Source: an optimization exercise on an open RTL-to-GDS flow (aim: small area and a short achievable clock period). Production flows keep margins and buffers that such runs may drop.
Where RTL was checked, it was by simulation tests only, not by an equivalence proof against the original.
Not every run is shown, and edits may drop behaviour that the tests do not exercise.
The RTL of runs 13 and 14 was laid out without a check of its function.
No run shown here takes its clock network from TritonCTS; it comes from the design's own scripts or RTL.
The flow treats the clock pin as an ideal source. Dropping or thinning the clock tree relies on that and would not hold on a real chip.

==> run_1/met1.png <==
Drawn at 4 px/um. Supply wires on this layer in grey.
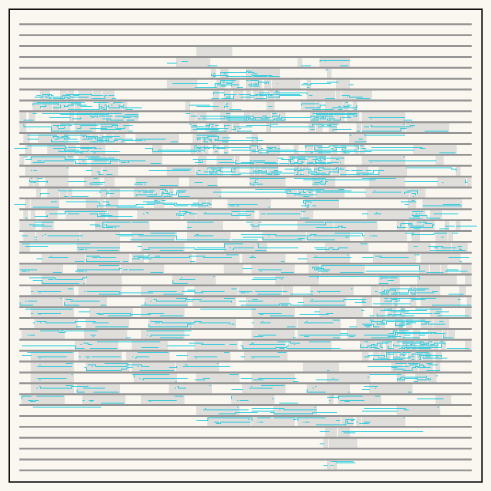
==> run_1/met2.png <==
Drawn at 3 px/um.
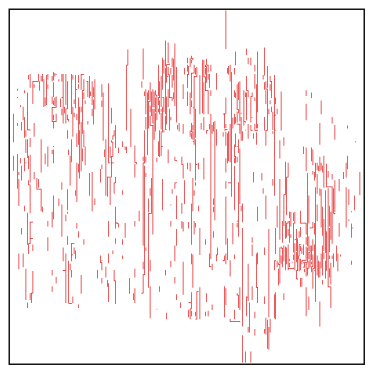
==> run_1/met3.png <==
Drawn at 3 px/um.
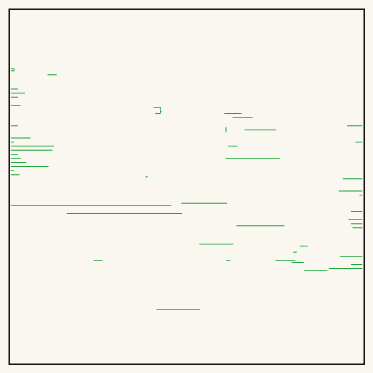
==> run_1/registers.png <==
Drawn at 4 px/um. Other sequential cells in the stronger grey, the rest of the logic in the fainter grey.
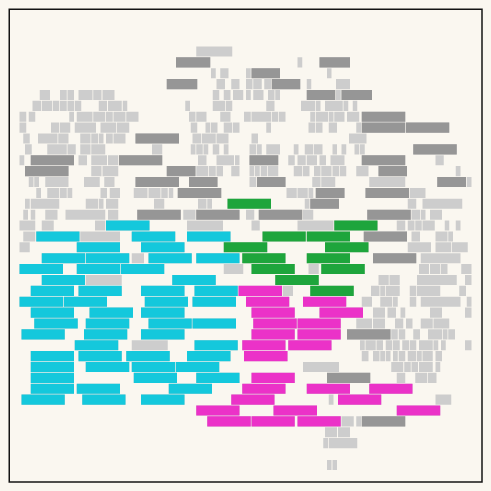
**standard.sh**
```bash
#!/bin/bash
# synth_recipe.tcl (not shown) runs the flow's synth.tcl, then flattens the netlist and writes it again
# the make line also repeats each setting of config.mk as NAME=value (left out here)
make -C /OpenROAD-flow-scripts/flow DESIGN_CONFIG=/design/flow/config.mk WORK_HOME=/design/flow/orfs CLKGATE_MAP_FILE= SYNTH_SCRIPT=/design/flow/synth_recipe.tcl "${@:-finish}"
```
**flow/manual_cts.tcl**
```tcl
# Replaces clock_tree_synthesis for this small design: the clock port drives a
# few clkbuf cells directly, each feeding a balanced group of the flip-flops
# (groups from a median split of the sink locations).
proc mcts_split {items axis parts} {
  # items: list of {iterm x y}; returns list of groups
  if {$parts <= 1} { return [list $items] }
  set idx [expr {$axis == "x" ? 1 : 2}]
  set sorted [lsort -real -index $idx $items]
  set n [llength $sorted]
  set h [expr {$parts / 2}]
  set cut [expr {int(round(double($n) * $h / $parts))}]
  set a [lrange $sorted 0 [expr {$cut - 1}]]
  set b [lrange $sorted $cut end]
  set next [expr {$axis == "x" ? "y" : "x"}]
  return [concat [mcts_split $a $next $h] [mcts_split $b $next [expr {$parts - $h}]]]
}

proc clock_tree_synthesis {args} {
  set db [ord::get_db]
  set block [ord::get_db_block]
  set port [$block findBTerm $::env(MCTS_CLOCK_PORT)]
  set clk_net [$port getNet]
  set master [$db findMaster $::env(MCTS_BUF)]
  set parts $::env(MCTS_GROUPS)
  # optional root buffer between the port and the leaf buffers
  set drv_net $clk_net
  if {[info exists ::env(MCTS_ROOT)] && $::env(MCTS_ROOT) ne ""} {
    set rmaster [$db findMaster $::env(MCTS_ROOT)]
    set rinst [odb::dbInst_create $block $rmaster "clkbuf_root"]
    set core [$block getCoreArea]
    $rinst setLocation [expr {([$core xMin] + [$core xMax]) / 2}] [expr {([$core yMin] + [$core yMax]) / 2}]
    $rinst setPlacementStatus PLACED
    set drv_net [odb::dbNet_create $block "clknet_root"]
    $drv_net setSigType CLOCK
  }
  set items {}
  foreach it [$clk_net getITerms] {
    set inst [$it getInst]
    set box [$inst getBBox]
    lappend items [list $it [expr {([$box xMin] + [$box xMax]) / 2.0}] [expr {([$box yMin] + [$box yMax]) / 2.0}]]
  }
  puts "manual CTS: [llength $items] sinks in $parts groups of $::env(MCTS_BUF)"
  set k 0
  foreach group [mcts_split $items x $parts] {
    set sx 0.0; set sy 0.0
    foreach g $group { set sx [expr {$sx + [lindex $g 1]}]; set sy [expr {$sy + [lindex $g 2]}] }
    set cx [expr {int($sx / [llength $group])}]
    set cy [expr {int($sy / [llength $group])}]
    set inst [odb::dbInst_create $block $master "clkbuf_leaf_$k"]
    $inst setLocation $cx $cy
    $inst setPlacementStatus PLACED
    set net [odb::dbNet_create $block "clknet_leaf_$k"]
    $net setSigType CLOCK
    [$inst findITerm A] connect $drv_net
    [$inst findITerm X] connect $net
    foreach g $group {
      set it [lindex $g 0]
      $it disconnect
      $it connect $net
    }
    puts "  group $k: [llength $group] sinks, buffer at $cx $cy"
    incr k
  }
  if {$drv_net ne $clk_net} {
    [$rinst findITerm A] connect $clk_net
    [$rinst findITerm X] connect $drv_net
    # root buffer at the centroid of the leaf buffers
    set sx 0; set sy 0
    for {set i 0} {$i < $k} {incr i} {
      set b [[$block findInst "clkbuf_leaf_$i"] getLocation]
      set sx [expr {$sx + [lindex $b 0]}]; set sy [expr {$sy + [lindex $b 1]}]
    }
    $rinst setLocation [expr {$sx / $k}] [expr {$sy / $k}]
  }
  $clk_net setSigType CLOCK
  set_propagated_clock [all_clocks]
}
```
**flow/run.sh**
```bash
#!/bin/bash
# Standard ORFS layout (standard.sh) with two changes:
#  - ports are buffered with a small buffer cell (resizing may grow it);
#  - the clock tree is built by flow/manual_cts.tcl: the clock port drives one
#    root clkbuf, which drives a few clkbufs, each feeding a balanced group of
#    flip-flops (all sinks at the same depth).
set -euo pipefail
W=$PWD
export BUFFER_PORTS_ARGS="-buffer_cell sky130_fd_sc_hd__buf_1"
export PRE_CTS_TCL=$W/flow/manual_cts.tcl
export MCTS_CLOCK_PORT=clk
export MCTS_ROOT=sky130_fd_sc_hd__clkbuf_8
export MCTS_BUF=sky130_fd_sc_hd__clkbuf_16
export MCTS_GROUPS=6
bash standard.sh > $W/standard_flow.log 2>&1
```
**constraint.sdc**
```tcl
create_clock -name core_clock -period 4.0 [get_ports {clk}]
set_input_delay 0.8000 -clock core_clock [delete_from_list [all_inputs] [get_ports {clk}]]
set_output_delay 0.8000 -clock core_clock [all_outputs]
set_load 0.01 [all_outputs]
```
**config.mk**
```make
export PLATFORM = sky130hd
export DESIGN_NAME = bcnn_pipeline
export DESIGN_NICKNAME = bcnn_pipeline
export VERILOG_FILES = /design/flow/design.v
export SDC_FILE = /design/flow/constraint.sdc
export NUM_CORES = 4
export LEC_CHECK = 0
export CAP_MARGIN = 20
export CORE_MARGIN = 2
export CORE_UTILIZATION = 40
export SETUP_SLACK_MARGIN = 2.2
export SLEW_MARGIN = 20
```
**design.v**
```verilog
`timescale 1ns / 1ps
module bcnn_pipeline (
    input  wire       clk,
    input  wire       reset,
    input  wire       pixel_in,
    input  wire       valid_in,
    input  wire [8:0] weight_bits1,
    input  wire [8:0] weight_bits2,
    input  wire [3:0] threshold1,
    input  wire [3:0] threshold2,
    output reg        pixel_out,
    output reg        valid_out
);
    reg [4:0] col, row;
    reg       f_lb1, f_pl1, f_l2;
    wire      last_col = (col == 5'd27);
    wire [4:0] col_nx  = last_col ? 5'd0 : col + 5'd1;
    wire [4:0] row_nx  = last_col ? ((row == 5'd27) ? 5'd0 : row + 5'd1) : row;
    always @(posedge clk) begin
        if (reset) begin
            col   <= 5'd0;
            row   <= 5'd0;
            f_lb1 <= 1'b1;
            f_pl1 <= 1'b0;
            f_l2  <= 1'b0;
        end else if (valid_in) begin
            col   <= col_nx;
            row   <= row_nx;
            f_lb1 <= (col_nx <= 5'd25);
            f_pl1 <= ~col_nx[0] && col_nx >= 5'd4 && col_nx <= 5'd26;
            f_l2  <= row_nx[0] && row_nx >= 5'd3 && row_nx <= 5'd25 && col_nx[0] && col_nx >= 5'd5;
        end
    end
    function [2:0] therm;
        input [2:0] q;
        therm = {&q, (q[0] & q[1]) | (q[0] & q[2]) | (q[1] & q[2]), |q};
    endfunction
    function [9:0] le_therm;
        input [3:0] th;
        integer j;
        for (j = 0; j < 10; j = j + 1)
            le_therm[j] = (th <= j);
    endfunction
    function [6:0] w_of;
        input [1:0] s;
        input [9:0] lth;
        integer k;
        for (k = 0; k < 7; k = k + 1)
            w_of[k] = ((s == 2'd0) & lth[k])     | ((s == 2'd1) & lth[k + 1]) |
                      ((s == 2'd2) & lth[k + 2]) | ((s == 2'd3) & lth[k + 3]);
    endfunction
    function [3:0] v_of;
        input [6:0] w;
        input [2:0] g;
        integer m;
        for (m = 0; m < 4; m = m + 1)
            v_of[m] = w[m] | (g[0] & w[m + 1]) | (g[1] & w[m + 2]) | (g[2] & w[m + 3]);
    endfunction
    function act;
        input [3:0] v;
        input [2:0] g;
        act = v[0] | (g[0] & v[1]) | (g[1] & v[2]) | (g[2] & v[3]);
    endfunction
    function [1:0] count3;
        input [2:0] q;
        count3 = {(q[0] & q[1]) | (q[0] & q[2]) | (q[1] & q[2]), ^q};
    endfunction
    reg  [51:0] lb1;                  
    wire        x1 = pixel_in;        
    wire        m1 = lb1[25];         
    wire        t1 = lb1[51];         
    wire [2:0] q10 = {~(t1 ^ weight_bits1[8]), ~(m1 ^ weight_bits1[5]), ~(x1 ^ weight_bits1[2])};
    wire [2:0] q11 = {~(t1 ^ weight_bits1[7]), ~(m1 ^ weight_bits1[4]), ~(x1 ^ weight_bits1[1])};
    wire [2:0] q12 = {~(t1 ^ weight_bits1[6]), ~(m1 ^ weight_bits1[3]), ~(x1 ^ weight_bits1[0])};
    reg  [1:0] s1;
    reg  [3:0] v1;
    reg        a1_r;                  
    wire [3:0] v1_nx = v_of(w_of(s1, le_therm(threshold1)), therm(q11));
    wire       a1    = act(v1, therm(q12));
    always @(posedge clk) begin
        if (valid_in) begin
            if (f_lb1)
                lb1 <= {lb1[50:0], x1};
            s1   <= count3(q10);
            v1   <= v1_nx;
            a1_r <= a1;
        end
    end
    reg        left1;                 
    reg [11:0] pl1;                   
    reg        p1_r;                  
    wire       pair1    = left1 | a1_r;
    wire       pair1_ev = f_pl1;
    wire       p1_ev    = f_pl1 && row[0] && row >= 5'd3 && row <= 5'd25;
    always @(posedge clk) begin
        if (valid_in) begin
            if (col[0])
                left1 <= a1_r;
            if (pair1_ev)
                pl1 <= {pl1[10:0], pair1};
            if (p1_ev)
                p1_r <= pair1 | pl1[11];
        end
    end
    wire       l2_ev = f_l2;
    reg [23:0] lb2;                   
    wire       x2 = p1_r;
    wire       m2 = lb2[11];
    wire       t2 = lb2[23];
    wire [2:0] q20 = {~(t2 ^ weight_bits2[8]), ~(m2 ^ weight_bits2[5]), ~(x2 ^ weight_bits2[2])};
    wire [2:0] q21 = {~(t2 ^ weight_bits2[7]), ~(m2 ^ weight_bits2[4]), ~(x2 ^ weight_bits2[1])};
    wire [2:0] q22 = {~(t2 ^ weight_bits2[6]), ~(m2 ^ weight_bits2[3]), ~(x2 ^ weight_bits2[0])};
    reg  [1:0] s2;
    reg  [3:0] v2;
    wire [3:0] v2_nx = v_of(w_of(s2, le_therm(threshold2)), therm(q21));
    wire       a2    = act(v2, therm(q22));
    reg        left2;
    reg  [4:0] pl2;
    wire       pair2    = left2 | a2;
    wire       left2_ev = l2_ev && col[1:0] == 2'b01;
    wire       pair2_ev = l2_ev && col[1:0] == 2'b11 && col >= 5'd11;
    wire       out_ev   = pair2_ev && row[1:0] == 2'b01 && row >= 5'd9;
    always @(posedge clk) begin
        if (l2_ev && valid_in) begin
            lb2 <= {lb2[22:0], x2};
            s2  <= count3(q20);
            v2  <= v2_nx;
        end
        if (left2_ev && valid_in)
            left2 <= a2;
        if (pair2_ev && valid_in)
            pl2 <= {pl2[3:0], pair2};
        pixel_out <= pair2 | pl2[4];
    end
    always @(posedge clk) begin
        if (reset)
            valid_out <= 1'b0;
        else
            valid_out <= valid_in && out_ev;
    end
endmodule
```
==> qor.txt, run 1 <==
======================================================================================================
Number of global-route vias before repair                                                         2755
Final HPWL DP                                                                                  4920 um
Number of enable flip-flop cells after synthesis                                                   109
Effective utilization at floorplan                                                               0.411
Slew at the pin closest to its max-slew limit                                                   707 ps
Minimum clock period                                                                           1920 ps
Worst hold slack after final layout                                                             416 ps
Detailed router's first-iteration violation count                                                  225
Largest net degree at the start of global routing                                                   27
WS Path Type                                                                                 in -> reg
Number of search-and-repair iterations in the first detailed-routing pass                            4
Slew Limit Fails                                                                                     0
Post-synth cell types                                                                               51
Clock transition at the register clock pins on the worst setup and hold paths after CTS          80 ps
Worst slew margin                                                                                0.528
Input/output buffers                                                                                31
Worst path arrival time                                                                        2040 ps
Worst-skew pair later-pin latency                                                               370 ps
Dpl ws                                                                                         1560 ps
Crit share post-route                                                                            0.480
Multi-input combinational cell area                                                           1710 um2
Final setup violation count                                                                          0
Number of maximum-capacitance constraint violations                                                  0
Remaining antenna violation count                                                                    0
Commonest non-fill, non-tap cell in the layout                                                edfxtp_1
Number of synthesized register bits                                                                124
Sum of negative setup slack                                                                       0 ps
Clock skew after layout                                                                        9.05 ps
Top FF cell, synth                                                                            edfxtp_1
Least setup slack across all paths after layout                                                2080 ps
Syn avg cell area                                                                             13.6 um2
Outcome                                                                                   finished clean
Final cell area excluding filler cells                                                        6010 um2
Number of antenna violations at the first check in global routing                                    0
Max FO, Critical Path                                                                                6
Launching element type of the critical path                                                 input port
Die footprint                                                                                13900 um2
Filler Cell Count                                                                                 1117
CP endpoint kind                                                                                  flop
Top library cells by usage in the layout, fill and taps aside                             edfxtp_1, a21oi_1, nor2_1, buf_1, nand2_1
Diode insertion count for antenna repair                                                             0
Core Region                                                                                  12600 um2
Via density per instance                                                                          5.17
Maximum frequency from static timing analysis                                                  521 MHz
Wire length of the first global-routing pass                                                  13500 um
RSZ-0062 raised after global routing                                                               yes
Post-placement cell area                                                                      5590 um2
Register cell area after layout                                                               3580 um2
Total number of yosys warnings                                                                       1
Share of final-layout standard cells stronger than drive strength 1                              0.178
DIE WIDTH                                                                                       118 um
Required time of the worst setup path                                                          4120 ps
Post-layout nets                                                                                   459
Ports                                                                                               32
======================================================================================================
Notes on met1.png above:
413 nets have wire on it. The layer carries 4090 um of wire. The longest straight run is 27.6 um. The layer holds 49% of the routed length. The wires run mostly horizontal.
vias after detailed routing: 3067
met1 usage: 0.175
Routed WL: 8310 um

Notes on met2.png above:
The wires run mostly vertical. The longest straight run is 48.3 um.
routing usage on met2: 0.180

Notes on met3.png above:
The layer holds 4.3% of the routed length. The longest straight run is 53.1 um. The wires run mostly horizontal. 41 nets have wire on it. The layer carries 358 um of wire.
met3 usage: 0.0126

Notes on registers.png above:
Green shows `pl1`, sequential cells 12. Magenta shows `lb2`, sequential cells 24, where bottom middle. Cyan shows `lb1`, sequential cells 52.
Another 36 sequential cells are not coloured.
final standard cell utilization of the core: 0.476

[run 1: metrics by stage]
step            util  std cells
5_1_grt        0.476        593
2_1_floorplan      -        381
4_1_cts        0.471        590
6_report       0.476        593
3_3_place_gp   0.443        568
3_5_place_dp   0.443        568
[run 1: cells in the mapped netlist, types with 2 or more instances]
cell / count / area share
a2111o_1: 2 / 0.0043
a211o_1: 2 / 0.0034
a211oi_1: 4 / 0.0058
a21o_1: 2 / 0.0029
a21oi_1: 27 / 0.026
a221o_1: 2 / 0.0039
a22o_1: 2 / 0.0034
a22oi_1: 2 / 0.0029
a31oi_1: 6 / 0.0072
and2_1: 7 / 0.0085
and3_1: 6 / 0.0072
and4b_1: 2 / 0.0039
buf_2: 2 / 0.0019
clkbuf_1: 15 / 0.011
dfxtp_1: 15 / 0.058
edfxtp_1: 109 / 0.63
fa_1: 2 / 0.0077
ha_1: 4 / 0.0097
inv_1: 14 / 0.010
maj3_1: 7 / 0.014
mux2i_1: 3 / 0.0058
nand2_1: 17 / 0.012
nand2b_1: 6 / 0.0072
nand3_1: 10 / 0.0097
nand3b_1: 2 / 0.0029
nand4_1: 2 / 0.0024
nor2_1: 20 / 0.014
nor2b_1: 7 / 0.0085
nor3_1: 11 / 0.011
nor4b_1: 2 / 0.0034
o211ai_1: 3 / 0.0043
o21ai_0: 17 / 0.016
o22ai_1: 2 / 0.0024
o31ai_1: 6 / 0.0087
or2_2: 2 / 0.0024
or3_1: 3 / 0.0036
xnor2_1: 11 / 0.019
xor2_1: 12 / 0.020
[run 1: sequential cells by signal (all words and copies together), names as in the netlist, 2 cells and up]
signal	count
col	5
lb1	52
lb2	24
pl1	12
pl2	5
row	5
s1	2
s2	2
v1	4
v2	4
[run 1: critical path, stage by stage]
cell,delay [ps]
buf_2,150
xnor2_4,150
maj3_2,380
a41o_1,240
a221o_1,320
[run 1: layer usage]
metal / up-vias / part of all wire / track usage
li1: 1504 / - / -
met1: 1485 / 0.49 / 0.175
met2: 69 / 0.45 / 0.180
met3: 9 / 0.043 / 0.0126
met4: 0 / 0.013 / 0.0173
met5: - / 0 / 0
[run 1: cell type report]
type,instances,share of cell area
buffer,7,0.0273
tap,172,0.0358
sequential,124,0.596
inverter,14,0.00874
multi-input combinational,228,0.285
timing repair buffer,48,0.0473
[run 1: worst paths after layout]
check | endpoint | from | slack (ps) | cells past startpoint
worst max-delay path | v2[1] | weight_bits2[1] | 2080 | 5
worst min-delay path | lb1[38] | lb1[37] | 420 | 0
worst max register to register | v2[1] | lb2[23] | 2090 | 4
worst min register to register | lb1[38] | lb1[37] | 420 | 0
[run 1: what timing repair did]
item,in CTS,in global routing
endpoints found under the setup margin,91,13
hold endpoints to repair,0,0
gates cloned,2,0
resized for setup,28,14
pin swaps,12,8
buffers inserted,13,3
[run 1: logic make-up (layout without fill, tap and decap cells)]
family / Yosys count / after routing / share of synthesized area
AND/OR/NAND/NOR: 101 / 103 / 0.104
multiplexers: 3 / 3 / 0.00580
flip-flops: 124 / 124 / 0.690
AO/OA/AOI/OAI: 85 / 85 / 0.106
adder cells (fa/ha/maj): 14 / 14 / 0.0331
XOR/XNOR: 23 / 23 / 0.0389
buffers and inverters: 31 / 69 / 0.0229
==> run_1/final_ir_drop.png <==
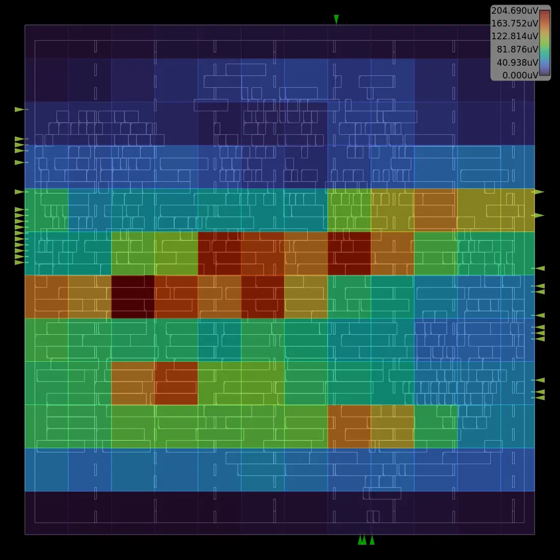

## Run 2: what changed since run 1
--- a/config.mk
+++ b/config.mk
@@ -8,5 +8,5 @@
 export CAP_MARGIN = 20
 export CORE_MARGIN = 2
 export CORE_UTILIZATION = 40
-export SETUP_SLACK_MARGIN = 2.2
+export SETUP_SLACK_MARGIN = 1.9
 export SLEW_MARGIN = 20
==> run_2/final_ir_drop.png <==
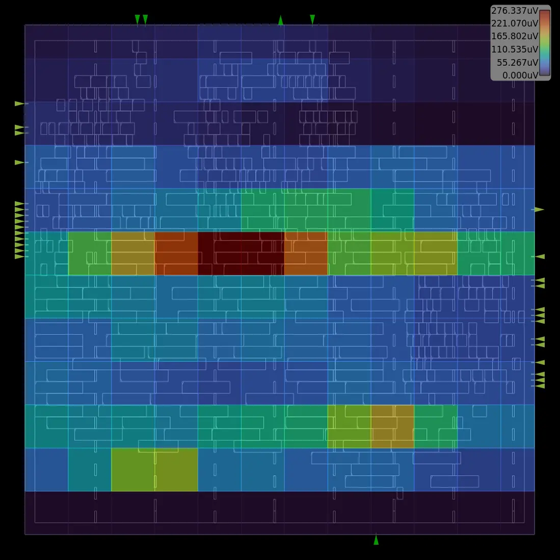

==> run_2/met3.png <==
Drawn at 3 px/um.
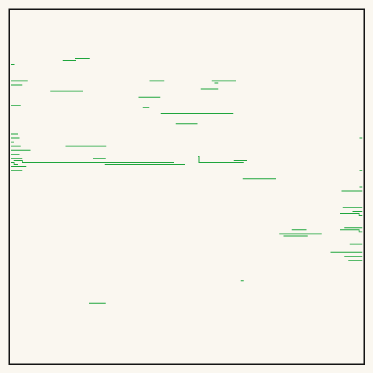
The layer holds 4.3% of the routed length. The wires run mostly horizontal. The layer carries 347 um of wire. 43 nets have wire on it. The longest straight run is 50.4 um.
vias after detailed routing: 2998
met3 usage: 0.00921
Routed WL: 8010 um

==> run_2/registers.png <==
Drawn at 4 px/um. Other sequential cells in the stronger grey, the rest of the logic in the fainter grey.
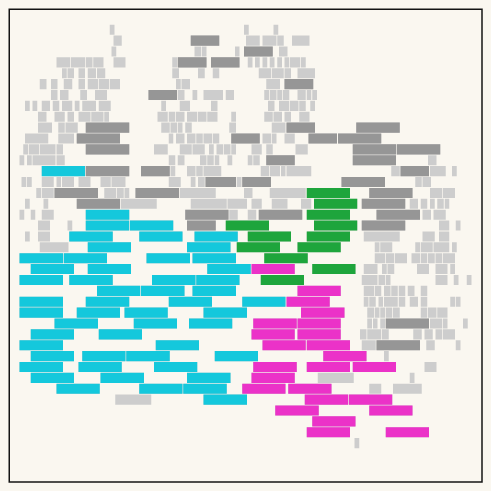
Magenta shows `lb2`, sequential cells 24. Cyan shows `lb1`, sequential cells 52. Green shows `pl1`, sequential cells 12.
Another 36 sequential cells are not coloured.
register cell area after layout: 3570 um2
final standard cell utilization of the core: 0.452
share of the final layout cell area in sequential cells: 0.627

==> qor.txt, run 2 <==
========================================================================================
Maximum frequency from static timing analysis                                    503 MHz
Flip-flop count of the largest register after layout                                  52
Diode insertion count for antenna repair                                               0
Top register by number of flip-flops                                                 lb1
Routing usage on met2                                                              0.184
Worst-skew pair later-pin latency                                                 380 ps
Number of maximum-capacitance constraint violations                                    0
WS Path Type                                                                   in -> reg
Least setup slack across all paths after layout                                  2010 ps
Commonest non-fill, non-tap cell in the layout                                  edfxtp_1
Number of antenna violations at the first check in global routing                      0
Number of search-and-repair iterations in the first detailed-routing pass              4
Leading cell type by number of instances after synthesis                        edfxtp_1
Die footprint                                                                  13900 um2
RSZ-0062 raised after global routing                                                 yes
Effective utilization at floorplan                                                 0.411
Count of placed standard cells in the final layout, fillers left out                 579
Total number of yosys warnings                                                         1
Sum of negative setup slack                                                         0 ps
Final HPWL DP                                                                    5150 um
Cell total after placement                                                           569
CP endpoint kind                                                                    flop
Post-synth cell types                                                                 51
Core Region                                                                    12600 um2
DIE WIDTH                                                                         118 um
Outcome                                                                     finished clean
Yosys top cell area share                                                          0.632
Worst slew margin                                                                  0.556
Required time of the worst setup path                                            4130 ps
Wire length of the first global-routing pass                                    13300 um
Slew Limit Fails                                                                       0
========================================================================================
-- run 2: cell counts after synthesis --
Identical to the previous run, type by type.
-- run 2: cells by family (layout without fill, tap and decap cells) --
kind of cell               Yosys count  after routing  synth area share
AOI/OAI and AO/OA                   85             85             0.106
xor gates and xnor gates            23             23            0.0389
adders and majority gates           14             14            0.0331
buffers and inverters               31             57            0.0229
DFF                                124            124             0.690
muxes                                3              3           0.00580
and+or+nand+nor                    101            101             0.104
-- run 2: final cells by class --
type / count / share of cell area
well taps: 172 / 0.0378
plain buffers: 7 / 0.0288
flip-flops and latches: 124 / 0.627
repair buffers: 36 / 0.0279
multi-input cells: 226 / 0.269
inverters: 14 / 0.00922
-- run 2: final timing paths --
| check | from | end | slack (ps) | depth (start not counted) |
|---|---|---|---|---|
| worst min register to register | lb2[7] | lb2[8] | 420 | 0 |
| worst min-delay path | lb2[7] | lb2[8] | 420 | 0 |
| worst max-delay path | threshold2[0] | v2[1] | 2010 | 6 |
| worst max register to register | lb2[11] | v2[0] | 2020 | 5 |
-- run 2: layer usage --
layer  part of all wire  vias to the layer above
li1                   -                     1476
met1               0.48                     1446
met2               0.46                       68
met3              0.043                        8
met4              0.015                        0
met5                  0                        -
-- run 2: stage by stage --
step | instance area [um2] | hold WS [ps]
2_1_floorplan | 5200 | 400
3_3_place_gp | 5470 | 403
3_5_place_dp | 5470 | 405
4_1_cts | 5640 | 425
5_1_grt | 5700 | 433
6_report | 5700 | 423
-- run 2: repair_timing --
item                       CTS  global route
setup buffers                0             3
pin swaps                    0             0
setup endpoints to repair    5            10
gates resized for setup      3             7
-- run 2: critical path: stages --
cell and delay, ps:
buf_1 120, nor2b_1 380, maj3_1 260, a21oi_1 100
and2_1 210, a221o_1 260
==> run_2/met2.png <==
Drawn at 3 px/um.
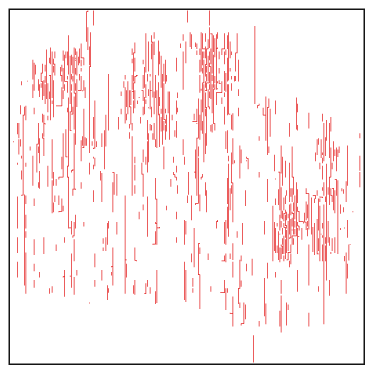

## Run 3: what changed since run 2
--- a/design.v
+++ b/design.v
@@ -11,26 +11,24 @@
     output reg        pixel_out,
     output reg        valid_out
 );
-    reg [4:0] col, row;
-    reg       f_lb1, f_pl1, f_l2;
-    wire      last_col = (col == 5'd27);
-    wire [4:0] col_nx  = last_col ? 5'd0 : col + 5'd1;
-    wire [4:0] row_nx  = last_col ? ((row == 5'd27) ? 5'd0 : row + 5'd1) : row;
+    reg [4:0] cp, rp;
+    wire      last_col = &cp;
     always @(posedge clk) begin
         if (reset) begin
-            col   <= 5'd0;
-            row   <= 5'd0;
-            f_lb1 <= 1'b1;
-            f_pl1 <= 1'b0;
-            f_l2  <= 1'b0;
+            cp <= 5'd4;
+            rp <= 5'd5;
         end else if (valid_in) begin
-            col   <= col_nx;
-            row   <= row_nx;
-            f_lb1 <= (col_nx <= 5'd25);
-            f_pl1 <= ~col_nx[0] && col_nx >= 5'd4 && col_nx <= 5'd26;
-            f_l2  <= row_nx[0] && row_nx >= 5'd3 && row_nx <= 5'd25 && col_nx[0] && col_nx >= 5'd5;
+            cp <= last_col ? 5'd4 : cp + 5'd1;
+            if (last_col)
+                rp <= (rp == 5'd0) ? 5'd5 : rp + 5'd1;
         end
     end
+    wire f_lb1 = ~&cp[4:1];                           
+    wire f_pl1 = ~cp[0] & (cp[4] | cp[3]);            
+    wire f_c2  = cp[0] & (cp[4] | cp[3]);             
+    wire f_ra  = ~rp[0] & (rp[4] | rp[3]);            
+    wire f_rb  = rp[1] & ~rp[0] & (rp[4] | (rp[3] & rp[2]));  
+    wire f_l2  = f_c2 & f_ra;
     function [2:0] therm;
         input [2:0] q;
         therm = {&q, (q[0] & q[1]) | (q[0] & q[2]) | (q[1] & q[2]), |q};
@@ -91,11 +89,10 @@
     reg        p1_r;                  
     wire       pair1    = left1 | a1_r;
     wire       pair1_ev = f_pl1;
-    wire       p1_ev    = f_pl1 && row[0] && row >= 5'd3 && row <= 5'd25;
+    wire       p1_ev    = f_pl1 & f_ra;
     always @(posedge clk) begin
         if (valid_in) begin
-            if (col[0])
-                left1 <= a1_r;
+            left1 <= a1_r;
             if (pair1_ev)
                 pl1 <= {pl1[10:0], pair1};
             if (p1_ev)
@@ -117,16 +114,15 @@
     reg        left2;
     reg  [4:0] pl2;
     wire       pair2    = left2 | a2;
-    wire       left2_ev = l2_ev && col[1:0] == 2'b01;
-    wire       pair2_ev = l2_ev && col[1:0] == 2'b11 && col >= 5'd11;
-    wire       out_ev   = pair2_ev && row[1:0] == 2'b01 && row >= 5'd9;
+    wire       pair2_ev = l2_ev & cp[1] & cp[0] & (cp[4] | (cp[3] & cp[2]));
+    wire       out_ev   = pair2_ev & f_rb;
     always @(posedge clk) begin
         if (l2_ev && valid_in) begin
             lb2 <= {lb2[22:0], x2};
             s2  <= count3(q20);
             v2  <= v2_nx;
         end
-        if (left2_ev && valid_in)
+        if (l2_ev && valid_in)
             left2 <= a2;
         if (pair2_ev && valid_in)
             pl2 <= {pl2[3:0], pair2};
--- a/config.mk
+++ b/config.mk
@@ -8,5 +8,5 @@
 export CAP_MARGIN = 20
 export CORE_MARGIN = 2
 export CORE_UTILIZATION = 40
-export SETUP_SLACK_MARGIN = 1.9
+export SETUP_SLACK_MARGIN = 2.4
 export SLEW_MARGIN = 20
==> run_3/met2.png <==
Drawn at 3 px/um.
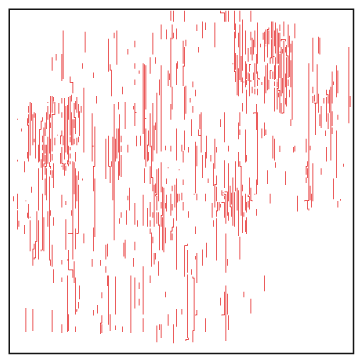
The layer holds 46% of the routed length. The wires run mostly vertical. The layer carries 3600 um of wire. 367 nets have wire on it. The longest straight run is 45.7 um.
vias after detailed routing: 2749
routing usage on met2: 0.195

==> run_3/met3.png <==
Drawn at 3 px/um.
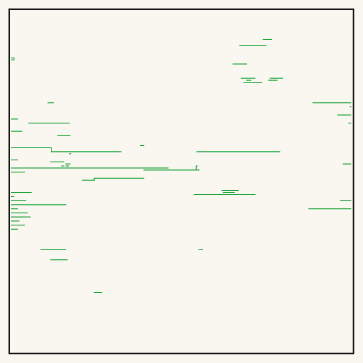
The wires run mostly horizontal. The longest straight run is 52.2 um. The layer carries 374 um of wire.
met3 usage: 0.0154
Routed WL: 7880 um

==> qor.txt, run 3 <==
======================================================================================================
Number of antenna violations at the first check in global routing                                    0
Effective utilization at floorplan                                                               0.408
Routed length on met1                                                                          3790 um
Amount of wire on met2 after detailed routing                                                  3600 um
Area share of and/or/nand/nor cells after synthesis                                             0.0770
Delay-heaviest family, CP                                                                  adder cells
Total number of yosys warnings                                                                       1
Top register by number of flip-flops                                                               lb1
Number of search-and-repair iterations in the first detailed-routing pass                            4
Minimum clock period                                                                           1790 ps
Met3 wire length                                                                                374 um
Max FO, Critical Path                                                                                3
Clock transition at the register clock pins on the worst setup and hold paths after CTS          80 ps
Top FF cell, synth                                                                            edfxtp_1
Largest net degree at the start of global routing                                                   53
Final cell area excluding filler cells                                                        6080 um2
Hold path startpoint                                                                           lb1[21]
Outcome                                                                                   finished clean
Worst path buffer plus inverter count                                                                1
Wire length of the first global-routing pass                                                  13200 um
Cell type with the highest occurrence count on the critical path                                maj3_2
Post-placement cell area                                                                      5460 um2
DIE WIDTH                                                                                       114 um
Input/output buffers                                                                                31
Startpoint of the most critical register-to-register path                                      lb2[23]
Number of enable flip-flop cells after synthesis                                                   109
Remaining antenna violation count                                                                    0
Leading cell type by number of instances after synthesis                                      edfxtp_1
Registers with the most flip-flops                                                        lb1: 52 flops, lb2: 24 flops, pl1: 12 flops
Crit path cell chain                                                                      buf_4 -> xor2_4 -> maj3_2 -> maj3_2 -> a21o_1 -> o21ai_2
Worst-skew pair later-pin latency                                                               370 ps
Flip-flop count of the largest register after layout                                                52
Sum of negative setup slack                                                                       0 ps
Worst slew margin                                                                                0.635
Syn avg cell area                                                                             14.7 um2
Biggest cell delay along the critical path                                                      310 ps
Clock skew after layout                                                                        7.02 ps
Maximum frequency from static timing analysis                                                  559 MHz
Synth cell count leaders                                                                  edfxtp_1, nor2_1, a21oi_1
Diode insertion count for antenna repair                                                             0
Number of global-route vias before repair                                                         2678
Hold path cells                                                                                      0
Core Region                                                                                  11900 um2
Leading area contributor after synthesis                                                      edfxtp_1
XOR/XNOR share of the synthesized area                                                          0.0451
Terminus of the critical flop-to-flop path                                                       v2[1]
Die footprint                                                                                13000 um2
======================================================================================================
==> run_3/final_ir_drop.png <==
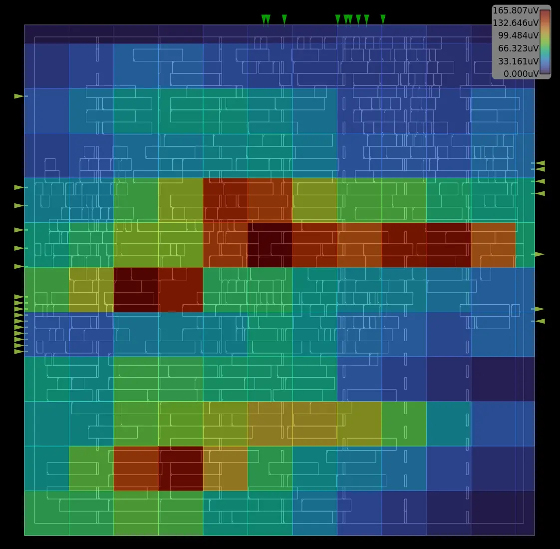

run 3: cell types whose count changed after synthesis, moves of 3 or more:
cell | previous run | this run
o21ai_0 | 17 | 14
and2_1 | 7 | 1
nand3_1 | 10 | 4
clkbuf_1 | 15 | 9
nor3_1 | 11 | 3
a221oi_1 | 0 | 3
a21oi_1 | 27 | 18
nand2_1 | 17 | 13
dfxtp_1 | 15 | 12
nand2b_1 | 6 | 9
nor2b_1 | 7 | 4
xor2_1 | 12 | 15
run 3: per-layer routing:
layer  GRT usage  vias up
met2       0.195       70
met4      0.0179        0
met3      0.0154       13
met1       0.185     1316
li1            -     1350
met5           0        -
run 3: timing repair:
item	in CTS	in global routing
gates cloned	1	0
pin swaps	28	14
buffers inserted	19	6
endpoints found under the setup margin	110	115
gates resized for setup	44	17
run 3: kinds of logic (layout without fill, tap and decap cells):
family / Yosys count / count (layout)
DFF: 121 / 121
and+or+nand+nor: 73 / 74
AOI/OAI and AO/OA: 68 / 68
xor gates and xnor gates: 25 / 25
buffers and inverters: 25 / 78
adders and majority gates: 16 / 16
muxes: 3 / 3
run 3: worst reg2reg max path, cell delays in order (launching register included):
cell and delay [ps]:
edfxtp_1 380, buf_6 160, xor2_2 200, maj3_2 310, maj3_2 310, a21o_1 170
o21ai_2 100
run 3: metrics by stage:
| stage | hold WS, ps | worst slack, ps | std cells | utilization |
|---|---|---|---|---|
| 4_1_cts | 414 | 2160 | 526 | 0.498 |
| 6_report | 415 | 2210 | 532 | 0.510 |
| 3_3_place_gp | 401 | 1640 | 499 | 0.458 |
| 2_1_floorplan | 398 | 1690 | 331 | - |
| 3_5_place_dp | 405 | 1550 | 499 | 0.458 |
| 5_1_grt | 430 | 2160 | 532 | 0.510 |
run 3: how the worst max path moves through the flow:
| stage | from | to | slack, ps | depth (start not counted) |
|---|---|---|---|---|
| after global placement | threshold2[2] | v2[0] | 1640 | 6 |
| after global routing | lb2[23] | v2[1] | 2160 | 6 |
| final | weight_bits2[1] | v2[1] | 2210 | 6 |
| after CTS | lb2[11] | v2[1] | 2160 | 6 |
| after floorplan | valid_in | lb1[0] | 1690 | 3 |
| after detailed placement | threshold2[1] | v2[0] | 1550 | 6 |
run 3: final cells by class:
class	count	area, um2
fill	1011	5830
sequential	121	3520
multi-input combinational	186	1710
timing repair buffer	58	454
tap	147	184
buffer	7	164
inverter	13	53.8
==> run_3/met1.png <==
Drawn at 4 px/um. Supply wires on this layer in grey.
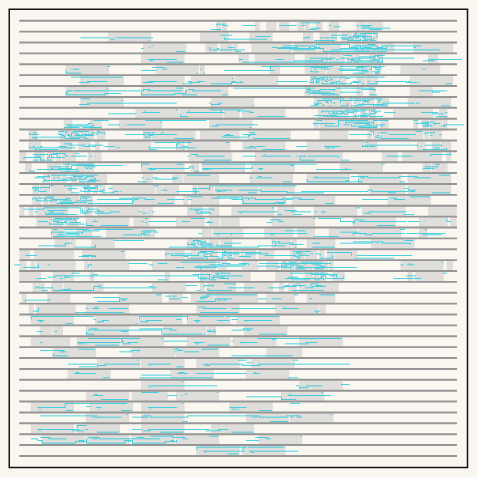

## Run 4: what changed since run 3
--- a/config.mk
+++ b/config.mk
@@ -8,5 +8,5 @@
 export CAP_MARGIN = 20
 export CORE_MARGIN = 2
 export CORE_UTILIZATION = 40
-export SETUP_SLACK_MARGIN = 2.4
+export SETUP_SLACK_MARGIN = 2.2
 export SLEW_MARGIN = 20
==> run_4/met1.png <==
Drawn at 4 px/um. Supply wires on this layer in grey.
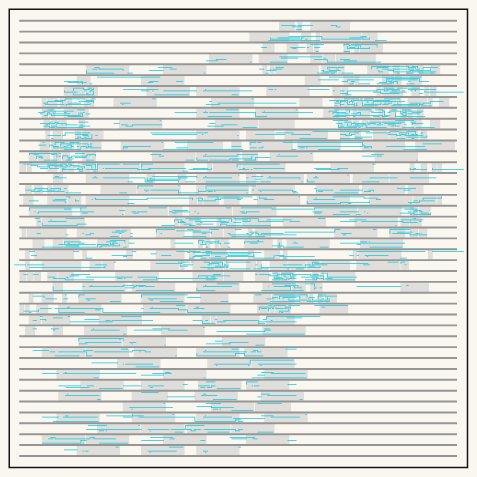
The longest straight run is 24.8 um. 372 nets have wire on it. The wires run mostly horizontal. The layer holds 48% of the routed length.
Routed WL: 7840 um
vias after detailed routing: 2725
met1 usage: 0.177

==> run_4/met4.png <==
Drawn at 4 px/um. Supply wires on this layer in grey.
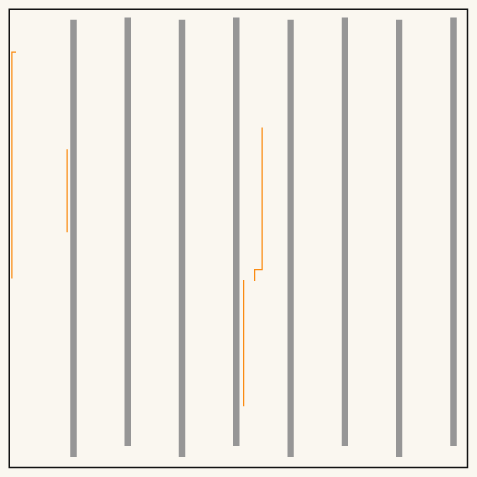
The layer carries 149 um of wire. 3 nets have wire on it. The longest straight run is 56.4 um. The wires run mostly vertical. The layer holds 1.9% of the routed length.

==> run_4/final_ir_drop.png <==
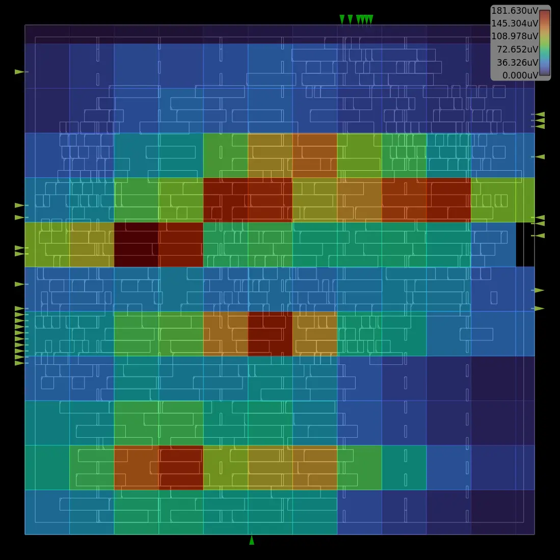

==> qor.txt, run 4 <==
======================================================================================================
Crit path cell chain                                                                      buf_6 -> xor2_4 -> maj3_2 -> maj3_2 -> a21o_1 -> o21ai_2
Synth area leaders                                                                        edfxtp_1, dfxtp_1, xor2_1, a21oi_1, maj3_1
Dpl ws                                                                                         1250 ps
Final HPWL DP                                                                                  5000 um
Worst path buffer plus inverter count                                                                1
Ports                                                                                               32
Leading cell type by number of instances after synthesis                                      edfxtp_1
Post-layout nets                                                                                   411
Launching element type of the critical path                                                 input port
Detailed router's first-iteration violation count                                                  194
Effective utilization at floorplan                                                               0.408
Routing usage on met2                                                                            0.190
Core Region                                                                                  11900 um2
Leading area contributor after synthesis                                                      edfxtp_1
Syn avg cell area                                                                             14.7 um2
Post-synthesis share of cell area spent on full adders, half adders and majority gates          0.0397
Worst path arrival time                                                                        2040 ps
Post-synth cell types                                                                               48
DIE WIDTH                                                                                       114 um
Cell type with the highest occurrence count on the critical path                                maj3_2
Clock transition at the register clock pins on the worst setup and hold paths after CTS          80 ps
Largest net degree at the start of global routing                                                   53
CP endpoint kind                                                                                  flop
Register cell area after layout                                                               3510 um2
Commonest non-fill, non-tap cell in the layout                                                edfxtp_1
Wire length of the first global-routing pass                                                  12700 um
Count of placed standard cells in the final layout, fillers left out                               519
Max FO, Critical Path                                                                                3
XOR/XNOR share of the synthesized area                                                          0.0451
Flip-flop count of the largest register after layout                                                52
Die footprint                                                                                13000 um2
Least setup slack across all paths after layout                                                2190 ps
Yosys top cell area share                                                                        0.674
Registers with the most flip-flops                                                        lb1: 52 flops, lb2: 24 flops, pl1: 12 flops
Top FF cell, synth                                                                            edfxtp_1
Number of global-route vias before repair                                                         2569
Total number of yosys warnings                                                                       1
Outcome                                                                                   finished clean
Input/output buffers                                                                                31
Worst-skew pair later-pin latency                                                               380 ps
Required time of the worst setup path                                                          4230 ps
======================================================================================================
## run 4: cell counts after synthesis
No cell type changed its count.
## run 4: kinds of logic after synthesis
group / count (synthesis)
AO/OA/AOI/OAI: 68
AND/OR/NAND/NOR: 73
XOR/XNOR: 25
adder cells (fa/ha/maj): 16
buffers and inverters: 25
multiplexers: 3
flip-flops: 121
## run 4: metrics by stage
step	area (um2)	hold slack [ps]
2_1_floorplan	5160	398
3_3_place_gp	5380	400
3_5_place_dp	5380	405
4_1_cts	5720	424
5_1_grt	5800	429
6_report	5800	421
## run 4: timing repair
item                       CTS  global route
gates resized for setup     30            14
buffers inserted             7             6
setup endpoints to repair  117            24
pin swaps                    7            13
cloned                       1             0
## run 4: worst register-to-register path, stage by stage, from the launching register on
cell and delay [ps]:
edfxtp_1 380, buf_6 170, xor2_4 160, maj3_2 310, maj3_2 310, a21o_1 200
o21ai_2 120
## run 4: routing by layer
metal	part of all wire	vias up	wire length, um
li1	-	1324	-
met1	0.48	1329	3750
met2	0.46	62	3590
met3	0.045	10	350
met4	0.019	0	148
met5	0	-	0
## run 4: area by class of cell
class	count	area share
buffer	7	0.0283
inverter	13	0.00927
multi-input combinational	186	0.273
sequential	121	0.606
tap	147	0.0317
timing repair buffer	45	0.0518
## run 4: worst paths after layout
kind | from | end | slack (ps) | cells past startpoint
max | weight_bits2[1] | v2[1] | 2190 | 6
min | lb1[32] | lb1[33] | 420 | 0
min reg2reg | lb1[32] | lb1[33] | 420 | 0
max reg2reg | p1_r | v2[1] | 2200 | 6
==> run_4/met2.png <==
Drawn at 3 px/um.
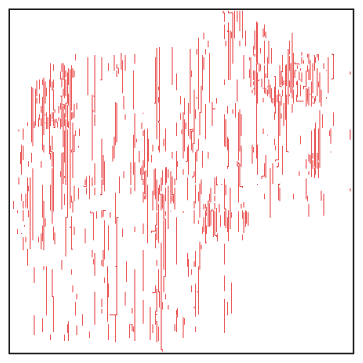

## Run 5: what changed since run 4
--- a/config.mk
+++ b/config.mk
@@ -10,3 +10,4 @@
 export CORE_UTILIZATION = 40
 export SETUP_SLACK_MARGIN = 2.2
 export SLEW_MARGIN = 20
+export TNS_END_PERCENT = 0
==> run_5/met2.png <==
Drawn at 3 px/um.
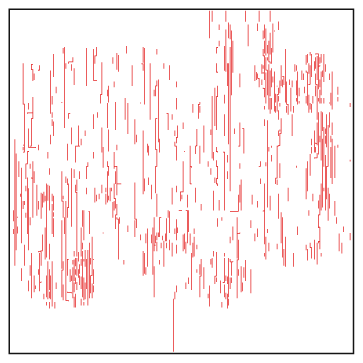
354 nets have wire on it. The layer holds 44% of the routed length. The wires run mostly vertical. The longest straight run is 47.9 um. The layer carries 3300 um of wire.
vias after detailed routing: 2679
routing usage on met2: 0.171
Routed WL: 7530 um

==> run_5/registers.png <==
Drawn at 4 px/um. Other sequential cells in the stronger grey, the rest of the logic in the fainter grey.
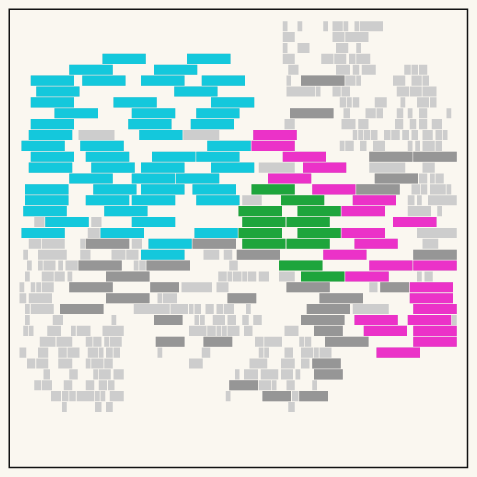
Green shows `pl1`, sequential cells 12. Cyan shows `lb1`, sequential cells 52. Magenta shows `lb2`, sequential cells 24, where right middle.
Another 33 sequential cells are not coloured.
final standard cell utilization of the core: 0.464
share of the final layout cell area in sequential cells: 0.636
register cell area after layout: 3510 um2

==> qor.txt, run 5 <==
================================================================================
Outcome                                                             finished clean
Worst path buffer plus inverter count                                          1
Max FO, Critical Path                                                          4
Number of antenna violations at the first check in global routing              0
Startpoint of the worst setup timing path                                lb2[11]
Number of maximum-capacitance constraint violations                            0
Synth area leaders                                                  edfxtp_1, dfxtp_1, xor2_1, a21oi_1, maj3_1
Worst-skew pair later-pin latency                                         380 ps
Diode insertion count for antenna repair                                       0
Slew Limit Fails                                                               0
Leading cell type by number of instances after synthesis                edfxtp_1
CP endpoint kind                                                            flop
Top library cells by usage in the layout, fill and taps aside       edfxtp_1, buf_1, nor2_1, a21oi_1, nand2_1
Worst path arrival time                                                  2240 ps
Post-synth cell types                                                         48
Biggest cell delay along the critical path                                550 ps
Worst slew margin                                                          0.555
Registers with the most flip-flops                                  lb1: 52 flops, lb2: 24 flops, pl1: 12 flops
Clock skew after layout                                                  7.71 ps
Final setup violation count                                                    0
Hold path startpoint                                                     lb2[14]
Ports                                                                         32
WS Path Type                                                          reg -> reg
Slew at the pin closest to its max-slew limit                             667 ps
Detailed router's first-iteration violation count                            199
Number of global-route vias before repair                                   2442
Required time of the worst setup path                                    4270 ps
Delay-heaviest family, CP                                           simple AND/OR/NAND/NOR gates
RSZ-0062 raised after global routing                                         yes
Number of enable flip-flop cells after synthesis                             109
Leading area contributor after synthesis                                edfxtp_1
Synth cell count leaders                                            edfxtp_1, nor2_1, a21oi_1
Effective utilization at floorplan                                         0.408
Remaining antenna violation count                                              0
Launching element type of the critical path                                 flop
DIE WIDTH                                                                 114 um
================================================================================
==> run_5/met1.png <==
Drawn at 4 px/um. Supply wires on this layer in grey.
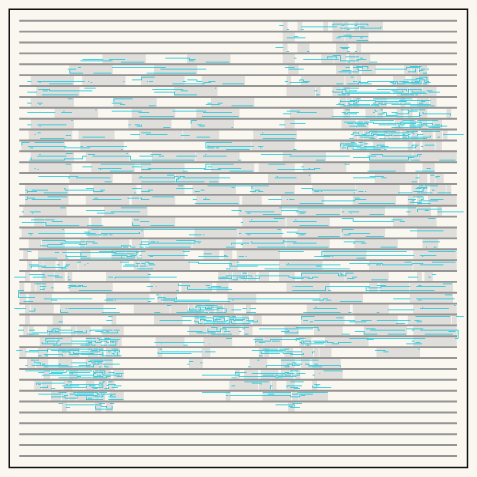
The wires run mostly horizontal. The layer holds 49% of the routed length. The longest straight run is 36.1 um. 378 nets have wire on it. The layer carries 3710 um of wire.
met1 usage: 0.161

run 5: cell counts after synthesis:
No cell type changed its count.
run 5: logic make-up after synthesis:
group	after synthesis	synth area share
fa+ha+maj	16	0.0397
simple gates	73	0.0770
compound gates	68	0.0894
xor+xnor	25	0.0451
mux	3	0.00618
flops	121	0.723
buf+inv	25	0.0196
run 5: layout make-up:
type	count	area, um2
buffer	7	164
fill	1068	6380
inverter	13	53.8
multi-input combinational	185	1370
sequential	121	3510
tap	147	184
timing repair buffer	43	239
run 5: per-layer routing:
layer | part of all wire | global-route usage
met1 | 0.49 | 0.161
met2 | 0.44 | 0.171
met3 | 0.042 | 0.0159
met4 | 0.027 | 0.0268
met5 | 0 | 0
run 5: worst paths after layout:
path                                  end  cells after the start
worst min register to register    lb2[15]                      0
worst max-delay path            pixel_out                      6
worst max register to register  pixel_out                      6
worst min-delay path              lb2[15]                      0
run 5: timing repair:
action                                  4_1_cts  5_1_grt
endpoints found under the setup margin      117      110
setup buffers                                 7        3
gates resized for setup                      23       13
pin swaps                                     5        6
run 5: stage by stage:
stage          hold WS [ps]  std cells   util  setup slack, ps
6_report                415        516  0.464             2040
5_1_grt                 430        516  0.464             1990
4_1_cts                 417        513  0.457             2090
3_5_place_dp            405        499  0.432             1160
3_3_place_gp            404        499  0.432             1300
2_1_floorplan           400        331      -             1690
==> run_5/met3.png <==
Drawn at 3 px/um.
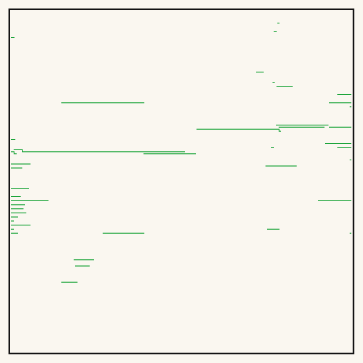

## Run 6: what changed since run 5
--- a/config.mk
+++ b/config.mk
@@ -10,4 +10,4 @@
 export CORE_UTILIZATION = 40
 export SETUP_SLACK_MARGIN = 2.2
 export SLEW_MARGIN = 20
-export TNS_END_PERCENT = 0
+export TNS_END_PERCENT = 10
==> run_6/met3.png <==
Drawn at 3 px/um.
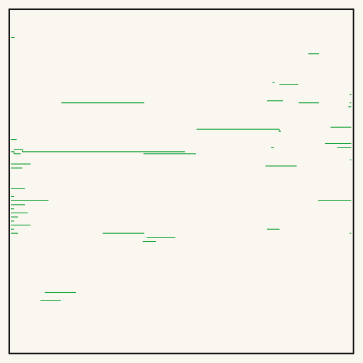
The wires run mostly horizontal. The layer holds 3.9% of the routed length.
met3 usage: 0.0159
Routed WL: 7600 um

==> run_6/final_ir_drop.png <==
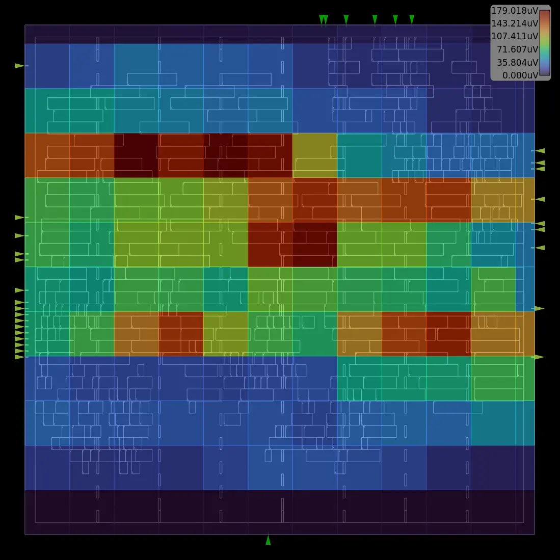

==> qor.txt, run 6 <==
======================================================================================================
Clock skew after layout                                                                        8.00 ps
Setup slack of the worst register-to-register path                                             2120 ps
Clock transition at the register clock pins on the worst setup and hold paths after CTS          80 ps
Outcome                                                                                   finished clean
Number of maximum-capacitance constraint violations                                                  0
Complex-gate fraction of the synthesized area                                                   0.0894
Required time of the worst setup path                                                          4270 ps
Yosys top cell area share                                                                        0.674
Launching element type of the critical path                                                       flop
Worst path buffer plus inverter count                                                                1
Total number of yosys warnings                                                                       1
RSZ-0062 raised after global routing                                                               yes
Synth area leaders                                                                        edfxtp_1, dfxtp_1, xor2_1, a21oi_1, maj3_1
Grt peak-use layer                                                                                met2
Worst path arrival time                                                                        2160 ps
Worst slew margin                                                                                0.602
Area share of and/or/nand/nor cells after synthesis                                             0.0770
Slew Limit Fails                                                                                     0
Final cell area excluding filler cells                                                        5640 um2
Number of synthesized register bits                                                                121
Number of search-and-repair iterations in the first detailed-routing pass                            4
Syn avg cell area                                                                             14.7 um2
Sum of negative setup slack                                                                       0 ps
Post-synthesis share of cell area spent on full adders, half adders and majority gates          0.0397
Input/output buffers                                                                                31
Maximum frequency from static timing analysis                                                  531 MHz
Commonest non-fill, non-tap cell in the layout                                                edfxtp_1
Crit path cell chain                                                                      buf_6 -> xnor2_4 -> a31oi_1 -> nor2b_1 -> or4_4 -> or2_1
Met1 usage                                                                                       0.161
Delay-heaviest family, CP                                                                 simple AND/OR/NAND/NOR gates
Crit share post-route                                                                            0.471
Number of global-route vias before repair                                                         2442
Worst-skew pair later-pin latency                                                               380 ps
Top register by number of flip-flops                                                               lb1
Die footprint                                                                                13000 um2
Largest family of logic cells by synthesized area                                         compound AO/OA/AOI/OAI gates
Share of final-layout standard cells stronger than drive strength 1                              0.183
DIE WIDTH                                                                                       114 um
Hold path cells                                                                                      0
Post-layout nets                                                                                   410
Wire length of the first global-routing pass                                                  11800 um
Via density per instance                                                                          5.22
Multiplexer area fraction after synthesis                                                      0.00618
Detailed router's first-iteration violation count                                                  184
Critical path capture point                                                                  pixel_out
CP endpoint kind                                                                                  flop
Routing usage on met2                                                                            0.171
CP max-delay cell                                                                             edfxtp_1
R2R cell count                                                                                       6
Post-placement cell area                                                                      5150 um2
Final HPWL DP                                                                                  4660 um
======================================================================================================
==> run_6/met1.png <==
Drawn at 4 px/um. Supply wires on this layer in grey.
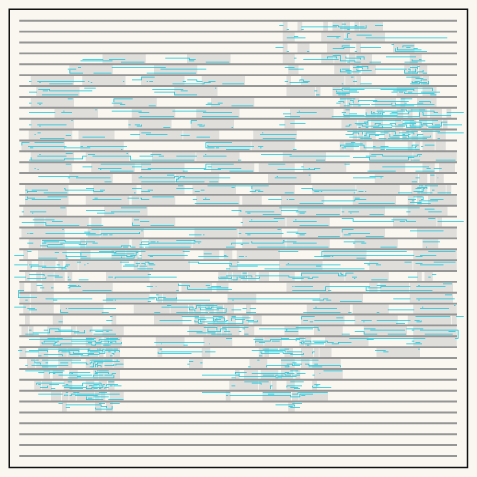
The layer holds 49% of the routed length. 381 nets have wire on it. The layer carries 3710 um of wire.
vias after detailed routing: 2706

run 6: cell types whose count changed in the layout (fill, tap and decap cells not counted), moves of 3 or more:
cell / delta
clkbuf_2: +4
buf_1: -4
maj3_1: -4
buf_2: -3
maj3_2: +4
run 6: cells by family after synthesis:
logic type	after synthesis
AOI/OAI and AO/OA	68
xor gates and xnor gates	25
adders and majority gates	16
buffers and inverters	25
DFF	121
muxes	3
and+or+nand+nor	73
run 6: cell type report:
cell class | count | area (um2)
Sequential cell | 121 | 3510
Timing Repair Buffer | 45 | 270
Tap cell | 147 | 184
Fill cell | 1058 | 6270
Buffer | 7 | 164
Multi-Input combinational cell | 185 | 1460
Inverter | 13 | 53.8
run 6: how the worst min path moves through the flow:
stage / start / to / slack [ps]
2_1_floorplan: lb1[9] / lb1[10] / 400
4_1_cts: lb2[14] / lb2[15] / 420
5_1_grt: lb1[4] / lb1[5] / 430
3_3_place_gp: pl1[4] / pl1[5] / 400
3_5_place_dp: lb1[35] / lb1[36] / 410
6_report: lb2[14] / lb2[15] / 420
run 6: worst reg2reg max path, stage by stage (launching register included):
cell      delay (ps)
edfxtp_1         510
buf_6            190
xnor2_4          130
a31oi_1          170
nor2b_1           80
or4_4            500
or2_1            220
run 6: metal layers:
metal / up-vias / part of all wire
li1: 1324 / -
met1: 1320 / 0.49
met2: 53 / 0.45
met3: 9 / 0.039
met4: 0 / 0.018
met5: - / 0
run 6: metrics by stage:
step,setup slack [ps],hold slack (ps),std cells,utilization
4_1_cts,2090,417,513,0.457
2_1_floorplan,1690,400,331,-
5_1_grt,2030,430,518,0.474
3_3_place_gp,1300,404,499,0.432
6_report,2120,415,518,0.474
3_5_place_dp,1160,405,499,0.432
run 6: repair_timing:
| item | CTS | global route |
|---|---|---|
| resized for setup | 23 | 41 |
| endpoints found under the setup margin | 117 | 110 |
| buffers inserted | 7 | 5 |
| pin swaps | 5 | 23 |
==> run_6/met2.png <==
Drawn at 3 px/um.
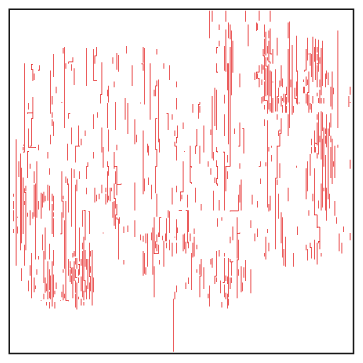

## Run 7: what changed since run 6
--- a/flow/run.sh
+++ b/flow/run.sh
@@ -9,7 +9,7 @@
 export BUFFER_PORTS_ARGS="-buffer_cell sky130_fd_sc_hd__buf_1"
 export PRE_CTS_TCL=$W/flow/manual_cts.tcl
 export MCTS_CLOCK_PORT=clk
-export MCTS_ROOT=sky130_fd_sc_hd__clkbuf_8
+export MCTS_ROOT=sky130_fd_sc_hd__clkbuf_4
 export MCTS_BUF=sky130_fd_sc_hd__clkbuf_16
-export MCTS_GROUPS=6
+export MCTS_GROUPS=5
 bash standard.sh > $W/standard_flow.log 2>&1
--- a/config.mk
+++ b/config.mk
@@ -10,4 +10,3 @@
 export CORE_UTILIZATION = 40
 export SETUP_SLACK_MARGIN = 2.2
 export SLEW_MARGIN = 20
-export TNS_END_PERCENT = 10
==> run_7/met2.png <==
Drawn at 3 px/um.
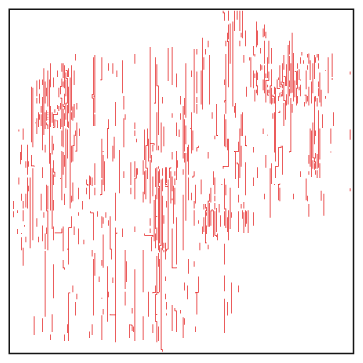
360 nets have wire on it. The wires run mostly vertical. The longest straight run is 43.5 um. The layer holds 45% of the routed length.
Routed WL: 7880 um
vias after detailed routing: 2734
routing usage on met2: 0.187

==> run_7/met4.png <==
Drawn at 4 px/um. Supply wires on this layer in grey.
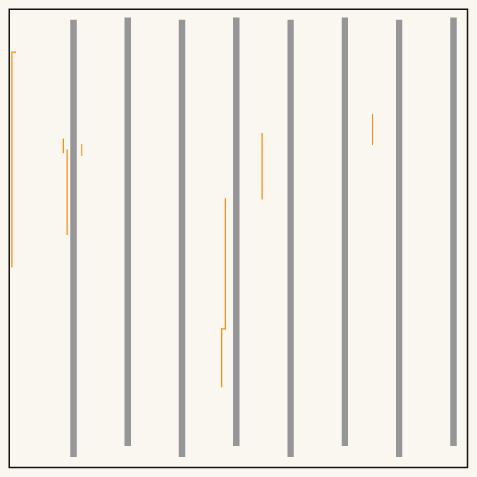
The layer carries 154 um of wire. The longest straight run is 53.7 um. The wires run mostly vertical. 6 nets have wire on it.

==> qor.txt, run 7 <==
================================================================================
Synth area leaders                                                  edfxtp_1, dfxtp_1, xor2_1, a21oi_1, maj3_1
Core Region                                                            11900 um2
Worst path arrival time                                                  2120 ps
Number of synthesized register bits                                          121
Top register by number of flip-flops                                         lb1
Syn avg cell area                                                       14.7 um2
Largest net degree at the start of global routing                             53
Setup slack of the worst register-to-register path                       2190 ps
WS Path Type                                                           in -> reg
Biggest cell delay along the critical path                                310 ps
Launching element type of the critical path                           input port
Hold endpoint                                                            lb1[10]
Detailed router's first-iteration violation count                            312
Registers with the most flip-flops                                  lb1: 52 flops, lb2: 24 flops, pl1: 12 flops
Final HPWL DP                                                            5000 um
Least setup slack across all paths after layout                          2180 ps
Worst path buffer plus inverter count                                          1
Ports                                                                         32
Hold path startpoint                                                      lb1[9]
Worst-skew pair later-pin latency                                         440 ps
Required time of the worst setup path                                    4300 ps
Number of global-route vias before repair                                   2509
Slew Limit Fails                                                               0
Maximum frequency from static timing analysis                            550 MHz
Outcome                                                             finished clean
CP max-delay cell                                                         maj3_2
Number of antenna violations at the first check in global routing              1
Worst slew margin                                                          0.580
Commonest non-fill, non-tap cell in the layout                          edfxtp_1
Dpl ws                                                                   1250 ps
R2R cell count                                                                 6
Leading cell type by number of instances after synthesis                edfxtp_1
Startpoint of the most critical register-to-register path                lb2[11]
Top library cells by usage in the layout, fill and taps aside       edfxtp_1, buf_1, nor2_1, a21oi_1, nand2_1
RSZ-0062 raised after global routing                                         yes
Clock skew after layout                                                  6.99 ps
Hold path cells                                                                0
Top FF cell, synth                                                      edfxtp_1
================================================================================
==> run_7/final_ir_drop.png <==
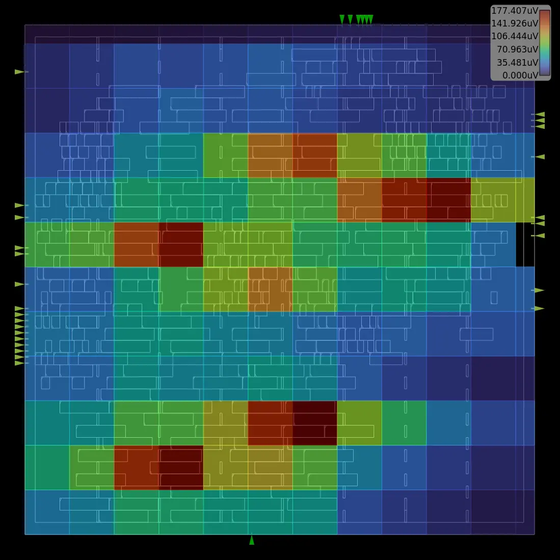

## run 7: cell counts after synthesis
Identical to the previous run, type by type.
## run 7: per-stage QoR
stage	instances	hold WS [ps]	cell area [um2]
3_3_place_gp	498	400	5380
3_5_place_dp	498	405	5380
6_report	518	425	5730
4_1_cts	512	426	5640
5_1_grt	518	432	5730
2_1_floorplan	331	398	5160
## run 7: area by class of cell
class | count | area (um2)
fill | 1009 | 6180
sequential | 121 | 3510
multi-input combinational | 186 | 1580
timing repair buffer | 44 | 263
tap | 147 | 184
buffer | 6 | 133
inverter | 13 | 53.8
antenna | 1 | 2.50
## run 7: cell families (layout without fill, tap and decap cells)
family                     count (synthesis)  in the layout  share of synthesized area
other                                      0              1                          0
buffers and inverters                     25             63                     0.0196
DFF                                      121            121                      0.723
and+or+nand+nor                           73             74                     0.0770
adders and majority gates                 16             16                     0.0397
muxes                                      3              3                    0.00618
AOI/OAI and AO/OA                         68             68                     0.0894
xor gates and xnor gates                  25             25                     0.0451
## run 7: routing by layer
layer | wire length, um | vias up | track usage
met3 | 377 | 16 | 0.0116
li1 | - | 1326 | -
met4 | 153 | 0 | 0.0187
met5 | 0 | - | 0
met2 | 3570 | 69 | 0.187
met1 | 3780 | 1323 | 0.177
## run 7: timing repair
| action | 4_1_cts | 5_1_grt |
|---|---|---|
| hold buffers | 0 | 0 |
| cloned | 1 | 0 |
| endpoints found under the setup margin | 116 | 65 |
| pin swaps | 2 | 9 |
| setup buffers | 7 | 5 |
| gates resized for setup | 15 | 13 |
## run 7: worst max path at each step
stage | startpoint | endpoint | slack (ps) | cells after the start
after floorplan | valid_in | lb1[0] | 1690 | 3
after global placement | valid_in | v2[0] | 1330 | 3
after detailed placement | valid_in | left2 | 1250 | 3
after CTS | lb2[11] | v2[1] | 2170 | 6
after global routing | lb2[11] | v2[1] | 2110 | 6
final | weight_bits2[1] | v2[1] | 2180 | 6
==> run_7/met1.png <==
Drawn at 4 px/um. Supply wires on this layer in grey.
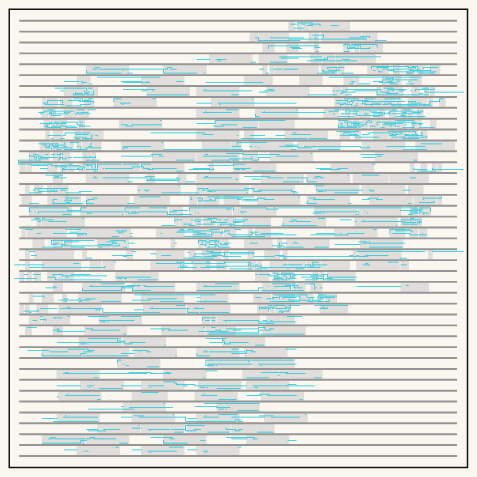

## Run 8: what changed since run 7
--- a/config.mk
+++ b/config.mk
@@ -8,5 +8,6 @@
 export CAP_MARGIN = 20
 export CORE_MARGIN = 2
 export CORE_UTILIZATION = 40
+export PLACE_DENSITY = 0.8
 export SETUP_SLACK_MARGIN = 2.2
 export SLEW_MARGIN = 20
==> run_8/met1.png <==
Drawn at 4 px/um. Supply wires on this layer in grey.
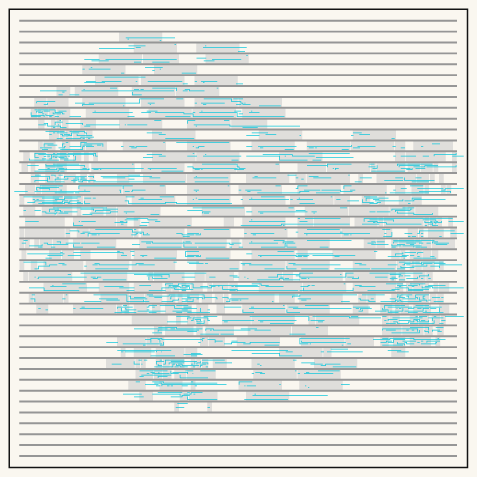
The wires run mostly horizontal. 380 nets have wire on it. The longest straight run is 31.3 um. The layer carries 3590 um of wire.
vias after detailed routing: 2745
Routed WL: 7820 um
met1 usage: 0.174

==> run_8/met3.png <==
Drawn at 3 px/um.
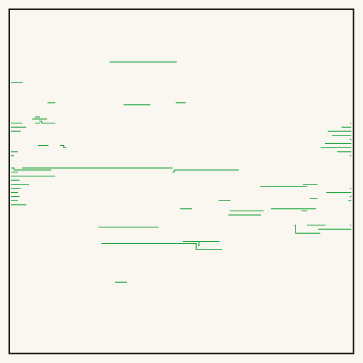
49 nets have wire on it. The layer carries 422 um of wire.
met3 usage: 0.0138

==> run_8/met2.png <==
Drawn at 3 px/um.
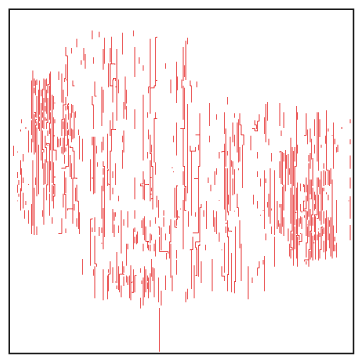
The wires run mostly vertical. 358 nets have wire on it. The layer carries 3720 um of wire. The layer holds 48% of the routed length.
routing usage on met2: 0.201

==> qor.txt, run 8 <==
======================================================================================================
Outcome                                                                                   finished clean
Worst-skew pair later-pin latency                                                               440 ps
Effective utilization at floorplan                                                               0.408
Crit share post-route                                                                            0.463
Detailed router's first-iteration violation count                                                  187
Number of antenna violations at the first check in global routing                                    0
Maximum frequency from static timing analysis                                                  539 MHz
Slew Limit Fails                                                                                     0
Launching element type of the critical path                                                 input port
Cts hold-fix bufs                                                                                    0
Number of maximum-capacitance constraint violations                                                  0
Final HPWL DP                                                                                  5010 um
Required time of the worst setup path                                                          4190 ps
Number of global-route vias before repair                                                         2667
Share of final-layout standard cells stronger than drive strength 1                              0.197
Post-synth cell types                                                                               48
Diode insertion count for antenna repair                                                             0
Top register by number of flip-flops                                                               lb1
Flip-flop count of the largest register after layout                                                52
Clock skew after layout                                                                        5.51 ps
Number of enable flip-flop cells after synthesis                                                   109
RSZ-0062 raised after global routing                                                               yes
Filler Cell Count                                                                                 1005
Registers with the most flip-flops                                                        lb1: 52 flops, lb2: 24 flops, pl1: 12 flops
Max FO, Critical Path                                                                                3
Largest net degree at the start of global routing                                                   53
Leading area contributor after synthesis                                                      edfxtp_1
Die footprint                                                                                13000 um2
Slew at the pin closest to its max-slew limit                                                   618 ps
Count of placed standard cells in the final layout, fillers left out                               523
Ports                                                                                               32
Leading cell type by number of instances after synthesis                                      edfxtp_1
Worst slew margin                                                                                0.588
Top FF cell, synth                                                                            edfxtp_1
Clock transition at the register clock pins on the worst setup and hold paths after CTS          90 ps
Minimum clock period                                                                           1850 ps
Total number of yosys warnings                                                                       1
CP endpoint kind                                                                                  flop
Number of synthesized register bits                                                                121
Syn avg cell area                                                                             14.7 um2
======================================================================================================
## run 8: layout make-up
type | count | share of cell area
multi-input cells | 186 | 0.271
repair buffers | 50 | 0.0533
well taps | 147 | 0.0320
plain buffers | 6 | 0.0231
inverters | 13 | 0.00936
flip-flops and latches | 121 | 0.611
## run 8: final timing paths
path,startpoint,end,slack (ps),cells past startpoint
worst max-delay path,weight_bits2[1],v2[2],2150,6
worst min-delay path,lb1[45],lb1[46],420,0
worst max register to register,p1_r,v2[2],2160,6
worst min register to register,lb1[45],lb1[46],420,0
## run 8: cell families (layout without fill, tap and decap cells)
group / Yosys count / count (layout) / synth area share
and+or+nand+nor: 73 / 74 / 0.0770
DFF: 121 / 121 / 0.723
AOI/OAI and AO/OA: 68 / 68 / 0.0894
buffers and inverters: 25 / 69 / 0.0196
muxes: 3 / 3 / 0.00618
adders and majority gates: 16 / 16 / 0.0397
xor gates and xnor gates: 25 / 25 / 0.0451
## run 8: critical path, cell delays in order
cell	delay, ps
buf_1	270
xnor2_4	120
maj3_2	360
buf_4	150
a221oi_2	200
o21ai_1	130
## run 8: layer usage
layer | track usage | vias up | part of all wire
met1 | 0.174 | 1314 | 0.46
li1 | - | 1338 | -
met5 | 0 | - | 0
met3 | 0.0138 | 8 | 0.054
met2 | 0.201 | 85 | 0.48
met4 | 0.0187 | 0 | 0.010
## run 8: through the flow
step	instance area [um2]	util	hold slack, ps	setup WS, ps
after floorplan	5160	-	398	1690
after global placement	5380	0.452	407	1300
after detailed placement	5380	0.452	405	1220
after CTS	5660	0.475	423	2180
after global routing	5750	0.483	431	2100
final	5750	0.483	424	2150
## run 8: repair_timing
action                                  4_1_cts  5_1_grt
pin swaps                                     2        8
cloned                                        1        0
buffers inserted                             10        8
endpoints found under the setup margin      115       79
resized for setup                            15        9
==> run_8/final_ir_drop.png <==
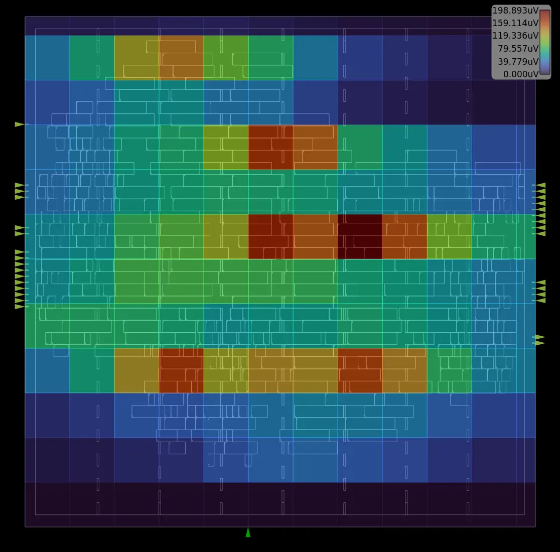

## Run 9: what changed since run 8
--- a/flow/run.sh
+++ b/flow/run.sh
@@ -12,4 +12,5 @@
 export MCTS_ROOT=sky130_fd_sc_hd__clkbuf_4
 export MCTS_BUF=sky130_fd_sc_hd__clkbuf_16
 export MCTS_GROUPS=5
+export REMOVE_ABC_BUFFERS=1
 bash standard.sh > $W/standard_flow.log 2>&1
--- a/config.mk
+++ b/config.mk
@@ -8,6 +8,5 @@
 export CAP_MARGIN = 20
 export CORE_MARGIN = 2
 export CORE_UTILIZATION = 40
-export PLACE_DENSITY = 0.8
 export SETUP_SLACK_MARGIN = 2.2
 export SLEW_MARGIN = 20
==> run_9/final_ir_drop.png <==
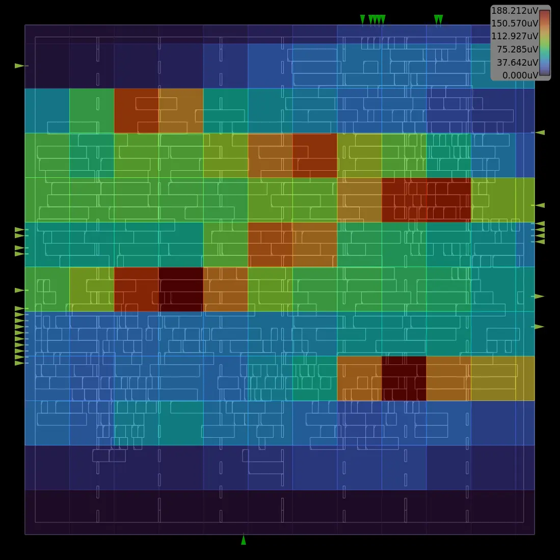

==> run_9/met4.png <==
Drawn at 4 px/um. Supply wires on this layer in grey.
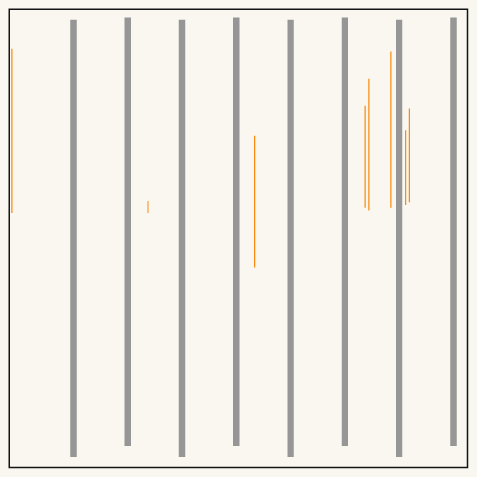
The wires run mostly vertical. The longest straight run is 40.8 um. The layer carries 214 um of wire.
Routed WL: 7870 um
vias after detailed routing: 2773

==> qor.txt, run 9 <==
================================================================================
Outcome                                                             finished clean
Input/output buffers                                                          31
Post-synth cell types                                                         48
Number of enable flip-flop cells after synthesis                             109
CP endpoint kind                                                            flop
R2R cell count                                                                 6
Wire length of the first global-routing pass                            12300 um
Synth area leaders                                                  edfxtp_1, dfxtp_1, xor2_1, a21oi_1, maj3_1
Final standard cell utilization of the core                                0.471
Sum of negative setup slack                                                 0 ps
Number of antenna violations at the first check in global routing              1
Worst path arrival time                                                  2150 ps
Commonest non-fill, non-tap cell in the layout                          edfxtp_1
Via density per instance                                                    5.34
Total number of yosys warnings                                                 1
Number of maximum-capacitance constraint violations                            0
Ports                                                                         32
Leading cell type by number of instances after synthesis                edfxtp_1
Detailed router's first-iteration violation count                            231
Cts hold-fix bufs                                                              0
Post-layout nets                                                             411
Flip-flop count of the largest register after layout                          52
Synth cell count leaders                                            edfxtp_1, nor2_1, a21oi_1
Die footprint                                                          13000 um2
Filler Cell Count                                                           1041
Slew at the pin closest to its max-slew limit                             722 ps
================================================================================
==> run_9/met3.png <==
Drawn at 3 px/um.
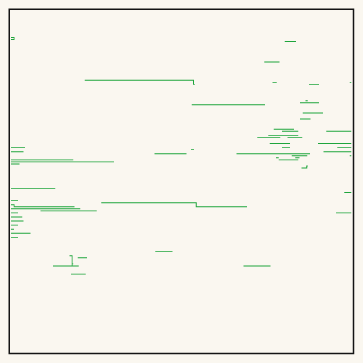
The layer carries 473 um of wire. The wires run mostly horizontal. The layer holds 6.0% of the routed length. The longest straight run is 36.1 um.
met3 usage: 0.0217

-- run 9: path summary, 6_finish.rpt --
path / start / endpoint
min: lb1[23] / lb1[24]
max reg2reg: p1_r / v2[1]
max: weight_bits2[1] / v2[1]
min reg2reg: lb1[23] / lb1[24]
-- run 9: kinds of logic (layout without fill, tap and decap cells) --
kind of cell    count (synthesis)  after routing  share of synthesized area
flops                         121            121                      0.723
simple gates                   73             73                     0.0770
compound gates                 68             68                     0.0894
xor+xnor                       25             25                     0.0451
buf+inv                        25             66                     0.0196
fa+ha+maj                      16             16                     0.0397
mux                             3              3                    0.00618
-- run 9: metrics by stage --
step | hold slack, ps | setup slack, ps | std cells
CTS | 427 | 2150 | 515
finish | 425 | 2160 | 519
global route | 436 | 2090 | 519
floorplan | 400 | -8.03 | 319
detailed placement | 405 | 1590 | 500
global placement | 403 | 1650 | 500
-- run 9: what timing repair did --
item / CTS / global route
pin swaps: 9 / 17
resized for setup: 28 / 25
setup endpoints to repair: 105 / 41
setup buffers: 9 / 4
-- run 9: area by class of cell --
type	count	area, um2	share of cell area
flip-flops and latches	121	3510	0.627
repair buffers	47	258	0.0460
multi-input cells	185	1470	0.262
well taps	147	184	0.0328
plain buffers	6	133	0.0237
inverters	13	48.8	0.00871
-- run 9: worst max-delay path: stages --
cell,delay [ps]
buf_1,270
xor2_2,130
maj3_2,320
maj3_2,310
a21o_1,210
o21ai_2,110
-- run 9: layer usage --
layer,up-vias,global-route usage,wire [um],share of wire
met1,1351,0.164,3600,0.46
met4,2,0.0276,214,0.027
met2,80,0.183,3570,0.45
met3,17,0.0217,473,0.060
met5,-,0,13,0.0017
li1,1323,-,-,-
==> run_9/met1.png <==
Drawn at 4 px/um. Supply wires on this layer in grey.
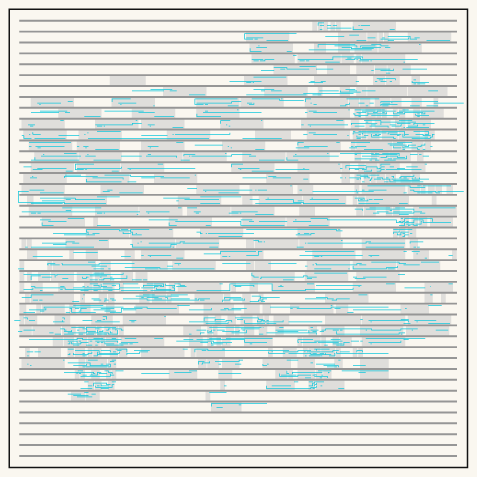

## Run 10: what changed since run 9
--- a/config.mk
+++ b/config.mk
@@ -8,5 +8,6 @@
 export CAP_MARGIN = 20
 export CORE_MARGIN = 2
 export CORE_UTILIZATION = 40
+export GPL_TIMING_DRIVEN = 0
 export SETUP_SLACK_MARGIN = 2.2
 export SLEW_MARGIN = 20
==> run_10/met1.png <==
Drawn at 4 px/um. Supply wires on this layer in grey.
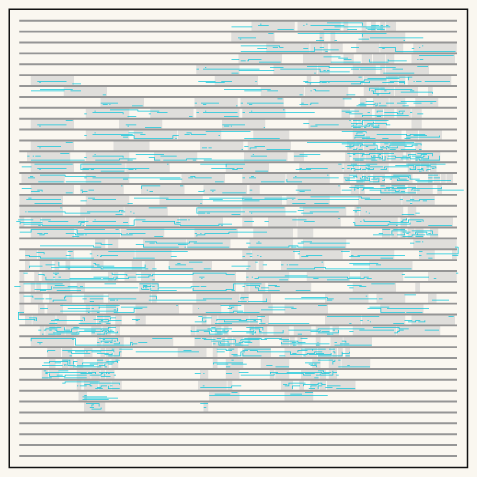
The layer carries 3700 um of wire. The longest straight run is 29.4 um. 383 nets have wire on it. The layer holds 47% of the routed length. The wires run mostly horizontal.
vias after detailed routing: 2733
met1 usage: 0.172
Routed WL: 7860 um

==> run_10/met4.png <==
Drawn at 4 px/um. Supply wires on this layer in grey.
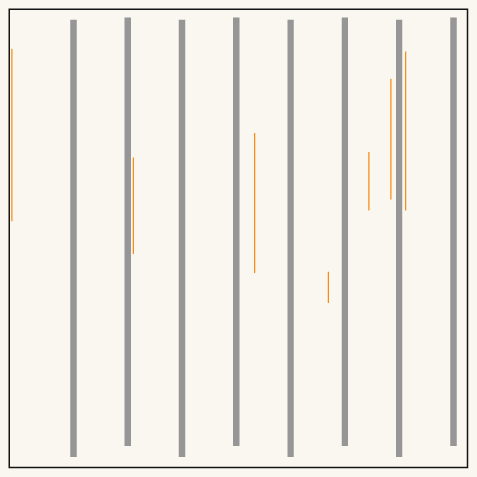
The wires run mostly vertical. 5 nets have wire on it. The longest straight run is 42.8 um. The layer carries 192 um of wire. The layer holds 2.5% of the routed length.

==> qor.txt, run 10 <==
======================================================================================================
Slew at the pin closest to its max-slew limit                                                   718 ps
Leading area contributor after synthesis                                                      edfxtp_1
DIE WIDTH                                                                                       114 um
Worst slew margin                                                                                0.521
Via density per instance                                                                          5.23
Maximum frequency from static timing analysis                                                  547 MHz
Largest family of logic cells by synthesized area                                         compound AO/OA/AOI/OAI gates
Post-synth cell types                                                                               48
Registers with the most flip-flops                                                        lb1: 52 flops, lb2: 24 flops, pl1: 12 flops
Worst path arrival time                                                                        2180 ps
Number of global-route vias before repair                                                         2539
Cts hold-fix bufs                                                                                    0
Post-layout nets                                                                                   414
Number of antenna violations at the first check in global routing                                    1
Syn avg cell area                                                                             14.7 um2
Minimum clock period                                                                           1830 ps
Launching element type of the critical path                                                       flop
Least setup slack across all paths after layout                                                2170 ps
Outcome                                                                                   finished clean
Crit share post-route                                                                            0.457
Area share of and/or/nand/nor cells after synthesis                                             0.0770
CP max-delay cell                                                                             edfxtp_1
Worst path buffer plus inverter count                                                                0
Ports                                                                                               32
Leading cell type by number of instances after synthesis                                      edfxtp_1
Delay-heaviest family, CP                                                                 simple AND/OR/NAND/NOR gates
Clock transition at the register clock pins on the worst setup and hold paths after CTS          90 ps
WS Path Type                                                                                reg -> reg
Final standard cell utilization of the core                                                      0.477
CP endpoint kind                                                                                  flop
Commonest non-fill, non-tap cell in the layout                                                edfxtp_1
Flip-flop count of the largest register after layout                                                52
Number of maximum-capacitance constraint violations                                                  0
Core Region                                                                                  11900 um2
Number of enable flip-flop cells after synthesis                                                   109
Slew Limit Fails                                                                                     0
Detailed router's first-iteration violation count                                                  190
RSZ-0062 raised after global routing                                                               yes
Input/output buffers                                                                                31
Required time of the worst setup path                                                          4350 ps
Cell total after placement                                                                         500
Top register by number of flip-flops                                                               lb1
Largest net degree at the start of global routing                                                   31
Complex-gate fraction of the synthesized area                                                   0.0894
Effective utilization at floorplan                                                               0.408
Multiplexer area fraction after synthesis                                                      0.00618
Synth area leaders                                                                        edfxtp_1, dfxtp_1, xor2_1, a21oi_1, maj3_1
Number of synthesized register bits                                                                121
Worst-skew pair later-pin latency                                                               450 ps
======================================================================================================
==> run_10/met2.png <==
Drawn at 3 px/um.
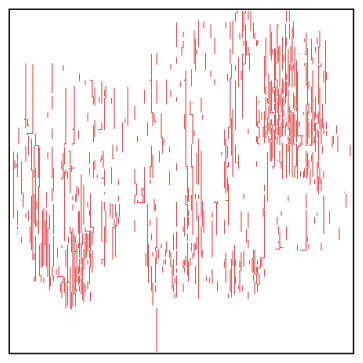
The wires run mostly vertical. The longest straight run is 31.9 um. The layer carries 3620 um of wire. 361 nets have wire on it. The layer holds 46% of the routed length.
routing usage on met2: 0.179

==> run 10: final cells by class <==
class | count | area, um2 | share of cell area
Antenna cell | 1 | 2.50 | 0.000440
Buffer | 6 | 133 | 0.0233
Inverter | 13 | 48.8 | 0.00859
Multi-Input combinational cell | 185 | 1460 | 0.257
Sequential cell | 121 | 3510 | 0.619
Tap cell | 147 | 184 | 0.0324
Timing Repair Buffer | 50 | 340 | 0.0599
==> run 10: metrics by stage <==
step / hold slack [ps] / area [um2]
after floorplan: 400 / 4810
after global placement: 400 / 5110
after detailed placement: 405 / 5210
after CTS: 427 / 5560
after global routing: 431 / 5680
final: 424 / 5680
==> run 10: logic make-up (layout without fill, tap and decap cells) <==
| kind of cell | Yosys count | in the layout |
|---|---|---|
| XOR/XNOR | 25 | 25 |
| AND/OR/NAND/NOR | 73 | 73 |
| other | 0 | 1 |
| buffers and inverters | 25 | 69 |
| adder cells (fa/ha/maj) | 16 | 16 |
| flip-flops | 121 | 121 |
| AO/OA/AOI/OAI | 68 | 68 |
| multiplexers | 3 | 3 |
==> run 10: final timing paths <==
check / start / endpoint / slack (ps) / cells after the start
max: lb2[11] / pixel_out / 2170 / 5
min: lb1[44] / lb1[45] / 420 / 0
max reg2reg: lb2[11] / pixel_out / 2170 / 5
min reg2reg: lb1[44] / lb1[45] / 420 / 0
==> run 10: per-layer routing <==
| metal | wire [um] | track usage |
|---|---|---|
| met5 | 0 | 0 |
| met3 | 352 | 0.0159 |
| met4 | 192 | 0.0260 |
| met2 | 3620 | 0.179 |
| met1 | 3700 | 0.172 |
==> run 10: timing repair <==
action                                  4_1_cts  5_1_grt
gates cloned                                  0        0
resized for setup                            31       21
endpoints found under the setup margin      113       41
setup buffers                                11        5
pin swaps                                    15       23
==> run_10/met3.png <==
Drawn at 3 px/um.
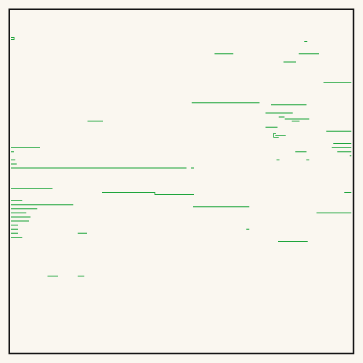

## Run 11: what changed since run 10
--- a/config.mk
+++ b/config.mk
@@ -8,6 +8,5 @@
 export CAP_MARGIN = 20
 export CORE_MARGIN = 2
 export CORE_UTILIZATION = 40
-export GPL_TIMING_DRIVEN = 0
-export SETUP_SLACK_MARGIN = 2.2
+export SETUP_SLACK_MARGIN = 2.3
 export SLEW_MARGIN = 20
==> run_11/met3.png <==
Drawn at 3 px/um.
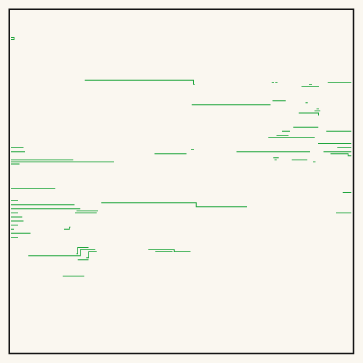
The wires run mostly horizontal. The layer holds 6.2% of the routed length. The longest straight run is 36.1 um. The layer carries 489 um of wire. 47 nets have wire on it.
vias after detailed routing: 2781
Routed WL: 7950 um

==> run_11/met4.png <==
Drawn at 4 px/um. Supply wires on this layer in grey.
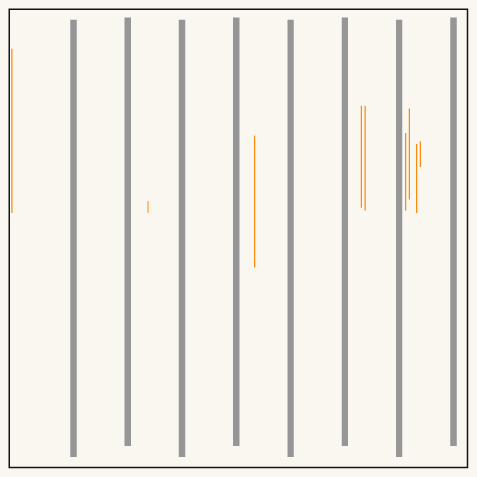
The longest straight run is 40.8 um. The layer holds 2.4% of the routed length. The layer carries 192 um of wire. The wires run mostly vertical.

==> qor.txt, run 11 <==
=====================================================================================================
Dpl ws                                                                                        1590 ps
Remaining antenna violation count                                                                   0
Sum of negative setup slack                                                                      0 ps
Maximum frequency from static timing analysis                                                 542 MHz
Worst path arrival time                                                                       2020 ps
Hold path startpoint                                                                           lb2[5]
Post-synthesis share of cell area spent on full adders, half adders and majority gates         0.0397
Die footprint                                                                               13000 um2
Ports                                                                                              32
Complex-gate fraction of the synthesized area                                                  0.0894
Clock skew after layout                                                                       12.2 ps
Synth area leaders                                                                       edfxtp_1, dfxtp_1, xor2_1, a21oi_1, maj3_1
Commonest non-fill, non-tap cell in the layout                                               edfxtp_1
Startpoint of the worst setup timing path                                                weight_bits2[7]
Number of antenna violations at the first check in global routing                                   1
Registers with the most flip-flops                                                       lb1: 52 flops, lb2: 24 flops, pl1: 12 flops
Required time of the worst setup path                                                         4170 ps
Final HPWL DP                                                                                 4710 um
Yosys top cell area share                                                                       0.674
Number of enable flip-flop cells after synthesis                                                  109
DIE WIDTH                                                                                      114 um
Area share of and/or/nand/nor cells after synthesis                                            0.0770
Total number of yosys warnings                                                                      1
WS Path Type                                                                                in -> reg
Least setup slack across all paths after layout                                               2150 ps
Number of synthesized register bits                                                               121
Cts hold-fix bufs                                                                                   0
CP endpoint kind                                                                                 flop
Filler Cell Count                                                                                1040
Number of global-route vias before repair                                                        2596
Outcome                                                                                  finished clean
Flip-flop count of the largest register after layout                                               52
XOR/XNOR share of the synthesized area                                                         0.0451
Syn avg cell area                                                                            14.7 um2
Largest family of logic cells by synthesized area                                        compound AO/OA/AOI/OAI gates
=====================================================================================================
==> run_11/final_ir_drop.png <==
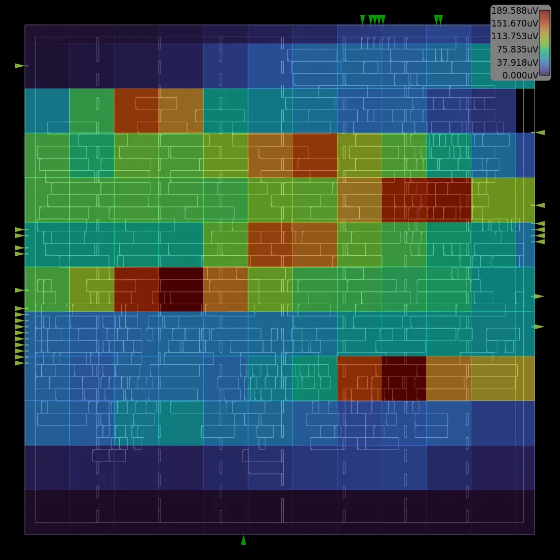

-- run 11: cell counts after synthesis --
No cell type changed its count.
-- run 11: kinds of logic (layout without fill, tap and decap cells) --
kind of cell	after synthesis	in the layout
buf+inv	25	68
flops	121	121
xor+xnor	25	25
mux	3	3
compound gates	68	68
fa+ha+maj	16	16
simple gates	73	73
-- run 11: routing by layer --
layer  wire length (um)  vias to the layer above  global-route usage
met2               3650                       80               0.187
met4                191                        2              0.0276
li1                   -                     1326                   -
met5                 13                        -                   0
met3                488                       19              0.0217
met1               3610                     1354               0.168
-- run 11: layout make-up --
cell class / count / area [um2] / share of cell area
sequential: 121 / 3510 / 0.618
multi-input combinational: 185 / 1500 / 0.264
timing repair buffer: 49 / 305 / 0.0537
tap: 147 / 184 / 0.0323
buffer: 6 / 133 / 0.0233
inverter: 13 / 48.8 / 0.00858
-- run 11: worst max-delay path, stage by stage --
cell	delay (ps)
buf_1	260
xnor2_4	150
maj3_2	380
a221oi_2	270
o311ai_1	150
-- run 11: worst paths after layout --
path                            slack [ps]  endpoint  cells after the start
worst max-delay path                  2150     v2[0]                      5
worst min-delay path                   420    lb2[6]                      0
worst max register to register        2170     v2[0]                      5
worst min register to register         420    lb2[6]                      0
-- run 11: per-stage QoR --
step            util  std cells  hold slack (ps)
2_1_floorplan      -        319              400
3_3_place_gp   0.433        500              403
3_5_place_dp   0.433        500              405
4_1_cts        0.464        517              427
5_1_grt        0.478        521              436
6_report       0.478        521              425
-- run 11: timing repair --
item                       CTS  global route
pin swaps                   18            15
buffers inserted            11             4
gates resized for setup     43            25
setup endpoints to repair  112            95
==> run_11/met2.png <==
Drawn at 3 px/um.
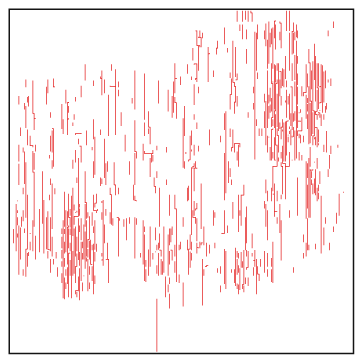

## Run 12: what changed since run 11
--- a/config.mk
+++ b/config.mk
@@ -5,8 +5,8 @@
 export SDC_FILE = /design/flow/constraint.sdc
 export NUM_CORES = 4
 export LEC_CHECK = 0
-export CAP_MARGIN = 20
+export CAP_MARGIN = 0
 export CORE_MARGIN = 2
 export CORE_UTILIZATION = 40
-export SETUP_SLACK_MARGIN = 2.3
-export SLEW_MARGIN = 20
+export SETUP_SLACK_MARGIN = 2.2
+export SLEW_MARGIN = 0
==> run_12/met2.png <==
Drawn at 3 px/um.
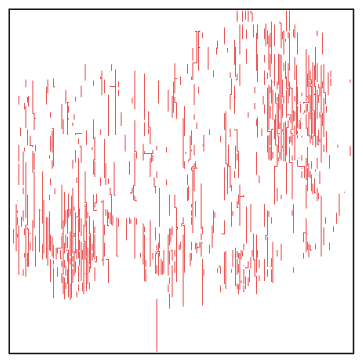
365 nets have wire on it. The wires run mostly vertical. The layer carries 3570 um of wire. The layer holds 45% of the routed length. The longest straight run is 35.0 um.
Routed WL: 7870 um
vias after detailed routing: 2773
routing usage on met2: 0.183

==> qor.txt, run 12 <==
========================================================================================
Share of final-layout standard cells stronger than drive strength 1                0.177
Commonest non-fill, non-tap cell in the layout                                  edfxtp_1
Minimum clock period                                                             1840 ps
Maximum frequency from static timing analysis                                    543 MHz
Worst path arrival time                                                          2150 ps
Registers with the most flip-flops                                          lb1: 52 flops, lb2: 24 flops, pl1: 12 flops
Total number of yosys warnings                                                         1
Number of search-and-repair iterations in the first detailed-routing pass              4
Flip-flop count of the largest register after layout                                  52
Leading area contributor after synthesis                                        edfxtp_1
Diode insertion count for antenna repair                                               0
Count of placed standard cells in the final layout, fillers left out                 519
Die footprint                                                                  13000 um2
Via density per instance                                                            5.34
Input/output buffers                                                                  31
RSZ-0062 raised after global routing                                                 yes
Clock skew after layout                                                          12.2 ps
Outcome                                                                     finished clean
Cts hold-fix bufs                                                                      0
Leading cell type by number of instances after synthesis                        edfxtp_1
Synth area leaders                                                          edfxtp_1, dfxtp_1, xor2_1, a21oi_1, maj3_1
Detailed router's first-iteration violation count                                    231
CP endpoint kind                                                                    flop
Synth cell count leaders                                                    edfxtp_1, nor2_1, a21oi_1
Final HPWL DP                                                                    4710 um
Post-synth cell types                                                                 48
Remaining antenna violation count                                                      0
========================================================================================
-- run 12: repair_timing --
action,CTS,global route
pin swaps,9,17
resized for setup,28,25
hold endpoints to repair,0,0
setup endpoints to repair,105,41
setup buffers,9,4
-- run 12: worst max-delay path, cell delays in order --
cell     delay, ps
buf_1          270
xor2_2         130
maj3_2         320
maj3_2         310
a21o_1         210
o21ai_2        110
-- run 12: layout make-up --
| type | instances | area, um2 | area share |
|---|---|---|---|
| flip-flops and latches | 121 | 3510 | 0.627 |
| inverters | 13 | 48.8 | 0.00871 |
| well taps | 147 | 184 | 0.0328 |
| plain buffers | 6 | 133 | 0.0237 |
| multi-input cells | 185 | 1470 | 0.262 |
| repair buffers | 47 | 258 | 0.0460 |
-- run 12: final timing paths --
| path | from | slack, ps | cells past startpoint | endpoint |
|---|---|---|---|---|
| setup reg to reg | p1_r | 2160 | 6 | v2[1] |
| hold / removal | lb1[23] | 430 | 0 | lb1[24] |
| hold reg to reg | lb1[23] | 430 | 0 | lb1[24] |
| setup / recovery | weight_bits2[1] | 2160 | 6 | v2[1] |
-- run 12: logic make-up after synthesis --
logic type	count (synthesis)	share of synthesized area
and+or+nand+nor	73	0.0770
AOI/OAI and AO/OA	68	0.0894
DFF	121	0.723
muxes	3	0.00618
buffers and inverters	25	0.0196
xor gates and xnor gates	25	0.0451
adders and majority gates	16	0.0397
-- run 12: through the flow --
stage                     setup TNS (ps)  hold slack [ps]   util
after floorplan                     -418              400      -
after global placement                 0              403  0.433
after detailed placement               0              405  0.433
after CTS                              0              427  0.459
after global routing                   0              436  0.471
final                                  0              425  0.471
-- run 12: metal layers --
layer,vias up,wire length [um],global-route usage,share of wire
met2,80,3570,0.183,0.45
met3,17,473,0.0217,0.060
met1,1351,3600,0.164,0.46
met4,2,214,0.0276,0.027
met5,-,13,0,0.0017
li1,1323,-,-,-
## Run 13: what changed since run 12
--- a/design.v
+++ b/design.v
@@ -72,7 +72,7 @@
     wire [2:0] q12 = {~(t1 ^ weight_bits1[6]), ~(m1 ^ weight_bits1[3]), ~(x1 ^ weight_bits1[0])};
     reg  [1:0] s1;
     reg  [3:0] v1;
-    reg        a1_r;                  
+    reg        pr1;
     wire [3:0] v1_nx = v_of(w_of(s1, le_therm(threshold1)), therm(q11));
     wire       a1    = act(v1, therm(q12));
     always @(posedge clk) begin
@@ -81,22 +81,18 @@
                 lb1 <= {lb1[50:0], x1};
             s1   <= count3(q10);
             v1   <= v1_nx;
-            a1_r <= a1;
+            pr1  <= a1 | (cp[0] & pr1);
         end
     end
-    reg        left1;                 
     reg [11:0] pl1;                   
     reg        p1_r;                  
-    wire       pair1    = left1 | a1_r;
-    wire       pair1_ev = f_pl1;
-    wire       p1_ev    = f_pl1 & f_ra;
+    wire       p1_ev = f_pl1 & f_ra;
     always @(posedge clk) begin
         if (valid_in) begin
-            left1 <= a1_r;
-            if (pair1_ev)
-                pl1 <= {pl1[10:0], pair1};
+            if (f_pl1)
+                pl1 <= {pl1[10:0], pr1};
             if (p1_ev)
-                p1_r <= pair1 | pl1[11];
+                p1_r <= pr1 | pl1[11];
         end
     end
     wire       l2_ev = f_l2;
--- a/config.mk
+++ b/config.mk
@@ -5,8 +5,8 @@
 export SDC_FILE = /design/flow/constraint.sdc
 export NUM_CORES = 4
 export LEC_CHECK = 0
-export CAP_MARGIN = 0
+export CAP_MARGIN = 20
 export CORE_MARGIN = 2
 export CORE_UTILIZATION = 40
 export SETUP_SLACK_MARGIN = 2.2
-export SLEW_MARGIN = 0
+export SLEW_MARGIN = 20
==> run_13/met3.png <==
Drawn at 3 px/um.
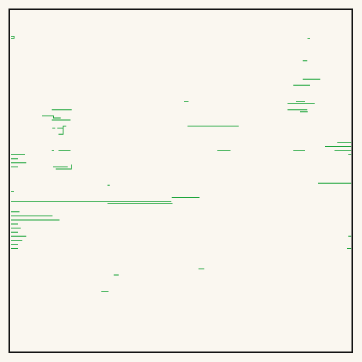
The wires run mostly horizontal. The layer carries 288 um of wire. The longest straight run is 53.1 um. 40 nets have wire on it.
met3 usage: 0.0106
Routed WL: 7560 um
vias after detailed routing: 2738

==> run_13/final_ir_drop.png <==
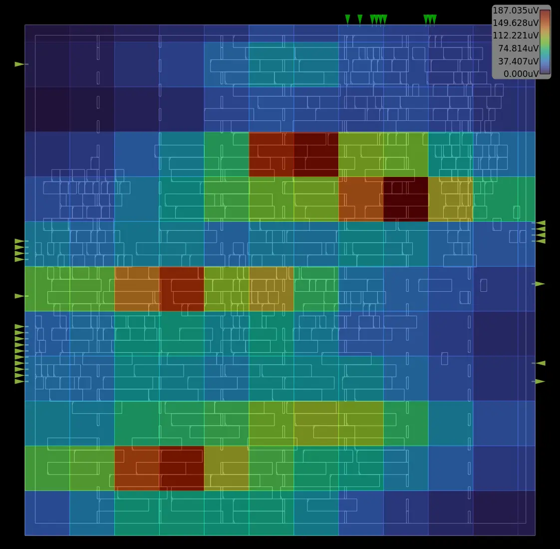

==> run_13/met4.png <==
Drawn at 4 px/um. Supply wires on this layer in grey.
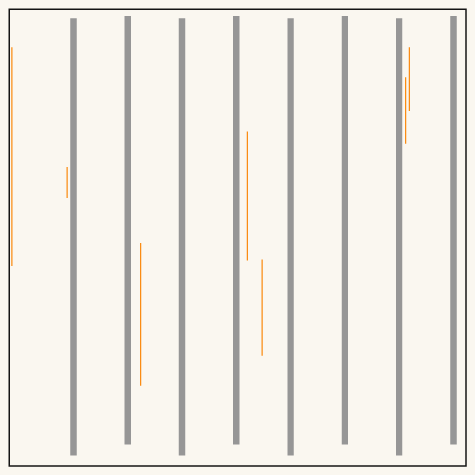
The longest straight run is 54.4 um. The layer carries 185 um of wire.

==> qor.txt, run 13 <==
============================================================================
Outcome                                                         finished clean
Number of maximum-capacitance constraint violations                        0
Via density per instance                                                5.27
Remaining antenna violation count                                          0
Cell total after placement                                               498
RSZ-0062 raised after global routing                                     yes
Required time of the worst setup path                                4350 ps
Top library cells by usage in the layout, fill and taps aside   edfxtp_1, buf_1, nor2_1, a21oi_1
Clock skew after layout                                              11.0 ps
Minimum clock period                                                 1940 ps
Sum of negative setup slack                                             0 ps
Top register by number of flip-flops                                     lb1
Delay-heaviest family, CP                                       simple AND/OR/NAND/NOR gates
Core Region                                                        11900 um2
Setup slack of the worst register-to-register path                   2060 ps
CP endpoint kind                                                        flop
Worst path arrival time                                              2290 ps
Ports                                                                     32
Commonest non-fill, non-tap cell in the layout                      edfxtp_1
Crit path cell chain                                            buf_4 -> xnor2_1 -> a21oi_1 -> nor2_1 -> or4_4 -> or2_1
Post-placement cell area                                            5110 um2
Maximum frequency from static timing analysis                        514 MHz
Wire length of the first global-routing pass                        12000 um
Flip-flop count of the largest register after layout                      52
R2R cell count                                                             6
Hold path cells                                                            0
Launching element type of the critical path                             flop
============================================================================
[run 13: cell count changes after synthesis]
| cell | delta |
|---|---|
| nand4_1 | +2 |
| a21oi_1 | +1 |
| a41oi_1 | -1 |
| edfxtp_1 | -1 |
| nand3_1 | -1 |
| or3_1 | -1 |
[run 13: worst max-delay path by stage]
stage / from / endpoint / slack (ps) / cells past startpoint
2_1_floorplan: valid_in / lb1[0] / -8 / 2
3_3_place_gp: valid_in / lb1[3] / 1330 / 4
3_5_place_dp: valid_in / lb1[6] / 1280 / 4
4_1_cts: p1_r / v2[0] / 2050 / 5
5_1_grt: p1_r / v2[0] / 1990 / 5
6_report: lb2[23] / pixel_out / 2060 / 6
[run 13: kinds of logic (layout without fill, tap and decap cells)]
group           Yosys count  in the layout  synth area share
flops                   120            120             0.722
mux                       3              3           0.00622
buf+inv                  25             67            0.0197
fa+ha+maj                16             16            0.0399
other cells               0              1                 0
xor+xnor                 25             25            0.0454
simple gates             73             73            0.0778
compound gates           68             68            0.0892
[run 13: final cells by class]
type                    count  share of cell area
flip-flops and latches    120               0.628
plain buffers               6              0.0239
inverters                  13             0.00879
multi-input cells         185               0.255
repair buffers             48              0.0507
well taps                 147              0.0331
diodes                      1            0.000451
[run 13: worst reg2reg max path, cell delays in order (launching register included)]
cell and delay [ps]:
edfxtp_1 510, buf_4 190, xnor2_1 150, a21oi_1 170
nor2_1 70, or4_4 530, or2_1 230
[run 13: routing by layer]
layer | part of all wire | global-route usage | vias to the layer above
met2 | 0.45 | 0.175 | 66
li1 | - | - | 1315
met4 | 0.024 | 0.0187 | 0
met3 | 0.038 | 0.0106 | 16
met1 | 0.49 | 0.170 | 1341
met5 | 0 | 0 | -
[run 13: per-stage QoR]
stage          utilization  setup WS [ps]  hold slack, ps
6_report             0.466           2060             422
5_1_grt              0.466           1990             433
4_1_cts              0.453           2050             424
3_5_place_dp         0.429           1280             405
3_3_place_gp         0.429           1330             401
2_1_floorplan            -          -8.03             400
[run 13: what timing repair did]
action                     CTS  global route
gates resized for setup     23            27
setup endpoints to repair  114           108
buffers inserted             8             7
pin swaps                    6            17
==> run_13/met1.png <==
Drawn at 4 px/um. Supply wires on this layer in grey.
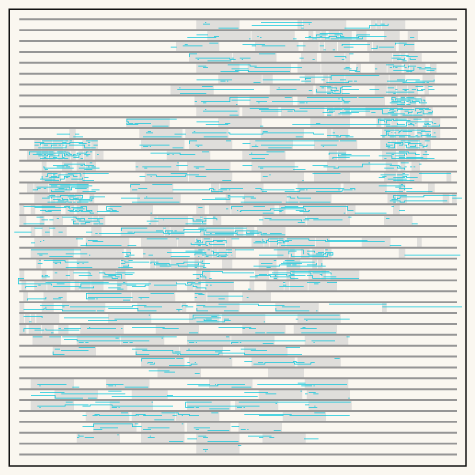

## Run 14: what changed since run 13
--- a/design.v
+++ b/design.v
@@ -107,9 +107,9 @@
     reg  [3:0] v2;
     wire [3:0] v2_nx = v_of(w_of(s2, le_therm(threshold2)), therm(q21));
     wire       a2    = act(v2, therm(q22));
-    reg        left2;
+    reg        pr2;
     reg  [4:0] pl2;
-    wire       pair2    = left2 | a2;
+    reg        d_pair, d_out;
     wire       pair2_ev = l2_ev & cp[1] & cp[0] & (cp[4] | (cp[3] & cp[2]));
     wire       out_ev   = pair2_ev & f_rb;
     always @(posedge clk) begin
@@ -117,17 +117,20 @@
             lb2 <= {lb2[22:0], x2};
             s2  <= count3(q20);
             v2  <= v2_nx;
+            pr2 <= a2 | (cp[1] & pr2);
         end
-        if (l2_ev && valid_in)
-            left2 <= a2;
-        if (pair2_ev && valid_in)
-            pl2 <= {pl2[3:0], pair2};
-        pixel_out <= pair2 | pl2[4];
+        d_pair <= valid_in & pair2_ev;
+        if (d_pair)
+            pl2 <= {pl2[3:0], pr2};
+        pixel_out <= pr2 | pl2[4];
     end
     always @(posedge clk) begin
-        if (reset)
+        if (reset) begin
+            d_out     <= 1'b0;
             valid_out <= 1'b0;
-        else
-            valid_out <= valid_in && out_ev;
+        end else begin
+            d_out     <= valid_in & out_ev;
+            valid_out <= d_out;
+        end
     end
 endmodule
==> run_14/met1.png <==
Drawn at 4 px/um. Supply wires on this layer in grey.
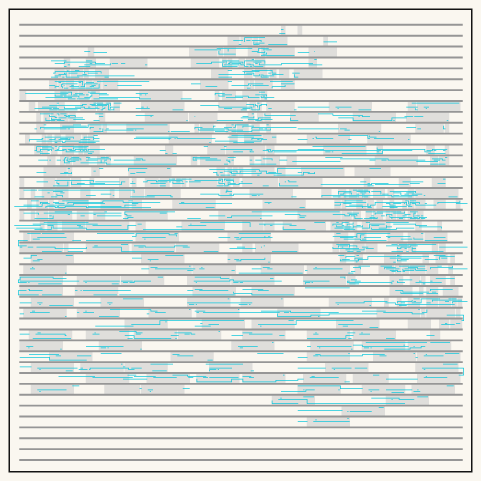
The layer holds 49% of the routed length. The layer carries 3880 um of wire. 391 nets have wire on it. The longest straight run is 28.7 um. The wires run mostly horizontal.
Routed WL: 7980 um
met1 usage: 0.175

==> run_14/final_ir_drop.png <==
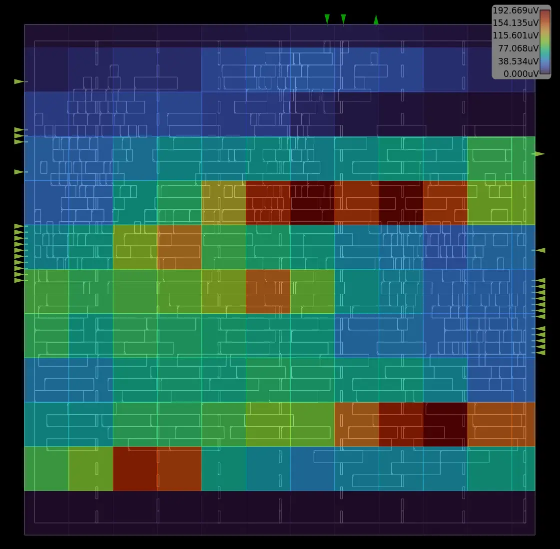

==> run_14/met2.png <==
Drawn at 3 px/um.
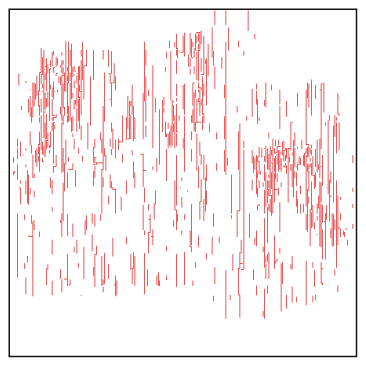
369 nets have wire on it. The layer carries 3570 um of wire. The wires run mostly vertical. The longest straight run is 44.2 um.
vias after detailed routing: 2866
routing usage on met2: 0.193

==> qor.txt, run 14 <==
======================================================================================================
Top FF cell, synth                                                                            edfxtp_1
Outcome                                                                                   finished clean
Commonest non-fill, non-tap cell in the layout                                                edfxtp_1
Ports                                                                                               32
Cts hold-fix bufs                                                                                    0
Post-synth cell types                                                                               44
Share of final-layout standard cells stronger than drive strength 1                              0.149
Startpoint of the most critical register-to-register path                                      lb1[51]
Setup slack of the worst register-to-register path                                             2090 ps
Top library cells by usage in the layout, fill and taps aside                             edfxtp_1, a21oi_1, buf_1, nor2_1, nand2_1
Worst slew margin                                                                                0.665
Worst path arrival time                                                                        2190 ps
Clock transition at the register clock pins on the worst setup and hold paths after CTS          90 ps
Top register by number of flip-flops                                                               lb1
Met3 usage                                                                                      0.0169
Slew at the pin closest to its max-slew limit                                                   498 ps
Synth cell count leaders                                                                  edfxtp_1, a21oi_1, nor2_1
Final setup violation count                                                                          0
Crit share post-route                                                                            0.476
Filler Cell Count                                                                                 1051
R2R cell count                                                                                       5
Yosys top cell area share                                                                        0.655
Number of search-and-repair iterations in the first detailed-routing pass                            4
======================================================================================================
-- run 14: cell types whose count changed in the layout (fill, tap and decap cells not counted), sizes merged, moves of 3 or more --
| cell | delta |
|---|---|
| and3 | -4 |
| nand4 | +3 |
| nand2b | -4 |
| a21oi | +7 |
| nor2 | -4 |
| nor3 | +5 |
| xnor2 | +3 |
| nand3 | +3 |
-- run 14: cell families after synthesis --
logic type | after synthesis | synth area share
AO/OA/AOI/OAI | 74 | 0.0928
adder cells (fa/ha/maj) | 18 | 0.0442
AND/OR/NAND/NOR | 73 | 0.0743
flip-flops | 122 | 0.712
XOR/XNOR | 29 | 0.0513
buffers and inverters | 25 | 0.0192
multiplexers | 3 | 0.00607
-- run 14: per-layer routing --
layer	vias up	part of all wire	wire length, um
li1	1388	-	-
met1	1394	0.49	3880
met2	73	0.45	3570
met3	11	0.048	381
met4	0	0.019	152
met5	-	0	0
-- run 14: worst max path at each step --
stage / to / slack [ps] / depth (start not counted)
2_1_floorplan: lb1[0] / -40 / 2
3_3_place_gp: v1[0] / 1600 / 6
3_5_place_dp: pl1[2] / 1480 / 5
4_1_cts: v2[0] / 2110 / 4
5_1_grt: v1[0] / 2040 / 5
6_report: v1[0] / 2090 / 5
-- run 14: layout make-up --
type	count	area (um2)	area share
Inverter	14	52.6	0.00926
Timing Repair Buffer	49	278	0.0489
Antenna cell	1	2.50	0.000441
Sequential cell	122	3520	0.621
Tap cell	168	210	0.0370
Buffer	6	133	0.0234
Multi-Input combinational cell	197	1480	0.260
-- run 14: timing repair --
action | CTS | global route
pin swaps | 4 | 3
setup buffers | 11 | 3
gates resized for setup | 11 | 22
setup endpoints to repair | 69 | 69
endpoints found under the hold margin | 0 | 0
-- run 14: critical path: stages (launching register included) --
cell and delay [ps]:
edfxtp_1 510, xor2_2 200, maj3_2 330, maj3_2 300
or3_4 340, o311ai_4 60
-- run 14: metrics by stage --
stage | worst slack [ps] | hold slack [ps] | instances | area, um2
6_report | 2090 | 420 | 557 | 5680
5_1_grt | 2040 | 430 | 556 | 5670
4_1_cts | 2110 | 422 | 553 | 5540
3_5_place_dp | 1480 | 405 | 536 | 5290
3_3_place_gp | 1600 | 402 | 536 | 5290
2_1_floorplan | -39.2 | 400 | 333 | 4910

## Gallery

Signal wires on met3.
Drawn at 3 px/um.
Plate I
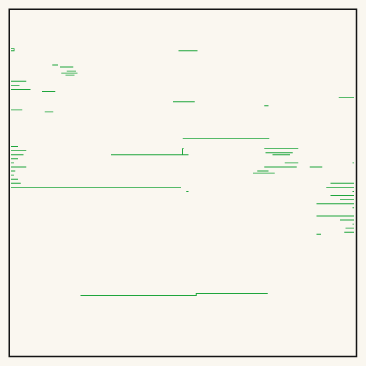
Plate II
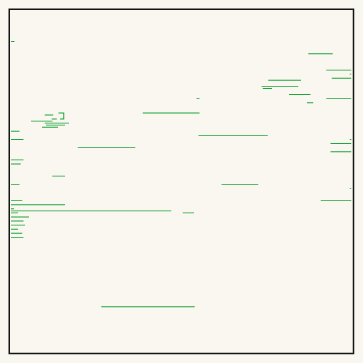
run 4: Plate II
run 14: Plate I

Key to Plate II:
The longest straight run is 53.1 um. The layer holds 4.5% of the routed length. The layer carries 351 um of wire.

==> afterwards: timing with drivers on the ports <==
The results above use ideal ports. As a check the final layouts listed here were re-extracted and re-timed, cells and wires unchanged.
Step 1 (the two cells are an assumption about what drives the block):
set clk [get_ports {clk}]
set_driving_cell -lib_cell sky130_fd_sc_hd__clkbuf_16 $clk
set_driving_cell -lib_cell sky130_fd_sc_hd__buf_2 [delete_from_list [all_inputs] $clk]
Step 2 times the ports against the registers' clock, not the clock port: input delays grow and output delays shrink by t, the midpoint of the rising clock arrivals with the driver on.
a / b / c = no drivers / after step 1 / after step 2; a / b = the first two.
run | shift t [ns] | slack for setup (ns) | worst setup path after step 2 | clock arrival spread, ns | slew at the worst register clock pin (ns)
run 1 | 0.398 | 2.081 / 2.089 / 1.693 | input to register | 0.012 / 0.012 | 0.08 / 0.08
run 2 | 0.409 | 2.012 / 2.015 / 1.606 | input to register | 0.009 / 0.009 | 0.09 / 0.09
run 3 | 0.402 | 2.210 / 2.208 / 1.805 | input to register | 0.010 / 0.011 | 0.08 / 0.08
run 4 | 0.407 | 2.192 / 2.188 / 1.781 | input to register | 0.010 / 0.010 | 0.08 / 0.08
run 5 | 0.404 | 2.037 / 2.037 / 1.701 | input to register | 0.009 / 0.008 | 0.08 / 0.08
run 6 | 0.404 | 2.116 / 2.116 / 1.729 | input to register | 0.009 / 0.009 | 0.08 / 0.08
run 7 | 0.474 | 2.180 / 2.186 / 1.718 | input to register | 0.007 / 0.007 | 0.09 / 0.09
run 8 | 0.471 | 2.146 / 2.150 / 1.679 | input to register | 0.007 / 0.006 | 0.09 / 0.09
run 9 | 0.476 | 2.157 / 2.160 / 1.688 | input to register | 0.014 / 0.013 | 0.09 / 0.09
run 10 | 0.482 | 2.171 / 2.171 / 1.745 | input to register | 0.011 / 0.011 | 0.09 / 0.09
run 11 | 0.477 | 2.153 / 2.162 / 1.685 | input to register | 0.013 / 0.013 | 0.09 / 0.09
run 12 | 0.476 | 2.157 / 2.160 / 1.688 | input to register | 0.014 / 0.013 | 0.09 / 0.09
run 13 | 0.478 | 2.056 / 2.056 / 1.718 | input to register | 0.012 / 0.012 | 0.09 / 0.09
run 14 | 0.479 | 2.094 / 2.094 / 1.629 | input to register | 0.012 / 0.012 | 0.09 / 0.09
After both steps setup and hold are still met in every run listed.
